This design comes from an exercise in tuning for small area and a short achievable clock period on the open sky130 flow, not from production work.
At most, simulation tests tie the RTL to the original design; equivalence was not proved.
Not every run is shown, and edits may drop behaviour that the tests do not exercise.
Only the layout flow was run in run 8; the RTL was not checked for function there.

--- flow/design.v: outline only ---
// module lms_filter: 4236 lines
// module lms_fa: 7 lines
// module lms_ha: 7 lines
// module lms_add_acc: 130 lines
// module lms_add_ens: 120 lines
// module lms_add_mue: 122 lines
// module lms_add_upd0: 120 lines
// module lms_add_upd1: 120 lines
// module lms_add_upd2: 120 lines
// module lms_add_upd3: 120 lines
module lms_filter (
    input clk,
    input reset,
    input en,                  
    input [15:0] x_in,         
    input [15:0] d_in,         
    input [15:0] mu,           
    output [15:0] y_out,       
    output [15:0] e_out        
);
  // ...
==> flow/flow/run.sh <==
#!/bin/bash
set -euo pipefail
MARGIN=$(tr -d ' \n' < flow/setup_margin)
bash standard.sh SETUP_SLACK_MARGIN="$MARGIN" finish > flow_make.log 2>&1
==> flow/flow/setup_margin <==
10
==> flow/standard.sh <==
#!/bin/bash
# synth_recipe.tcl (not shown) runs the flow's synth.tcl, then flattens the netlist and writes it again
# the make line also repeats each setting of config.mk as NAME=value (left out here)
make -C /OpenROAD-flow-scripts/flow DESIGN_CONFIG=/design/flow/config.mk WORK_HOME=/design/flow/orfs CLKGATE_MAP_FILE= SYNTH_SCRIPT=/design/flow/synth_recipe.tcl "${@:-finish}"
==> flow/config.mk <==
export PLATFORM = sky130hd
export DESIGN_NAME = lms_filter
export DESIGN_NICKNAME = lms_filter
export VERILOG_FILES = /design/flow/design.v
export SDC_FILE = /design/flow/constraint.sdc
export NUM_CORES = 4
export LEC_CHECK = 0
export ABC_AREA = 1
export CAP_MARGIN = 20
export CORE_MARGIN = 2
export CORE_UTILIZATION = 45
export SLEW_MARGIN = 20
export SYNTH_HIERARCHICAL = 1
==> flow/constraint.sdc <==
create_clock -name core_clock -period 26.0 [get_ports {clk}]
set_input_delay 5.2000 -clock core_clock [delete_from_list [all_inputs] [get_ports {clk}]]
set_output_delay 5.2000 -clock core_clock [all_outputs]
set_load 0.01 [all_outputs]
Fig. 1: run 1, met1 routing
Bar = 100 um. Supply wires on this layer in grey.
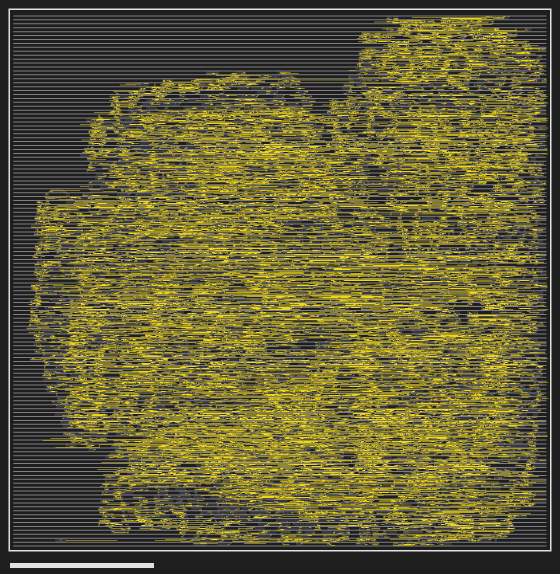
The layer holds 38% of the routed length. The wires run mostly horizontal. The longest straight run is 103 um. 7931 nets have wire on it. The layer carries 93.7 mm of wire.

Fig. 2: run 1, signal wires by layer
Bar = 100 um.
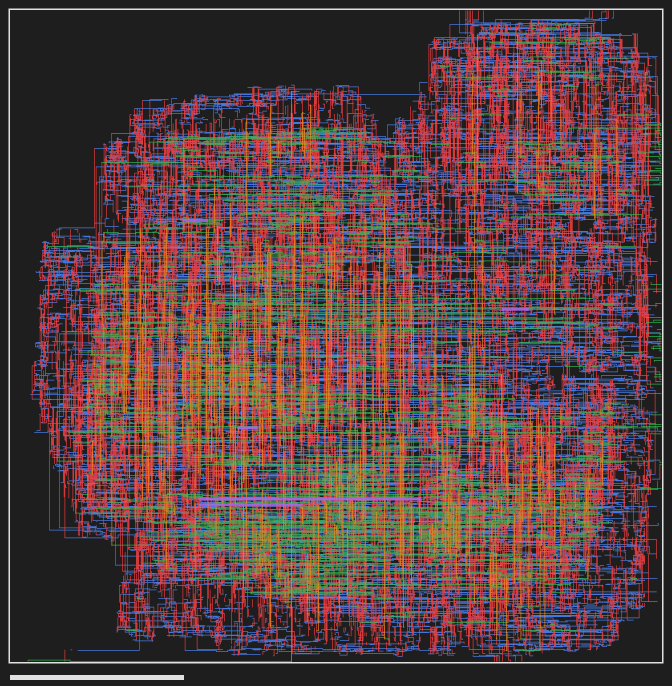
Blue marks M1, wire length 93.7 mm. Green marks M3, wire length 30.7 mm. Red marks M2, wire length 105 mm. Purple marks M5, wire length 221 um. Orange marks M4, wire length 14900 um.

Fig. 3: run 1, the metal 3 layer
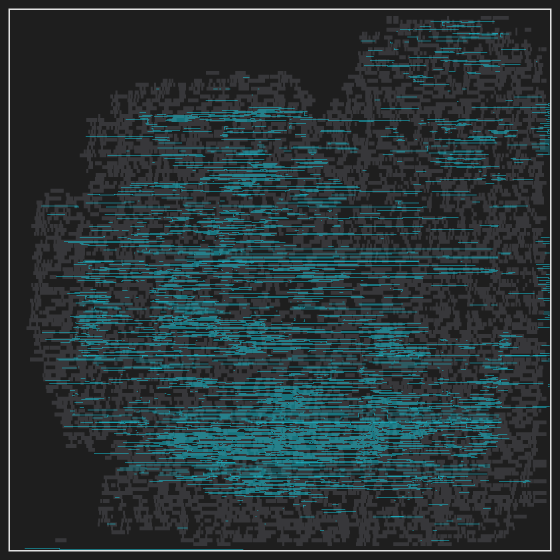
The longest straight run is 229 um. The wires run mostly horizontal. 1033 nets have wire on it. The layer carries 30.7 mm of wire.
DR vias: 56400
met3 usage: 9.71%
Routed WL: 245000 um

==> results.json, run 1 <==
{
  "status": "no timing/DRC/antenna violations",
  "drt-initial-drc-count": 7882,
  "fin_tns_setup_ns": 0,
  "crit_type": "register to register",
  "grt_busiest_layer": "met2",
  "layout_setup_ws_ns": 10.44,
  "die_h_um": 374,
  "slew-limit-headroom_pct": 17.8,
  "dr.pass1.iters": 11,
  "rr_worst_depth": 66,
  "cap_violations": 0,
  "end_kind": "register",
  "cp_data_arrival_time_ns": 16.03,
  "clkTransAtPathRegs_ns": 0.09,
  "use_met1_pct": 45.6,
  "grt_max_degree": 81,
  "clockBufferDepth": 2,
  "critPathMaxStageDelay_ns": 0.75,
  "grt_pass1_vias": 55100,
  "final-seq-area_mm2": 0.00453,
  "avgSynthCellArea_um2": 8.37,
  "max_freq_ghz": 0.0643,
  "num-fill-cells": 12900,
  "worst-path-max-fanout": 36,
  "die_w_um": 374,
  "worst_pin_slew_ns": 1.23,
  "hpwl_um": 179000,
  "placementRows": 135,
  "cpMostUsedCell": "fa_1",
  "layout.nets": 8712,
  "drtAntennaViolNets": 0,
  "gr-total-overflow": 0,
  "fin_skew_ns": 0.0338,
  "multi_input_area_mm2": 0.0528,
  "use_met2_pct": 51.3,
  "cp-start-kind": "register",
  "drcViolationCount": 0,
  "hold_viol": 0,
  "ctsRootBufferMaster": "clkbuf_16",
  "drive_above_1_share_pct": 11.8,
  "finalSetupViolCount": 0
}
==> run 1: stage by stage <==
stage | cell area [um^2] | hold slack, ns | util, % | std cells
4_1_cts | 65200 | 0.585 | 48.1 | 8908
3_3_place_gp | 63100 | 0.540 | 46.5 | 8760
3_5_place_dp | 63200 | 0.545 | 46.6 | 8762
2_1_floorplan | 61600 | 0.453 | - | 7369
6_report | 67300 | 0.586 | 49.6 | 9048
5_1_grt | 67200 | 0.615 | 49.6 | 9042
==> run 1: critical path, delay by kind of cell, from the launching register on <==
kind / cells / cell delay [ns]
simple gates: 28 / 2.72
buf+inv: 11 / 1.59
flops: 1 / 0.47
compound gates: 5 / 0.87
fa+ha+maj: 19 / 8.89
xor+xnor: 3 / 0.75
==> run 1: routing by layer <==
metal | wire length [um] | up-vias
met5 | 220 | -
met4 | 14900 | 10
met3 | 30700 | 791
met2 | 105000 | 3827
met1 | 93700 | 27900
li1 | - | 23900
==> run 1: layout make-up <==
type	count	share of cell area [%]
Timing Repair Buffer	429	6.01
Multi-Input combinational cell	5953	78.5
Clock inverter	14	0.253
Clock buffer	18	0.653
Timing Repair inverter	11	0.0893
Inverter	660	4.43
Sequential cell	176	6.74
Tap cell	1781	3.31
Antenna cell	6	0.0223
==> run 1: cells in the final DEF, fill, tap and decap left out, types with 140 or more instances in the layout <==
cell type / instances
o22ai_1: 977
ha_1: 358
fa_1: 1037
a21oi_1: 140
nand3_1: 297
nor2_1: 162
xor2_1: 1108
inv_1: 503
buf_4: 283
o21ai_0: 173
nand2_1: 1386
==> run 1: repair_timing <==
item | CTS | global route
cloned | 8 | 4
pin swaps | 1 | 12
buffers inserted | 106 | 130
resized for setup | 166 | 250
hold buffers | 0 | 0
endpoints found under the setup margin | 64 | 64
endpoints found under the hold margin | 0 | 0
==> run 2: too many edits to list; what changed since run 1 <==
flow/design.v: 5102 -> 5018 lines; modules unchanged: 2
  lms_filter: edited, 4236 -> 4236 lines
  lms_add_acc: edited, 130 -> 118 lines
  lms_add_ens: edited, 120 -> 108 lines
  lms_add_mue: edited, 122 -> 110 lines
  lms_add_upd0: edited, 120 -> 108 lines
  lms_add_upd1: edited, 120 -> 108 lines
  lms_add_upd2: edited, 120 -> 108 lines
  lms_add_upd3: edited, 120 -> 108 lines
==> module lms_add_upd1 as of run 2 <==
module lms_add_upd1 (
    input [30:0] g, p,
    output [15:0] s
);
    wire n3615 = g[14] | (p[14] & g[13]);
    wire n3616 = p[14] & p[13];
    wire n3617 = g[12] | (p[12] & g[11]);
    wire n3618 = p[12] & p[11];
    wire n3619 = n3615 | (n3616 & n3617);
    wire n3620 = n3616 & n3618;
    wire n3621 = g[10] | (p[10] & g[9]);
    wire n3622 = p[10] & p[9];
    wire n3623 = g[8] | (p[8] & g[7]);
    wire n3624 = p[8] & p[7];
    wire n3625 = n3621 | (n3622 & n3623);
    wire n3626 = n3622 & n3624;
    wire n3627 = n3619 | (n3620 & n3625);
    wire n3628 = n3620 & n3626;
    wire n3629 = g[6] | (p[6] & g[5]);
    wire n3630 = p[6] & p[5];
    wire n3631 = g[4] | (p[4] & g[3]);
    wire n3632 = p[4] & p[3];
    wire n3633 = n3629 | (n3630 & n3631);
    wire n3634 = n3630 & n3632;
    wire n3635 = g[2] | (p[2] & g[1]);
    wire n3636 = p[2] & p[1];
    wire n3637 = n3635 | (n3636 & g[0]);
    wire n3638 = n3636 & p[0];
    wire n3639 = n3633 | (n3634 & n3637);
    wire n3640 = n3634 & n3638;
    wire n3641 = n3627 | (n3628 & n3639);
    wire n3642 = n3628 & n3640;
    wire n3643 = g[16] | (p[16] & g[15]);
    wire n3644 = p[16] & p[15];
    wire n3645 = g[18] | (p[18] & g[17]);
    wire n3646 = p[18] & p[17];
    wire n3647 = g[20] | (p[20] & g[19]);
    wire n3648 = p[20] & p[19];
    wire n3649 = g[22] | (p[22] & g[21]);
    wire n3650 = p[22] & p[21];
    wire n3651 = g[24] | (p[24] & g[23]);
    wire n3652 = p[24] & p[23];
    wire n3653 = g[26] | (p[26] & g[25]);
    wire n3654 = p[26] & p[25];
    wire n3655 = g[28] | (p[28] & g[27]);
    wire n3656 = p[28] & p[27];
    wire n3657 = n3645 | (n3646 & n3643);
    wire n3658 = n3646 & n3644;
    wire n3659 = n3649 | (n3650 & n3647);
    wire n3660 = n3650 & n3648;
    wire n3661 = n3653 | (n3654 & n3651);
    wire n3662 = n3654 & n3652;
    wire n3663 = n3659 | (n3660 & n3657);
    wire n3664 = n3660 & n3658;
    wire n3665 = n3661 | (n3662 & n3663);
    wire n3666 = n3662 & n3664;
    wire n3667 = n3647 | (n3648 & n3657);
    wire n3668 = n3648 & n3658;
    wire n3669 = n3651 | (n3652 & n3663);
    wire n3670 = n3652 & n3664;
    wire n3671 = n3655 | (n3656 & n3665);
    wire n3672 = n3656 & n3666;
    wire n3673 = g[17] | (p[17] & n3643);
    wire n3674 = p[17] & n3644;
    wire n3675 = g[19] | (p[19] & n3657);
    wire n3676 = p[19] & n3658;
    wire n3677 = g[21] | (p[21] & n3667);
    wire n3678 = p[21] & n3668;
    wire n3679 = g[23] | (p[23] & n3663);
    wire n3680 = p[23] & n3664;
    wire n3681 = g[25] | (p[25] & n3669);
    wire n3682 = p[25] & n3670;
    wire n3683 = g[27] | (p[27] & n3665);
    wire n3684 = p[27] & n3666;
    wire n3685 = g[29] | (p[29] & n3671);
    wire n3686 = p[29] & n3672;
    wire n3687 = g[15] | (p[15] & n3641);
    wire n3688 = n3643 | (n3644 & n3641);
    wire n3689 = n3673 | (n3674 & n3641);
    wire n3690 = n3657 | (n3658 & n3641);
    wire n3691 = n3675 | (n3676 & n3641);
    wire n3692 = n3667 | (n3668 & n3641);
    wire n3693 = n3677 | (n3678 & n3641);
    wire n3694 = n3663 | (n3664 & n3641);
    wire n3695 = n3679 | (n3680 & n3641);
    wire n3696 = n3669 | (n3670 & n3641);
    wire n3697 = n3681 | (n3682 & n3641);
    wire n3698 = n3665 | (n3666 & n3641);
    wire n3699 = n3683 | (n3684 & n3641);
    wire n3700 = n3671 | (n3672 & n3641);
    wire n3701 = n3685 | (n3686 & n3641);
    assign s[0] = p[15] ^ n3641;
    assign s[1] = p[16] ^ n3687;
    assign s[2] = p[17] ^ n3688;
    assign s[3] = p[18] ^ n3689;
    assign s[4] = p[19] ^ n3690;
    assign s[5] = p[20] ^ n3691;
    assign s[6] = p[21] ^ n3692;
    assign s[7] = p[22] ^ n3693;
    assign s[8] = p[23] ^ n3694;
    assign s[9] = p[24] ^ n3695;
    assign s[10] = p[25] ^ n3696;
    assign s[11] = p[26] ^ n3697;
    assign s[12] = p[27] ^ n3698;
    assign s[13] = p[28] ^ n3699;
    assign s[14] = p[29] ^ n3700;
    assign s[15] = p[30] ^ n3701;
endmodule
==> module lms_add_acc as of run 2 <==
module lms_add_acc (
    input [31:0] g, p,
    output [16:0] s
);
    wire n1720 = g[14] | (p[14] & g[13]);
    wire n1721 = p[14] & p[13];
    wire n1722 = g[12] | (p[12] & g[11]);
    wire n1723 = p[12] & p[11];
    wire n1724 = n1720 | (n1721 & n1722);
    wire n1725 = n1721 & n1723;
    wire n1726 = g[10] | (p[10] & g[9]);
    wire n1727 = p[10] & p[9];
    wire n1728 = g[8] | (p[8] & g[7]);
    wire n1729 = p[8] & p[7];
    wire n1730 = n1726 | (n1727 & n1728);
    wire n1731 = n1727 & n1729;
    wire n1732 = n1724 | (n1725 & n1730);
    wire n1733 = n1725 & n1731;
    wire n1734 = g[6] | (p[6] & g[5]);
    wire n1735 = p[6] & p[5];
    wire n1736 = g[4] | (p[4] & g[3]);
    wire n1737 = p[4] & p[3];
    wire n1738 = n1734 | (n1735 & n1736);
    wire n1739 = n1735 & n1737;
    wire n1740 = g[2] | (p[2] & g[1]);
    wire n1741 = p[2] & p[1];
    wire n1742 = n1740 | (n1741 & g[0]);
    wire n1743 = n1741 & p[0];
    wire n1744 = n1738 | (n1739 & n1742);
    wire n1745 = n1739 & n1743;
    wire n1746 = n1732 | (n1733 & n1744);
    wire n1747 = n1733 & n1745;
    wire n1748 = g[16] | (p[16] & g[15]);
    wire n1749 = p[16] & p[15];
    wire n1750 = g[18] | (p[18] & g[17]);
    wire n1751 = p[18] & p[17];
    wire n1752 = g[20] | (p[20] & g[19]);
    wire n1753 = p[20] & p[19];
    wire n1754 = g[22] | (p[22] & g[21]);
    wire n1755 = p[22] & p[21];
    wire n1756 = g[24] | (p[24] & g[23]);
    wire n1757 = p[24] & p[23];
    wire n1758 = g[26] | (p[26] & g[25]);
    wire n1759 = p[26] & p[25];
    wire n1760 = g[28] | (p[28] & g[27]);
    wire n1761 = p[28] & p[27];
    wire n1762 = g[30] | (p[30] & g[29]);
    wire n1763 = p[30] & p[29];
    wire n1764 = n1750 | (n1751 & n1748);
    wire n1765 = n1751 & n1749;
    wire n1766 = n1754 | (n1755 & n1752);
    wire n1767 = n1755 & n1753;
    wire n1768 = n1758 | (n1759 & n1756);
    wire n1769 = n1759 & n1757;
    wire n1770 = n1762 | (n1763 & n1760);
    wire n1771 = n1763 & n1761;
    wire n1772 = n1766 | (n1767 & n1764);
    wire n1773 = n1767 & n1765;
    wire n1774 = n1770 | (n1771 & n1768);
    wire n1775 = n1771 & n1769;
    wire n1776 = n1774 | (n1775 & n1772);
    wire n1777 = n1775 & n1773;
    wire n1778 = n1768 | (n1769 & n1772);
    wire n1779 = n1769 & n1773;
    wire n1780 = n1752 | (n1753 & n1764);
    wire n1781 = n1753 & n1765;
    wire n1782 = n1756 | (n1757 & n1772);
    wire n1783 = n1757 & n1773;
    wire n1784 = n1760 | (n1761 & n1778);
    wire n1785 = n1761 & n1779;
    wire n1786 = g[17] | (p[17] & n1748);
    wire n1787 = p[17] & n1749;
    wire n1788 = g[19] | (p[19] & n1764);
    wire n1789 = p[19] & n1765;
    wire n1790 = g[21] | (p[21] & n1780);
    wire n1791 = p[21] & n1781;
    wire n1792 = g[23] | (p[23] & n1772);
    wire n1793 = p[23] & n1773;
    wire n1794 = g[25] | (p[25] & n1782);
    wire n1795 = p[25] & n1783;
    wire n1796 = g[27] | (p[27] & n1778);
    wire n1797 = p[27] & n1779;
    wire n1798 = g[29] | (p[29] & n1784);
    wire n1799 = p[29] & n1785;
    wire n1800 = g[15] | (p[15] & n1746);
    wire n1801 = n1748 | (n1749 & n1746);
    wire n1802 = n1786 | (n1787 & n1746);
    wire n1803 = n1764 | (n1765 & n1746);
    wire n1804 = n1788 | (n1789 & n1746);
    wire n1805 = n1780 | (n1781 & n1746);
    wire n1806 = n1790 | (n1791 & n1746);
    wire n1807 = n1772 | (n1773 & n1746);
    wire n1808 = n1792 | (n1793 & n1746);
    wire n1809 = n1782 | (n1783 & n1746);
    wire n1810 = n1794 | (n1795 & n1746);
    wire n1811 = n1778 | (n1779 & n1746);
    wire n1812 = n1796 | (n1797 & n1746);
    wire n1813 = n1784 | (n1785 & n1746);
    wire n1814 = n1798 | (n1799 & n1746);
    wire n1815 = n1776 | (n1777 & n1746);
    assign s[0] = p[15] ^ n1746;
    assign s[1] = p[16] ^ n1800;
    assign s[2] = p[17] ^ n1801;
    assign s[3] = p[18] ^ n1802;
    assign s[4] = p[19] ^ n1803;
    assign s[5] = p[20] ^ n1804;
    assign s[6] = p[21] ^ n1805;
    assign s[7] = p[22] ^ n1806;
    assign s[8] = p[23] ^ n1807;
    assign s[9] = p[24] ^ n1808;
    assign s[10] = p[25] ^ n1809;
    assign s[11] = p[26] ^ n1810;
    assign s[12] = p[27] ^ n1811;
    assign s[13] = p[28] ^ n1812;
    assign s[14] = p[29] ^ n1813;
    assign s[15] = p[30] ^ n1814;
    assign s[16] = p[31] ^ n1815;
endmodule
==> module lms_add_upd0 as of run 2 <==
module lms_add_upd0 (
    input [30:0] g, p,
    output [15:0] s
);
    wire n3084 = g[14] | (p[14] & g[13]);
    wire n3085 = p[14] & p[13];
    wire n3086 = g[12] | (p[12] & g[11]);
    wire n3087 = p[12] & p[11];
    wire n3088 = n3084 | (n3085 & n3086);
    wire n3089 = n3085 & n3087;
    wire n3090 = g[10] | (p[10] & g[9]);
    wire n3091 = p[10] & p[9];
    wire n3092 = g[8] | (p[8] & g[7]);
    wire n3093 = p[8] & p[7];
    wire n3094 = n3090 | (n3091 & n3092);
    wire n3095 = n3091 & n3093;
    wire n3096 = n3088 | (n3089 & n3094);
    wire n3097 = n3089 & n3095;
    wire n3098 = g[6] | (p[6] & g[5]);
    wire n3099 = p[6] & p[5];
    wire n3100 = g[4] | (p[4] & g[3]);
    wire n3101 = p[4] & p[3];
    wire n3102 = n3098 | (n3099 & n3100);
    wire n3103 = n3099 & n3101;
    wire n3104 = g[2] | (p[2] & g[1]);
    wire n3105 = p[2] & p[1];
    wire n3106 = n3104 | (n3105 & g[0]);
    wire n3107 = n3105 & p[0];
    wire n3108 = n3102 | (n3103 & n3106);
    wire n3109 = n3103 & n3107;
    wire n3110 = n3096 | (n3097 & n3108);
    wire n3111 = n3097 & n3109;
    wire n3112 = g[16] | (p[16] & g[15]);
    wire n3113 = p[16] & p[15];
    wire n3114 = g[18] | (p[18] & g[17]);
    wire n3115 = p[18] & p[17];
    wire n3116 = g[20] | (p[20] & g[19]);
    wire n3117 = p[20] & p[19];
    wire n3118 = g[22] | (p[22] & g[21]);
    wire n3119 = p[22] & p[21];
    wire n3120 = g[24] | (p[24] & g[23]);
    wire n3121 = p[24] & p[23];
    wire n3122 = g[26] | (p[26] & g[25]);
    wire n3123 = p[26] & p[25];
    wire n3124 = g[28] | (p[28] & g[27]);
    wire n3125 = p[28] & p[27];
    wire n3126 = n3114 | (n3115 & n3112);
    wire n3127 = n3115 & n3113;
    wire n3128 = n3118 | (n3119 & n3116);
    wire n3129 = n3119 & n3117;
    wire n3130 = n3122 | (n3123 & n3120);
    wire n3131 = n3123 & n3121;
    wire n3132 = n3128 | (n3129 & n3126);
    wire n3133 = n3129 & n3127;
    wire n3134 = n3130 | (n3131 & n3132);
    wire n3135 = n3131 & n3133;
    wire n3136 = n3116 | (n3117 & n3126);
    wire n3137 = n3117 & n3127;
    wire n3138 = n3120 | (n3121 & n3132);
    wire n3139 = n3121 & n3133;
    wire n3140 = n3124 | (n3125 & n3134);
    wire n3141 = n3125 & n3135;
    wire n3142 = g[17] | (p[17] & n3112);
    wire n3143 = p[17] & n3113;
    wire n3144 = g[19] | (p[19] & n3126);
    wire n3145 = p[19] & n3127;
    wire n3146 = g[21] | (p[21] & n3136);
    wire n3147 = p[21] & n3137;
    wire n3148 = g[23] | (p[23] & n3132);
    wire n3149 = p[23] & n3133;
    wire n3150 = g[25] | (p[25] & n3138);
    wire n3151 = p[25] & n3139;
    wire n3152 = g[27] | (p[27] & n3134);
    wire n3153 = p[27] & n3135;
    wire n3154 = g[29] | (p[29] & n3140);
    wire n3155 = p[29] & n3141;
    wire n3156 = g[15] | (p[15] & n3110);
    wire n3157 = n3112 | (n3113 & n3110);
    wire n3158 = n3142 | (n3143 & n3110);
    wire n3159 = n3126 | (n3127 & n3110);
    wire n3160 = n3144 | (n3145 & n3110);
    wire n3161 = n3136 | (n3137 & n3110);
    wire n3162 = n3146 | (n3147 & n3110);
    wire n3163 = n3132 | (n3133 & n3110);
    wire n3164 = n3148 | (n3149 & n3110);
    wire n3165 = n3138 | (n3139 & n3110);
    wire n3166 = n3150 | (n3151 & n3110);
    wire n3167 = n3134 | (n3135 & n3110);
    wire n3168 = n3152 | (n3153 & n3110);
    wire n3169 = n3140 | (n3141 & n3110);
    wire n3170 = n3154 | (n3155 & n3110);
    assign s[0] = p[15] ^ n3110;
    assign s[1] = p[16] ^ n3156;
    assign s[2] = p[17] ^ n3157;
    assign s[3] = p[18] ^ n3158;
    assign s[4] = p[19] ^ n3159;
    assign s[5] = p[20] ^ n3160;
    assign s[6] = p[21] ^ n3161;
    assign s[7] = p[22] ^ n3162;
    assign s[8] = p[23] ^ n3163;
    assign s[9] = p[24] ^ n3164;
    assign s[10] = p[25] ^ n3165;
    assign s[11] = p[26] ^ n3166;
    assign s[12] = p[27] ^ n3167;
    assign s[13] = p[28] ^ n3168;
    assign s[14] = p[29] ^ n3169;
    assign s[15] = p[30] ^ n3170;
endmodule
--- a/flow/config.mk
+++ b/flow/config.mk
@@ -9,5 +9,5 @@
 export CAP_MARGIN = 20
 export CORE_MARGIN = 2
-export CORE_UTILIZATION = 45
+export CORE_UTILIZATION = 52
 export SLEW_MARGIN = 20
 export SYNTH_HIERARCHICAL = 1
==> results.json, run 2 <==
{
  "die_w_um": 344,
  "dr.pass1.iters": 9,
  "worst_pin_slew_ns": 1.09,
  "rr_worst_depth": 68,
  "fin_skew_ns": 0.0241,
  "ctsRootBufferMaster": "clkbuf_16",
  "worst-path-max-fanout": 25,
  "die_h_um": 344,
  "final-seq-area_mm2": 0.00454,
  "gr-total-overflow": 0,
  "hold_buffers": 0,
  "num-fill-cells": 10300,
  "placed_cell_area_mm2": 0.0613,
  "status": "no timing/DRC/antenna violations",
  "cp_data_arrival_time_ns": 16.00,
  "placementRows": 124,
  "end_kind": "register",
  "crit_type": "register to register",
  "clkTransAtPathRegs_ns": 0.09,
  "dp_cells": 8207,
  "cpMostUsedCell": "nand2_1",
  "layout.nets": 8360,
  "whs_ns": 0.548,
  "drive_above_1_share_pct": 14.5,
  "max_freq_ghz": 0.0644,
  "cp.buffers_inverters": 10,
  "cap_violations": 0,
  "drcViolationCount": 0,
  "slew-limit-headroom_pct": 27.2
}
==> run 2: changes by cell type in the layout (fill, tap and decap cells not counted), sizes merged, moves of 8 or more <==
cell      previous run  this run
nor3                28         3
a31oi                0         8
nor2               196       100
inv                560       580
xor2              1120      1200
or2                 13        89
o21ai              181       204
clkinvlp            98        76
ha                 363       266
nand3              308       252
a21oi              191       119
buf                347       384
nand2             1466      1305
==> run 2: per-layer routing <==
metal / vias to the layer above / routed length (um)
met3: 886 / 33300
li1: 22900 / -
met5: - / 115
met4: 12 / 17700
met2: 4108 / 104000
met1: 27000 / 91400
==> run 2: what timing repair did <==
action | 4_1_cts | 5_1_grt
setup endpoints to repair | 73 | 64
pin swaps | 1 | 45
resized for setup | 163 | 405
gates cloned | 2 | 17
setup buffers | 89 | 171
==> run 2: per-stage QoR <==
step,setup WS (ns),util [%]
CTS,10.01,55.3
global placement,7.83,53.6
global route,9.90,58.2
finish,10.48,58.2
floorplan,11.58,-
detailed placement,7.55,53.6
==> run 2: worst reg2reg max path, delay by kind of cell (launching register included) <==
kind                     cells  cell delay [ns]
AND/OR/NAND/NOR             31             3.45
adder cells (fa/ha/maj)     17             7.97
flip-flops                   1             0.57
AO/OA/AOI/OAI                7             1.18
buffers and inverters       10             1.65
XOR/XNOR                     3             0.60
==> run 2: cell type report <==
cell class | count | area share (%)
clock inverters | 14 | 0.256
multi-input cells | 5644 | 77.6
well taps | 1512 | 2.84
inverters | 673 | 4.66
diodes | 4 | 0.0150
clock buffers | 18 | 0.645
repair inverters | 9 | 0.0714
flip-flops and latches | 176 | 6.81
repair buffers | 472 | 7.12
Fig. 4: run 2, the metal 3 layer
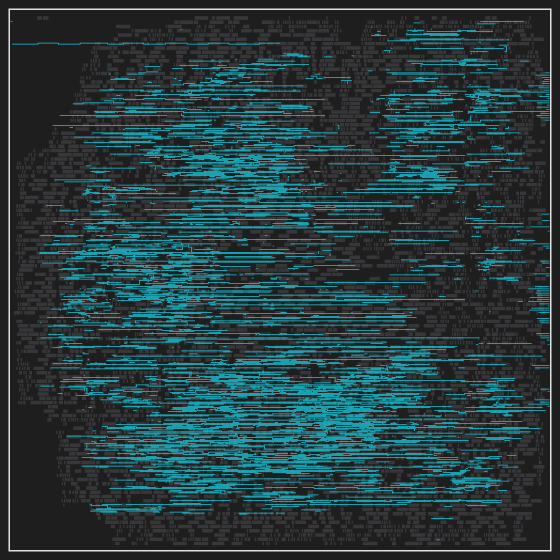
The wires run mostly horizontal. 1092 nets have wire on it. The longest straight run is 158 um. The layer carries 33.3 mm of wire. The layer holds 14% of the routed length.
Routed WL: 247000 um
met3 usage: 11.5%
DR vias: 54900

Fig. 5: run 2, clock wires, drivers and flops
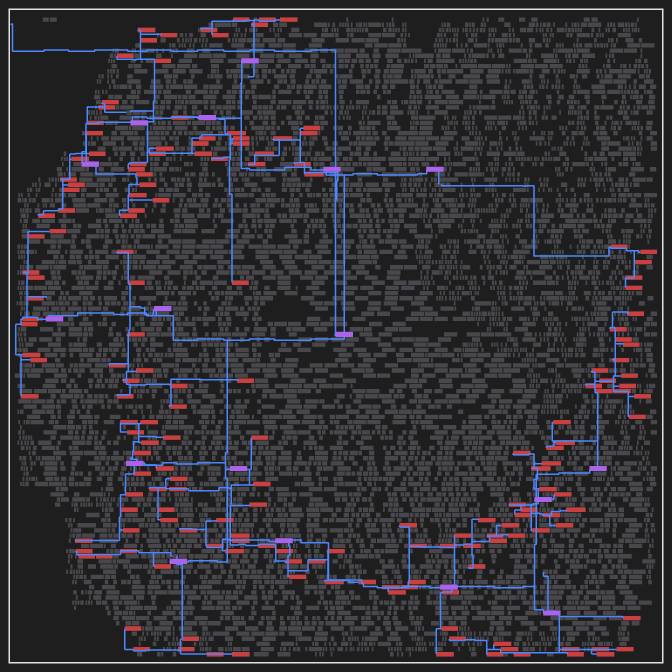
Purple marks clock-net drivers, count 17. Blue marks clock wires, length 4100 um. Red marks flip-flops, count 176.
Position of the flops: all over the die.

Fig. 6: run 2, met1 routing
Bar = 100 um. Supply wires on this layer in grey.
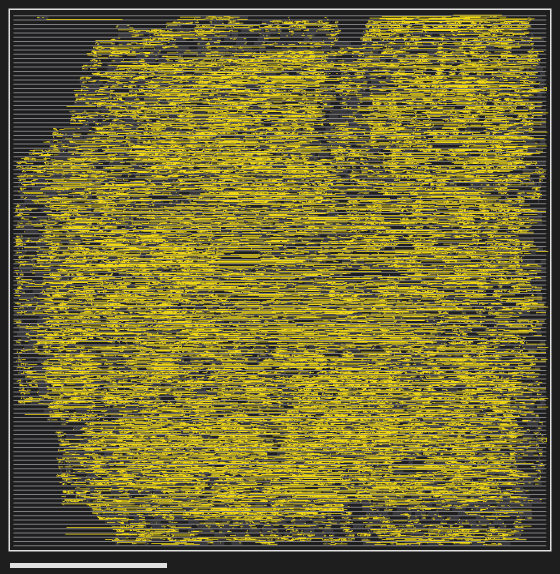
The longest straight run is 127 um. The wires run mostly horizontal. The layer carries 91.4 mm of wire. 7559 nets have wire on it.

==> inputs of run 3 (changes only) <==
--- a/flow/config.mk
+++ b/flow/config.mk
@@ -8,6 +8,7 @@
 export ABC_AREA = 1
 export CAP_MARGIN = 20
 export CORE_MARGIN = 2
-export CORE_UTILIZATION = 52
+export CORE_UTILIZATION = 50
+export PLACE_DENSITY = 0.72
 export SLEW_MARGIN = 20
 export SYNTH_HIERARCHICAL = 1
==> results.json, run 3 <==
{
  "cp_data_arrival_time_ns": 16.03,
  "grt_pass1_vias": 53700,
  "drtAntennaViolNets": 0,
  "clockBufferDepth": 2,
  "ctsRootBufferMaster": "clkbuf_16",
  "critPathMaxStageDelay_ns": 0.72,
  "rr_worst_depth": 72,
  "drive_above_1_share_pct": 14.9,
  "layout_common_cells": "nand2_1 (1203), xor2_1 (1175), fa_1 (1012), o22ai_1 (972), inv_1 (518)",
  "final_cell_count_no_fill": 8637,
  "layout_commonest_cell": "nand2_1",
  "end_kind": "register",
  "dp_cells": 8302,
  "avgSynthCellArea_um2": 8.50,
  "die_h_um": 350,
  "finalSetupViolCount": 0,
  "cpMostUsedCell": "nand2_1",
  "die_w_um": 350,
  "drt-initial-drc-count": 8803,
  "gr-total-overflow": 0,
  "slew-limit-headroom_pct": 29.1,
  "num-fill-cells": 10600,
  "fin_tns_setup_ns": 0,
  "cp-start-kind": "register",
  "hold_buffers": 0,
  "max_freq_ghz": 0.0641,
  "hold_viol": 0,
  "multi_input_area_mm2": 0.0517,
  "clkTransAtPathRegs_ns": 0.09,
  "totalWireLength_um": 244000,
  "layout.nets": 8377,
  "dr.pass1.iters": 10,
  "placementRows": 127,
  "grt_max_degree": 69,
  "hpwl_um": 172000,
  "crit_type": "register to register",
  "status": "no timing/DRC/antenna violations",
  "worst_pin_slew_ns": 1.06,
  "drcViolationCount": 0,
  "worst-path-max-fanout": 29,
  "cap_violations": 0
}
==> run 3: final cells by class <==
class | count | share of cell area, %
inverter | 673 | 4.46
clock buffer | 21 | 0.661
sequential | 176 | 6.84
timing repair inverter | 8 | 0.0601
clock inverter | 11 | 0.223
multi-input combinational | 5644 | 77.5
timing repair buffer | 490 | 7.19
tap | 1612 | 3.03
antenna | 2 | 0.00751
==> run 3: per-layer routing <==
layer	part of all wire, %	GRT usage, %
met1	35	49.9
met2	42	57.6
met3	15	12.6
met4	7.4	19.1
met5	0.042	0
==> run 3: stage by stage <==
step                hold WS (ns)  cell area, um^2  worst slack (ns)
floorplan                  0.453            60000             11.58
global placement           0.530            61400              7.63
detailed placement         0.542            61400              7.31
CTS                        0.566            63200             10.00
global route               0.580            66700              9.85
finish                     0.563            66700             10.39
==> run 3: what timing repair did <==
item	4_1_cts	5_1_grt
endpoints found under the setup margin	70	64
hold endpoints to repair	0	0
setup buffers	90	194
gates resized for setup	161	420
pin swaps	3	55
cloned	2	15
==> run 3: critical path, delay by kind of cell, from the launching register on <==
kind                       cells  cell delay (ns)
AOI/OAI and AO/OA              4             0.67
buffers and inverters         12             1.83
adders and majority gates     20             8.93
DFF                            1             0.48
and+or+nand+nor               34             3.14
xor gates and xnor gates       2             0.39
Fig. 7: run 3, routing congestion map
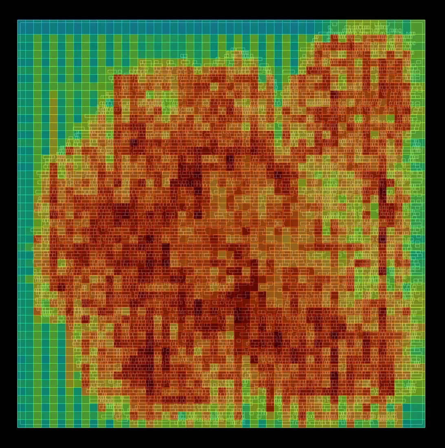
GRT busiest layer: met2
final core utilization: 55.8%

Fig. 8: run 3, clock wires, drivers and flops
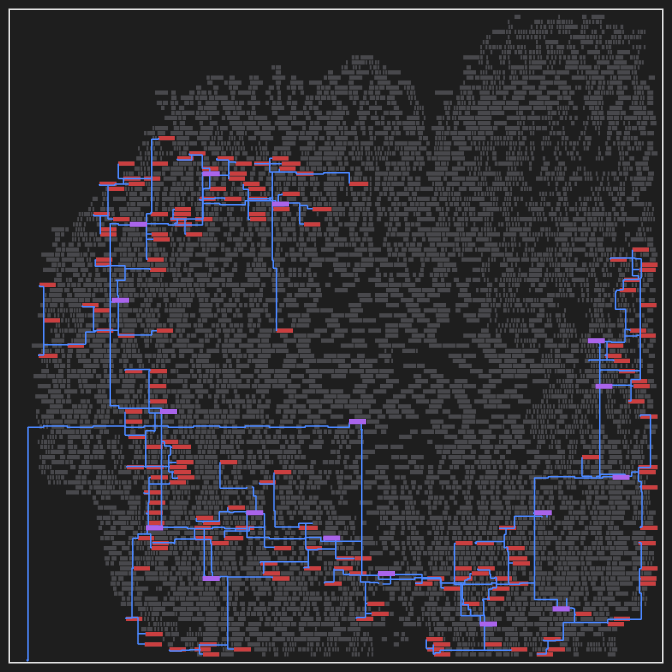
clock skew: 0.0267 ns

Fig. 9: run 3, signal wires by layer
Bar = 100 um.
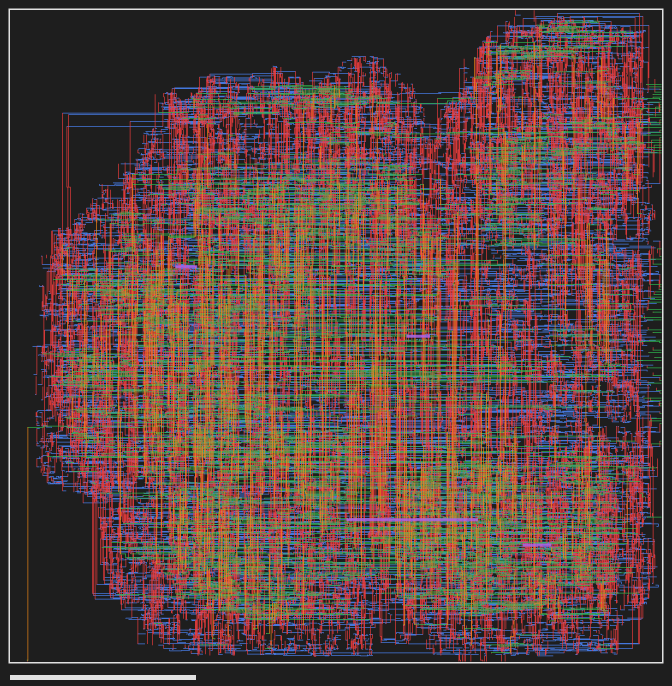
Blue marks M1, wire length 86.5 mm. Purple marks M5, wire length 104 um. Green marks M3, wire length 36.7 mm. Red marks M2, wire length 103 mm. Orange marks M4, wire length 18000 um.
Global Route Usage Sum: 38.5%
post-DR wirelength/cell: 28.3 um
DR vias: 55600

==> inputs of run 4 (changes only) <==
--- a/flow/config.mk
+++ b/flow/config.mk
@@ -8,7 +8,7 @@
 export ABC_AREA = 1
 export CAP_MARGIN = 20
 export CORE_MARGIN = 2
-export CORE_UTILIZATION = 50
-export PLACE_DENSITY = 0.72
+export CORE_UTILIZATION = 45
+export GPL_ROUTABILITY_DRIVEN = 0
 export SLEW_MARGIN = 20
 export SYNTH_HIERARCHICAL = 1
==> results.json, run 4 <==
{
  "clock-sinks": 176,
  "status": "no timing/DRC/antenna violations",
  "worst_pin_slew_ns": 0.970,
  "layout_setup_ws_ns": 10.46,
  "cp_data_arrival_time_ns": 16.02,
  "cp-start-kind": "register",
  "final_area_mm2": 0.0661,
  "fin_skew_ns": 0.0346,
  "num-fill-cells": 12300,
  "cp_num_cells": 59,
  "track_usage_pct": 34.2,
  "layout.nets": 8340,
  "ctsRootBufferMaster": "clkbuf_16",
  "gr-total-overflow": 0,
  "drcViolationCount": 0,
  "finalSetupViolCount": 0,
  "die_w_um": 369,
  "critPathMaxStageDelay_ns": 0.71,
  "avgSynthCellArea_um2": 8.50,
  "place_ws_ns": 7.80,
  "avgRoutedWirePerCell_um": 27.2,
  "drt-initial-drc-count": 8577,
  "dr.pass1.iters": 9,
  "grt_max_degree": 92,
  "max_freq_ghz": 0.0643,
  "fin_tns_setup_ns": 0,
  "hold_buffers": 0,
  "cap_violations": 0,
  "whs_ns": 0.499,
  "worst-path-max-fanout": 32,
  "rr_worst_depth": 59,
  "die_h_um": 369,
  "clkTransAtPathRegs_ns": 0.11,
  "slew-limit-headroom_pct": 35.3,
  "end_kind": "register",
  "hpwl_um": 171000,
  "hold_viol": 0,
  "layout_common_cells": "nand2_1 (1212), xor2_1 (1186), fa_1 (1035), o22ai_1 (969), inv_1 (519)",
  "placementRows": 133,
  "drive_above_1_share_pct": 13.4,
  "cp.buffers_inverters": 7,
  "layout_commonest_cell": "nand2_1",
  "clockBufferDepth": 2,
  "cp_top_family": "adder cells",
  "netlist_area_mm2": 0.0600,
  "grt_pass1_vias": 52700,
  "drtAntennaViolNets": 0,
  "placed_cell_area_mm2": 0.0617,
  "crit_type": "register to register"
}
-- run 4: layer usage --
layer,part of all wire (%),global-route usage (%),vias up,wire length (um)
met3,15,12.4,907,35100
met4,6.7,16.6,2,15800
li1,-,-,22800,-
met2,41,49.3,4210,98000
met1,37,45.4,26800,88500
met5,0.021,0,-,50
-- run 4: timing repair --
| action | in CTS | in global routing |
|---|---|---|
| pin swaps | 1 | 26 |
| buffers inserted | 84 | 166 |
| cloned | 2 | 5 |
| endpoints found under the setup margin | 67 | 64 |
| resized for setup | 140 | 316 |
-- run 4: tightest hold or removal path, cell delays in order (launching register included) --
cell     delay (ns)
dfrtp_1        0.36
nand2_1        0.05
o21ai_0        0.06
-- run 4: through the flow --
step	cells
after global placement	8451
final	8743
after CTS	8570
after floorplan	7067
after global routing	8741
after detailed placement	8452
-- run 4: cell type report --
class	count	area, um^2	area share, %
antenna	2	5.00	0.00757
clock buffer	17	425	0.644
clock inverter	15	168	0.254
inverter	673	3020	4.57
multi-input combinational	5642	51300	77.7
sequential	176	4510	6.83
tap	1755	2200	3.32
timing repair buffer	457	4380	6.63
timing repair inverter	6	33.8	0.0511
Fig. 10: run 4, routing congestion map
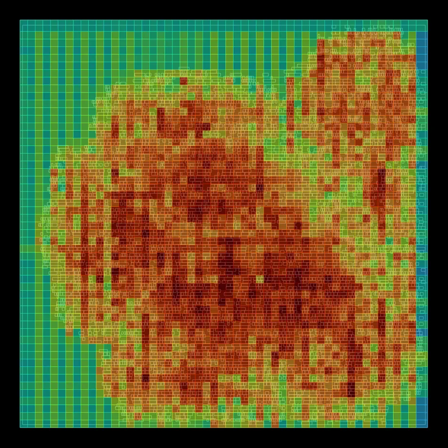
final core utilization: 50.1%
met3 usage: 12.4%
met1 usage: 45.4%

Fig. 11: run 4, the metal 3 layer
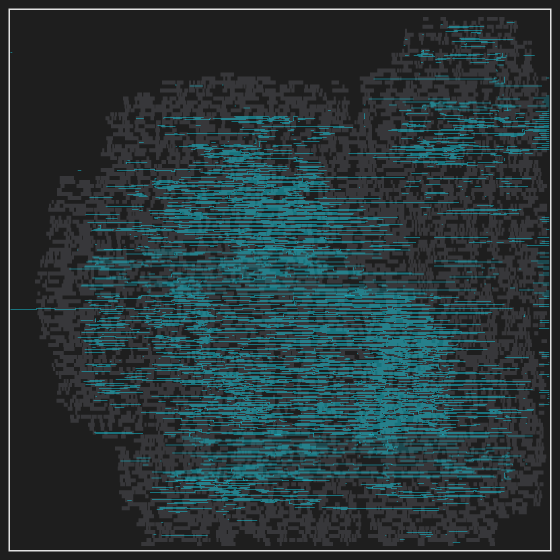
The longest straight run is 189 um. 1142 nets have wire on it.
DR vias: 54800
Routed WL: 237000 um

Fig. 12: run 4, met1 routing
Bar = 100 um. Supply wires on this layer in grey.
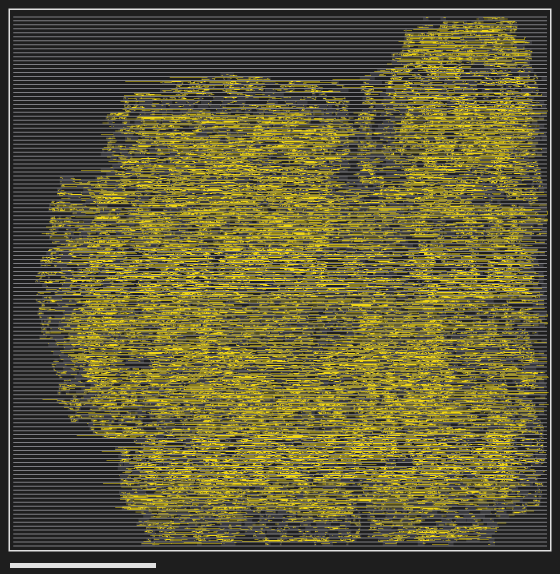
The longest straight run is 85.6 um. The layer holds 37% of the routed length. 7571 nets have wire on it.

==> inputs of run 5 (changes only) <==
--- a/flow/config.mk
+++ b/flow/config.mk
@@ -9,6 +9,5 @@
 export CAP_MARGIN = 20
 export CORE_MARGIN = 2
 export CORE_UTILIZATION = 45
-export GPL_ROUTABILITY_DRIVEN = 0
 export SLEW_MARGIN = 20
 export SYNTH_HIERARCHICAL = 1
==> results.json, run 5 <==
{
  "cp-start-kind": "register",
  "placementRows": 133,
  "hpwl_um": 172000,
  "hold_viol": 0,
  "grt_pass1_vias": 52000,
  "drive_above_1_share_pct": 13.5,
  "cpMostUsedCell": "nand2_1",
  "min_period_ns": 15.43,
  "die_h_um": 369,
  "layout_setup_ws_ns": 10.57,
  "slew-limit-headroom_pct": 31.7,
  "cap_violations": 0,
  "initial_core_util_pct": 45.5,
  "die_w_um": 369,
  "clock-sinks": 176,
  "gr-total-overflow": 0,
  "clkTransAtPathRegs_ns": 0.09,
  "end_kind": "register",
  "num-fill-cells": 12400,
  "hold_buffers": 0,
  "netlist_area_mm2": 0.0600,
  "rr_worst_depth": 71,
  "fin_skew_ns": 0.0263,
  "portBuffers": 82,
  "max_freq_ghz": 0.0648,
  "avgSynthCellArea_um2": 8.50,
  "crit_type": "register to register",
  "cpMaxStageDelayCell": "fa_1",
  "grt_max_degree": 89,
  "layout.nets": 8316,
  "rrSetupSlack_ns": 10.57,
  "dr.pass1.iters": 14,
  "fin_tns_setup_ns": 0,
  "status": "no timing/DRC/antenna violations",
  "final-seq-area_mm2": 0.00451,
  "final_max_slew_viol_count": 0,
  "layout_common_cells": "nand2_1 (1209), xor2_1 (1177), fa_1 (1029), o22ai_1 (960), inv_1 (519)",
  "multi_input_area_mm2": 0.0516,
  "layout_commonest_cell": "nand2_1",
  "worst-path-max-fanout": 48,
  "drtAntennaViolNets": 0,
  "ctsRootBufferMaster": "clkbuf_16",
  "critPathMaxStageDelay_ns": 0.59,
  "cp_data_arrival_time_ns": 15.88,
  "clockBufferDepth": 2,
  "drt-initial-drc-count": 7456,
  "worst_pin_slew_ns": 1.02,
  "drcViolationCount": 0,
  "finalSetupViolCount": 0,
  "place_ws_ns": 7.51,
  "post-route-period-util_pct": 59.3
}
## run 5: timing repair
item / in CTS / in global routing
gates cloned: 1 / 13
gates resized for setup: 124 / 371
pin swaps: 2 / 30
setup buffers: 67 / 153
setup endpoints to repair: 65 / 64
## run 5: layer usage
metal / routed length, um / track usage, % / vias up
li1: - / - / 22800
met2: 100000 / 49.8 / 3956
met1: 92100 / 46.2 / 26500
met4: 15100 / 15.0 / 6
met5: 262 / 1.32 / -
met3: 33200 / 11.2 / 783
## run 5: stage by stage
stage                     cell area (um^2)  hold slack, ns  util [%]  std cells
after detailed placement             61600           0.524      46.7       8451
final                                66400           0.562      50.3       8720
after global routing                 66400           0.587      50.3       8717
after floorplan                      60000           0.453         -       7067
after CTS                            63200           0.559      47.9       8551
after global placement               61600           0.532      46.7       8451
## run 5: worst max-delay path: cells and delay by family (launching register included)
family	cells	cell delay [ns]
compound gates	5	0.86
xor+xnor	3	0.66
fa+ha+maj	19	8.38
buf+inv	14	1.96
flops	1	0.43
simple gates	30	2.90
## run 5: layout make-up
cell class                      count  share of cell area (%)
Multi-Input combinational cell   5643                    77.7
Sequential cell                   176                    6.79
Timing Repair Buffer              432                    6.66
Inverter                          673                    4.56
Tap cell                         1755                    3.31
Clock buffer                       17                   0.641
Clock inverter                     15                   0.279
Timing Repair inverter              6                  0.0603
Antenna cell                        3                  0.0113
Fig. 13: run 5, the metal 3 layer
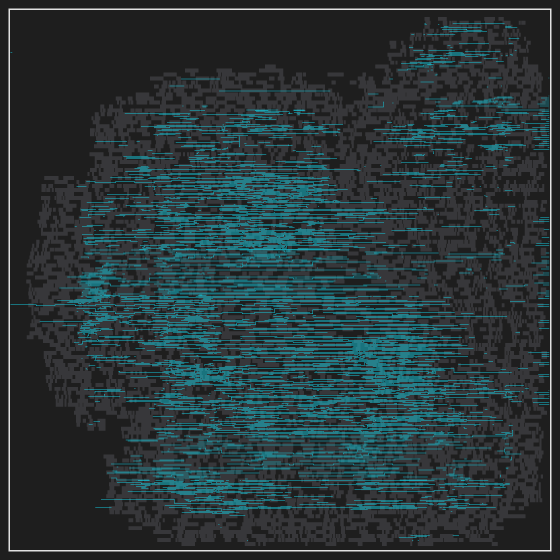
DR vias: 54000
Routed WL: 241000 um
met3 usage: 11.2%

Fig. 14: run 5, clock wires, drivers and flops
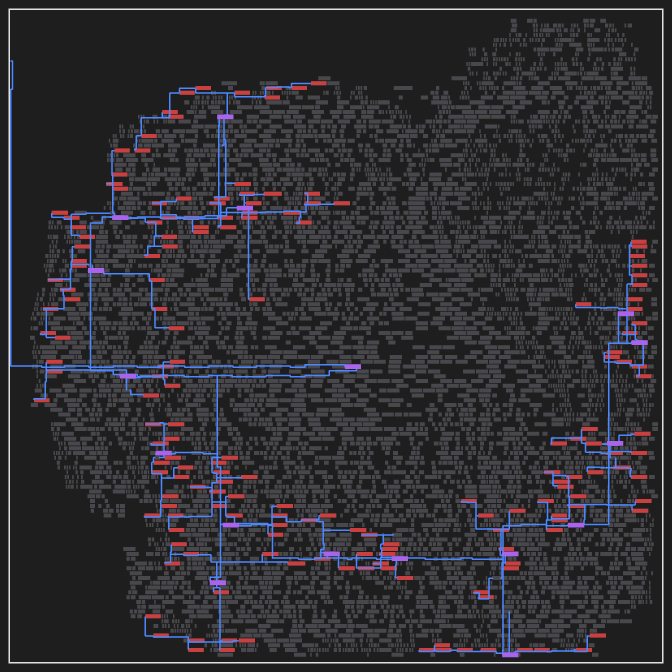
Red marks flip-flops, count 176. Purple marks clock-net drivers, count 17. Blue marks clock wires, length 3800 um.
Position of the flops: all over the die. There are 18 routed clock nets.

Fig. 15: run 5, signal wires by layer
Bar = 100 um.
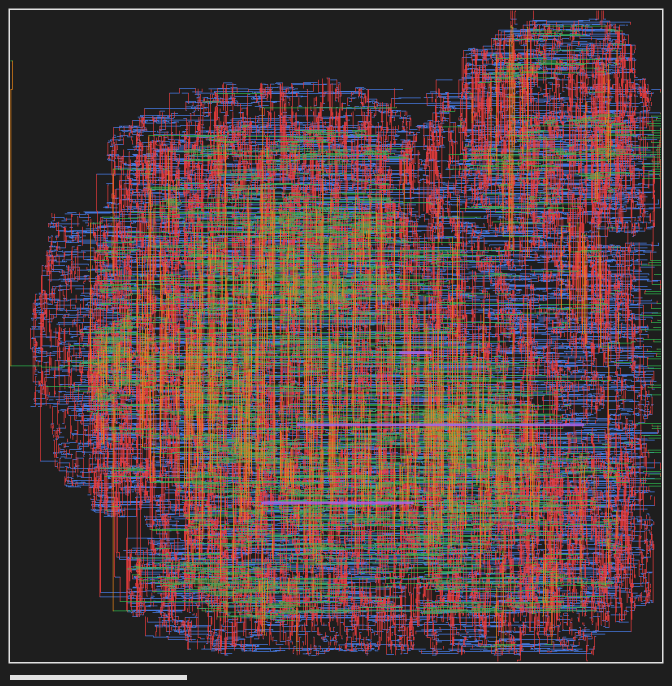
Purple marks M5, wire length 262 um. Green marks M3, wire length 33.2 mm. Red marks M2, wire length 100 mm. Blue marks M1, wire length 92.1 mm. Orange marks M4, wire length 15100 um.
post-DR wirelength/cell: 27.6 um
Global Route Usage Sum: 34.2%

==> inputs of run 6 (changes only) <==
==> flow/flow/run.sh (replaced) <==
#!/bin/bash
set -euo pipefail
read -r CTS_MARGIN GRT_MARGIN < flow/setup_margin
bash standard.sh SETUP_SLACK_MARGIN="$CTS_MARGIN" cts > flow_make_cts.log 2>&1
bash standard.sh SETUP_SLACK_MARGIN="$GRT_MARGIN" finish > flow_make_finish.log 2>&1
==> flow/flow/setup_margin (replaced) <==
10 9.5
--- a/flow/config.mk
+++ b/flow/config.mk
@@ -8,6 +8,6 @@
 export ABC_AREA = 1
 export CAP_MARGIN = 20
 export CORE_MARGIN = 2
-export CORE_UTILIZATION = 45
+export CORE_UTILIZATION = 50
 export SLEW_MARGIN = 20
 export SYNTH_HIERARCHICAL = 1
==> results.json, run 6 <==
{
  "worst-path-max-fanout": 45,
  "cap_violations": 0,
  "drtAntennaViolNets": 0,
  "avgRoutedWirePerCell_um": 28.0,
  "layout_setup_ws_ns": 10.10,
  "die_h_um": 350,
  "final_max_slew_viol_count": 0,
  "layout.nets": 8288,
  "finalSetupViolCount": 0,
  "grt_busiest_layer": "met2",
  "num-fill-cells": 11200,
  "cpMaxStageDelayCell": "fa_2",
  "avgSynthCellArea_um2": 8.50,
  "worst_pin_slew_ns": 1.18,
  "grt_pass1_vias": 53000,
  "drive_above_1_share_pct": 12.1,
  "final_area_mm2": 0.0649,
  "layout_commonest_cell": "nand2_1",
  "status": "no timing/DRC/antenna violations",
  "slew-limit-headroom_pct": 20.6,
  "clock-sinks": 176,
  "end_kind": "register",
  "track_usage_pct": 38.9,
  "placed_cell_area_mm2": 0.0615,
  "dr.pass1.iters": 9
}
run 6: repair_timing:
item,CTS,global route
pin swaps,2,8
gates resized for setup,166,168
buffers inserted,101,99
cloned,3,4
endpoints found under the setup margin,75,64
run 6: tightest hold or removal path: stages, from the launching register on:
cell and delay, ns:
dfrtp_1 0.41, nand2_1 0.08, o21ai_0 0.06
run 6: through the flow:
| step | utilization (%) | hold WS (ns) |
|---|---|---|
| 6_report | 54.3 | 0.554 |
| 4_1_cts | 53.1 | 0.556 |
| 2_1_floorplan | - | 0.453 |
| 5_1_grt | 54.3 | 0.575 |
| 3_5_place_dp | 51.4 | 0.522 |
| 3_3_place_gp | 51.4 | 0.516 |
run 6: final cells by class:
| class | count | share of cell area (%) |
|---|---|---|
| clock buffer | 21 | 0.725 |
| clock inverter | 11 | 0.177 |
| tap | 1612 | 3.11 |
| sequential | 176 | 6.96 |
| multi-input combinational | 5644 | 78.8 |
| timing repair buffer | 406 | 5.75 |
| inverter | 673 | 4.41 |
| timing repair inverter | 3 | 0.0231 |
| antenna | 2 | 0.00771 |
run 6: routing by layer:
metal,share of wire [%],up-vias
met5,0.075,-
met4,6.7,6
met1,38,26400
met3,13,789
li1,-,22700
met2,42,3761
Fig. 16: run 6, met1 routing
Bar = 100 um. Supply wires on this layer in grey.
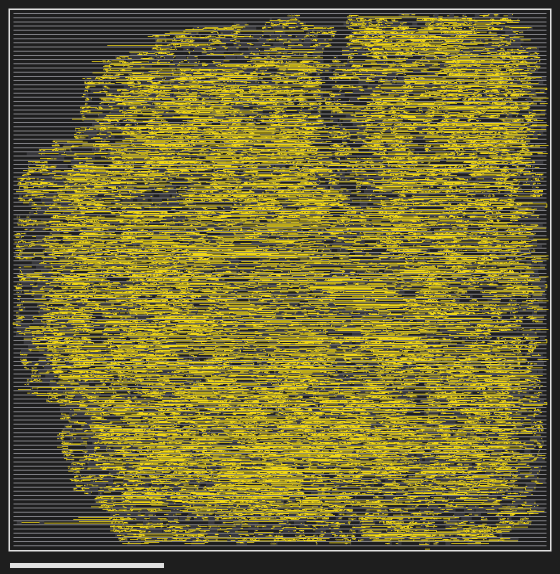
Routed WL: 239000 um
DR vias: 53700
met1 usage: 51.9%

Fig. 17: run 6, clock wires, drivers and flops
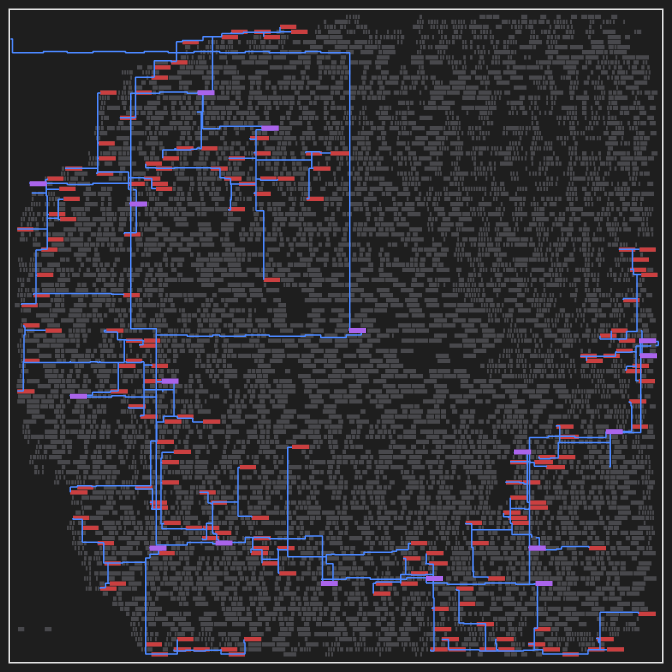
Blue marks clock wires, length 4150 um. Red marks flip-flops, count 176. Purple marks clock-net drivers, count 17.
Position of the flops: all over the die.

Fig. 18: run 6, the metal 3 layer
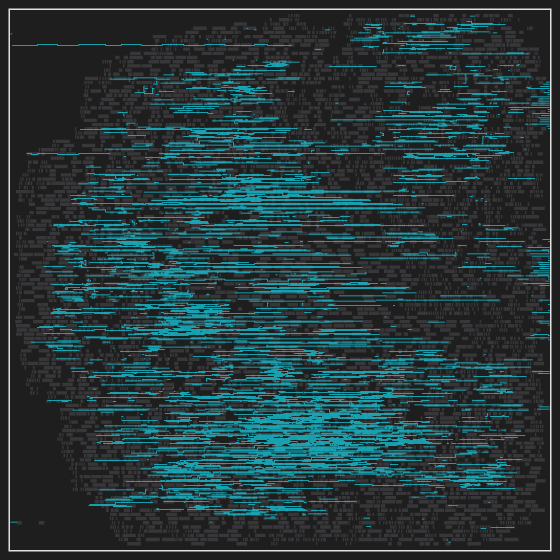
1023 nets have wire on it. The longest straight run is 178 um.

==> inputs of run 7 (changes only) <==
==> flow/flow/setup_margin (replaced) <==
10.5 0
--- a/flow/config.mk
+++ b/flow/config.mk
@@ -8,6 +8,6 @@
 export ABC_AREA = 1
 export CAP_MARGIN = 20
 export CORE_MARGIN = 2
-export CORE_UTILIZATION = 50
+export CORE_UTILIZATION = 45
 export SLEW_MARGIN = 20
 export SYNTH_HIERARCHICAL = 1
==> results.json, run 7 <==
{
  "ctsRootBufferMaster": "clkbuf_16",
  "hold_viol": 0,
  "final_max_slew_viol_count": 0,
  "avgRoutedWirePerCell_um": 27.2,
  "drt-initial-drc-count": 7430,
  "critPathMaxStageDelay_ns": 0.82,
  "layout.nets": 8250,
  "slew-limit-headroom_pct": 32.0,
  "cts_buffers": 17,
  "portBuffers": 82,
  "cp-start-kind": "register",
  "avgSynthCellArea_um2": 8.50,
  "initial_core_util_pct": 45.5,
  "fin_tns_setup_ns": 0,
  "cpMaxStageDelayCell": "fa_1",
  "cap_violations": 0,
  "num-fill-cells": 12600,
  "track_usage_pct": 34.6,
  "min_period_ns": 16.00,
  "worst-path-max-fanout": 48,
  "rr_worst_depth": 63,
  "hpwl_um": 172000,
  "dr.max_layer_used": "met4",
  "place_ws_ns": 7.51,
  "finalSetupViolCount": 0,
  "clkTransAtPathRegs_ns": 0.10,
  "end_kind": "register",
  "placed_cell_area_mm2": 0.0616,
  "wl_met3_um": 31700,
  "die_w_um": 369,
  "dr.pass1.iters": 9,
  "ys_warn_count": 7,
  "cp_data_arrival_time_ns": 16.45,
  "worst_pin_slew_ns": 1.02,
  "whs_ns": 0.585,
  "post-route-period-util_pct": 61.5,
  "drcViolationCount": 0,
  "max_freq_ghz": 0.0625,
  "routedLengthMet1_um": 91900,
  "status": "no timing/DRC/antenna violations",
  "final_area_mm2": 0.0645,
  "layout_commonest_cell": "nand2_1",
  "grt_max_degree": 89,
  "placementRows": 133,
  "dr_wl_met2_um": 98100,
  "clockBufferDepth": 2,
  "gr-total-overflow": 0,
  "cpMostUsedCell": "nand2_1",
  "layout_common_cells": "nand2_1 (1214), xor2_1 (1195), fa_1 (1047), o22ai_1 (984), inv_1 (527)",
  "netlist_area_mm2": 0.0600,
  "layout_setup_ws_ns": 10.00,
  "crit_required_ns": 26.45,
  "drive_above_1_share_pct": 11.0
}
-- run 7: layout make-up --
class,count,area [um^2],area share [%]
antenna,4,10.0,0.0155
clock buffer,17,425,0.660
clock inverter,15,185,0.287
inverter,673,2860,4.43
multi-input combinational,5642,50900,78.9
sequential,176,4490,6.96
tap,1755,2200,3.40
timing repair buffer,370,3460,5.37
timing repair inverter,3,15.0,0.0233
-- run 7: routing by layer --
metal,global-route usage (%),up-vias
li1,-,22600
met1,46.7,26200
met2,49.8,3807
met3,11.3,679
met4,17.0,0
met5,0,-
-- run 7: through the flow --
stage / instances / util, %
after floorplan: 7067 / -
after global placement: 8451 / 46.7
after detailed placement: 8451 / 46.7
after CTS: 8651 / 48.9
after global routing: 8651 / 48.9
final: 8655 / 48.9
-- run 7: what timing repair did --
| action | in CTS | in global routing |
|---|---|---|
| endpoints found under the setup margin | 94 | 0 |
| setup buffers | 164 | 0 |
| gates resized for setup | 254 | 0 |
-- run 7: worst max-delay path: cells and delay by family (launching register included) --
family	cells	cell delay, ns
XOR/XNOR	4	1.09
adder cells (fa/ha/maj)	17	8.02
AND/OR/NAND/NOR	27	2.85
AO/OA/AOI/OAI	7	1.09
flip-flops	1	0.52
buffers and inverters	8	2.09
Fig. 19: run 7, the metal 3 layer
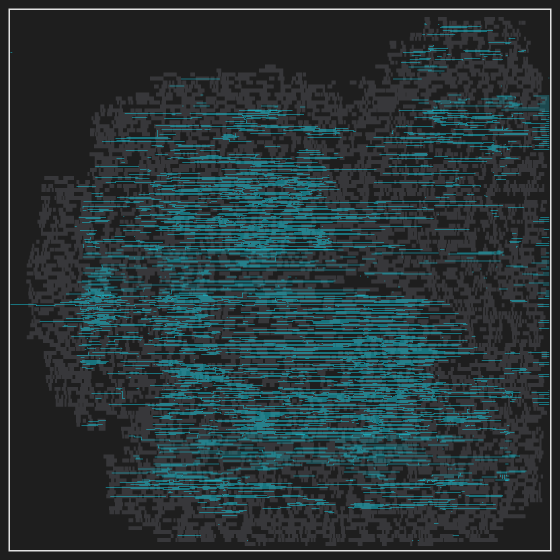
The wires run mostly horizontal. 1017 nets have wire on it. The longest straight run is 162 um. The layer carries 31.7 mm of wire. The layer holds 13% of the routed length.
Routed WL: 236000 um
DR vias: 53300
met3 usage: 11.3%

Fig. 20: run 7, met1 routing
Bar = 100 um. Supply wires on this layer in grey.
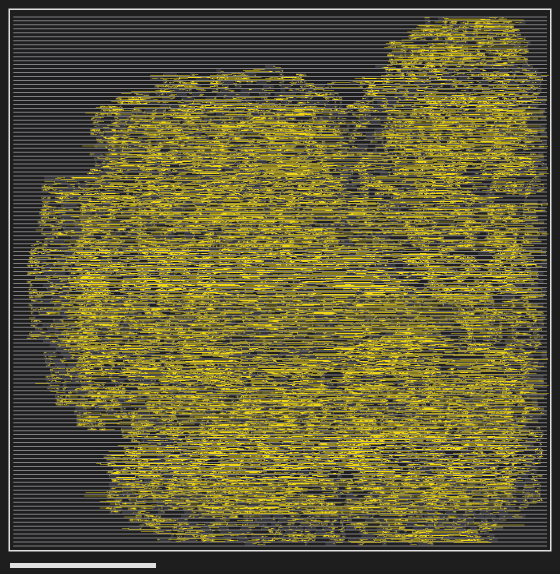
7487 nets have wire on it. The longest straight run is 184 um.

Fig. 21: run 7, clock wires, drivers and flops
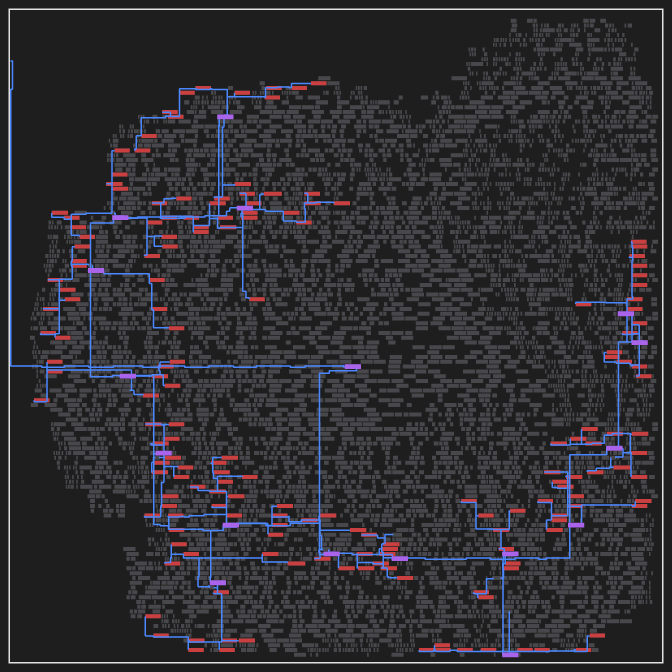
clock skew: 0.0299 ns
clock latency on the worst-skew pair: 0.58 ns

==> inputs of run 8 (changes only) <==
--- a/flow/design.v
+++ b/flow/design.v
@@ -4216,7 +4216,7 @@
     wire [30:0] upd3 = {upd3_s, 15'b0};
     wire sat = acc[31] ^ acc[30];
     assign y_out = sat ? {acc[31], {15{~acc[31]}}} : acc[30:15];
-    assign e = sat ? (acc[31] ? (dq ^ 16'h8000) : (dq1 ^ 16'h8000)) : ens[30:15];
+    lms_err u_err (.acc_hi(acc[31:30]), .dq(dq), .dq1(dq1), .ens(ens[30:15]), .e(e));
     assign e_out = e;
     assign step = mue[31:16];
     always @(posedge clk or posedge reset) begin
@@ -4234,6 +4234,14 @@
         end
     end
 endmodule
+module lms_err (
+    input [1:0] acc_hi,
+    input [15:0] dq, dq1, ens,
+    output [15:0] e
+);
+    wire sat = acc_hi[1] ^ acc_hi[0];
+    assign e = sat ? (acc_hi[1] ? (dq ^ 16'h8000) : (dq1 ^ 16'h8000)) : ens;
+endmodule
 module lms_fa (
     input a, b, c,
     output s, co
==> flow/flow/run.sh (replaced) <==
#!/bin/bash
set -euo pipefail
MARGIN=$(tr -d ' \n' < flow/setup_margin)
bash standard.sh SETUP_SLACK_MARGIN="$MARGIN" finish > flow_make.log 2>&1
==> flow/flow/setup_margin (replaced) <==
10
==> results.json, run 8 <==
{
  "crit_type": "register to register",
  "crit_required_ns": 26.47,
  "cpMostUsedCell": "nand2_1",
  "clkTransAtPathRegs_ns": 0.09,
  "drive_above_1_share_pct": 13.1,
  "rrSetupSlack_ns": 10.47,
  "post-route-period-util_pct": 59.7,
  "grt_busiest_layer": "met2",
  "drt-initial-drc-count": 8053,
  "drtAntennaViolNets": 0,
  "die_w_um": 370,
  "dp_cells": 8583,
  "hold_viol": 0,
  "num-fill-cells": 12500,
  "dr.pass1.iters": 10,
  "cp_top_family": "adder cells",
  "end_kind": "register",
  "slew-limit-headroom_pct": 35.1,
  "cp_data_arrival_time_ns": 16.00,
  "final_max_slew_viol_count": 0,
  "placementRows": 134,
  "initial_core_util_pct": 45.3,
  "ys_warn_count": 7,
  "layout_commonest_cell": "nand2_1",
  "status": "no timing/DRC/antenna violations",
  "finalSetupViolCount": 0,
  "avgSynthCellArea_um2": 8.41,
  "clockBufferDepth": 2,
  "grt_pass1_vias": 53500,
  "drcViolationCount": 0
}
-- run 8: metrics by stage --
| step | setup WS [ns] | hold WS (ns) | utilization, % | instance area [um^2] |
|---|---|---|---|---|
| finish | 10.47 | 0.522 | 50.0 | 66700 |
| global route | 9.86 | 0.550 | 50.0 | 66700 |
| CTS | 10.01 | 0.514 | 47.7 | 63500 |
| detailed placement | 8.28 | 0.492 | 46.5 | 61900 |
| global placement | 8.49 | 0.483 | 46.5 | 61900 |
| floorplan | 11.60 | 0.453 | - | 60400 |
-- run 8: layout make-up --
cell class	count	area share (%)
multi-input cells	5761	77.4
clock inverters	14	0.210
diodes	1	0.00375
well taps	1768	3.32
clock buffers	18	0.659
inverters	666	4.53
repair buffers	468	7.05
flip-flops and latches	176	6.80
-- run 8: repair_timing --
action                     4_1_cts  5_1_grt
setup endpoints to repair       64       64
gates cloned                     0        6
hold buffers                     0        0
gates resized for setup        140      385
pin swaps                        0       24
setup buffers                   71      179
-- run 8: layer usage --
metal,up-vias,part of all wire (%)
met4,2,5.5
met1,27300,39
met2,4021,42
met3,782,14
met5,-,0.0041
li1,23300,-
-- run 8: worst register-to-register path, delay by kind of cell (launching register included) --
family | cells | cell delay, ns
DFF | 1 | 0.68
buffers and inverters | 10 | 1.41
and+or+nand+nor | 39 | 3.13
adders and majority gates | 20 | 9.14
AOI/OAI and AO/OA | 3 | 0.60
xor gates and xnor gates | 2 | 0.47
Fig. 22: run 8, the metal 3 layer
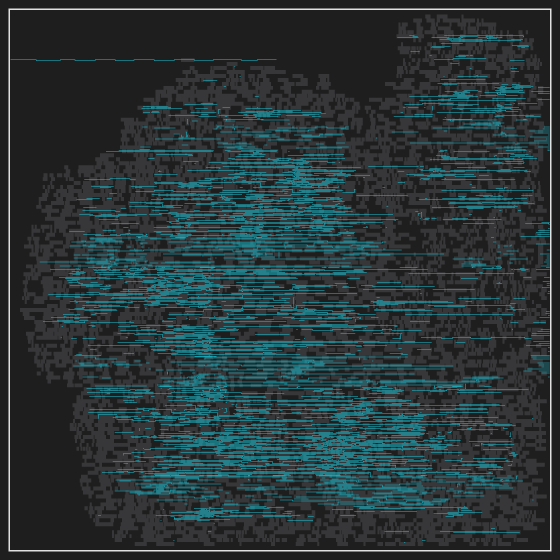
DR vias: 55400
Routed WL: 245000 um
met3 usage: 10.6%

Fig. 23: run 8, routing congestion map
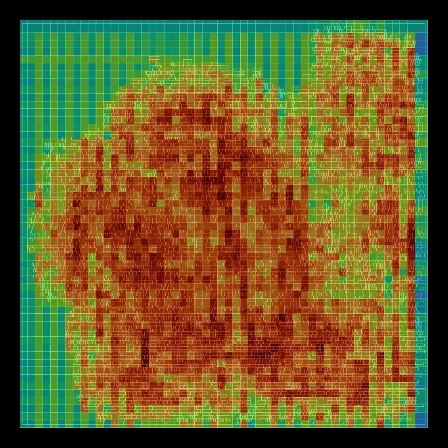
post-DR wirelength/cell: 27.6 um
GR Util met2: 51.8%
met1 usage: 47.7%
Global Route Usage Sum: 35.1%
final core utilization: 50.0%

Fig. 24: run 8, signal wires by layer
Bar = 100 um.
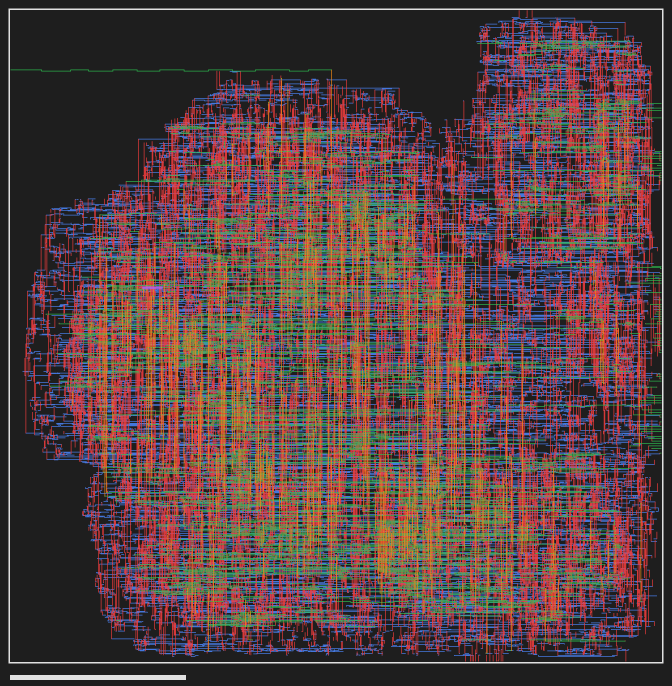
Red marks M2, wire length 104 mm. Blue marks M1, wire length 94.4 mm. Green marks M3, wire length 33.3 mm. Orange marks M4, wire length 13600 um. Purple marks M5, wire length 10.1 um.

-- re-timing with driven ports --
How much do the figures lean on ideal ports? The routed layouts below were timed once more, with nothing changed but the port constraints. Step 1 (the two cells are an assumption about what drives the block):
set clk [get_ports {clk}]
set_driving_cell -lib_cell sky130_fd_sc_hd__clkbuf_16 $clk
set_driving_cell -lib_cell sky130_fd_sc_hd__buf_2 [delete_from_list [all_inputs] $clk]
Step 2 moves the port delays by t, midway between the first and last clock arrival at a register: inputs arrive t later, outputs are due t later. That takes back most of the time a late clock gives input paths. a / b / c = ideal / step 1 / step 2; a / b = the first two.
run	t (ns)	setup WS [ns]	latest minus earliest clock arrival (ns)
run 1	0.648	10.439 / 10.439 / 10.040	0.034 / 0.034
run 2	0.645	10.480 / 10.480 / 9.966	0.024 / 0.024
run 3	0.619	10.387 / 10.387 / 10.287	0.026 / 0.027
run 4	0.639	10.458 / 10.458 / 10.359	0.036 / 0.036
run 5	0.643	10.572 / 10.572 / 10.165	0.026 / 0.027
run 6	0.643	10.100 / 10.100 / 10.012	0.024 / 0.023
run 7	0.641	10.003 / 10.003 / 9.916	0.033 / 0.034
run 8	0.647	10.473 / 10.473 / 10.009	0.042 / 0.041
After both steps every run listed still meets setup and hold. The setup slack of run 2, which loses most, moves by 0.000 ns with the drivers and by -0.514 ns with both steps.
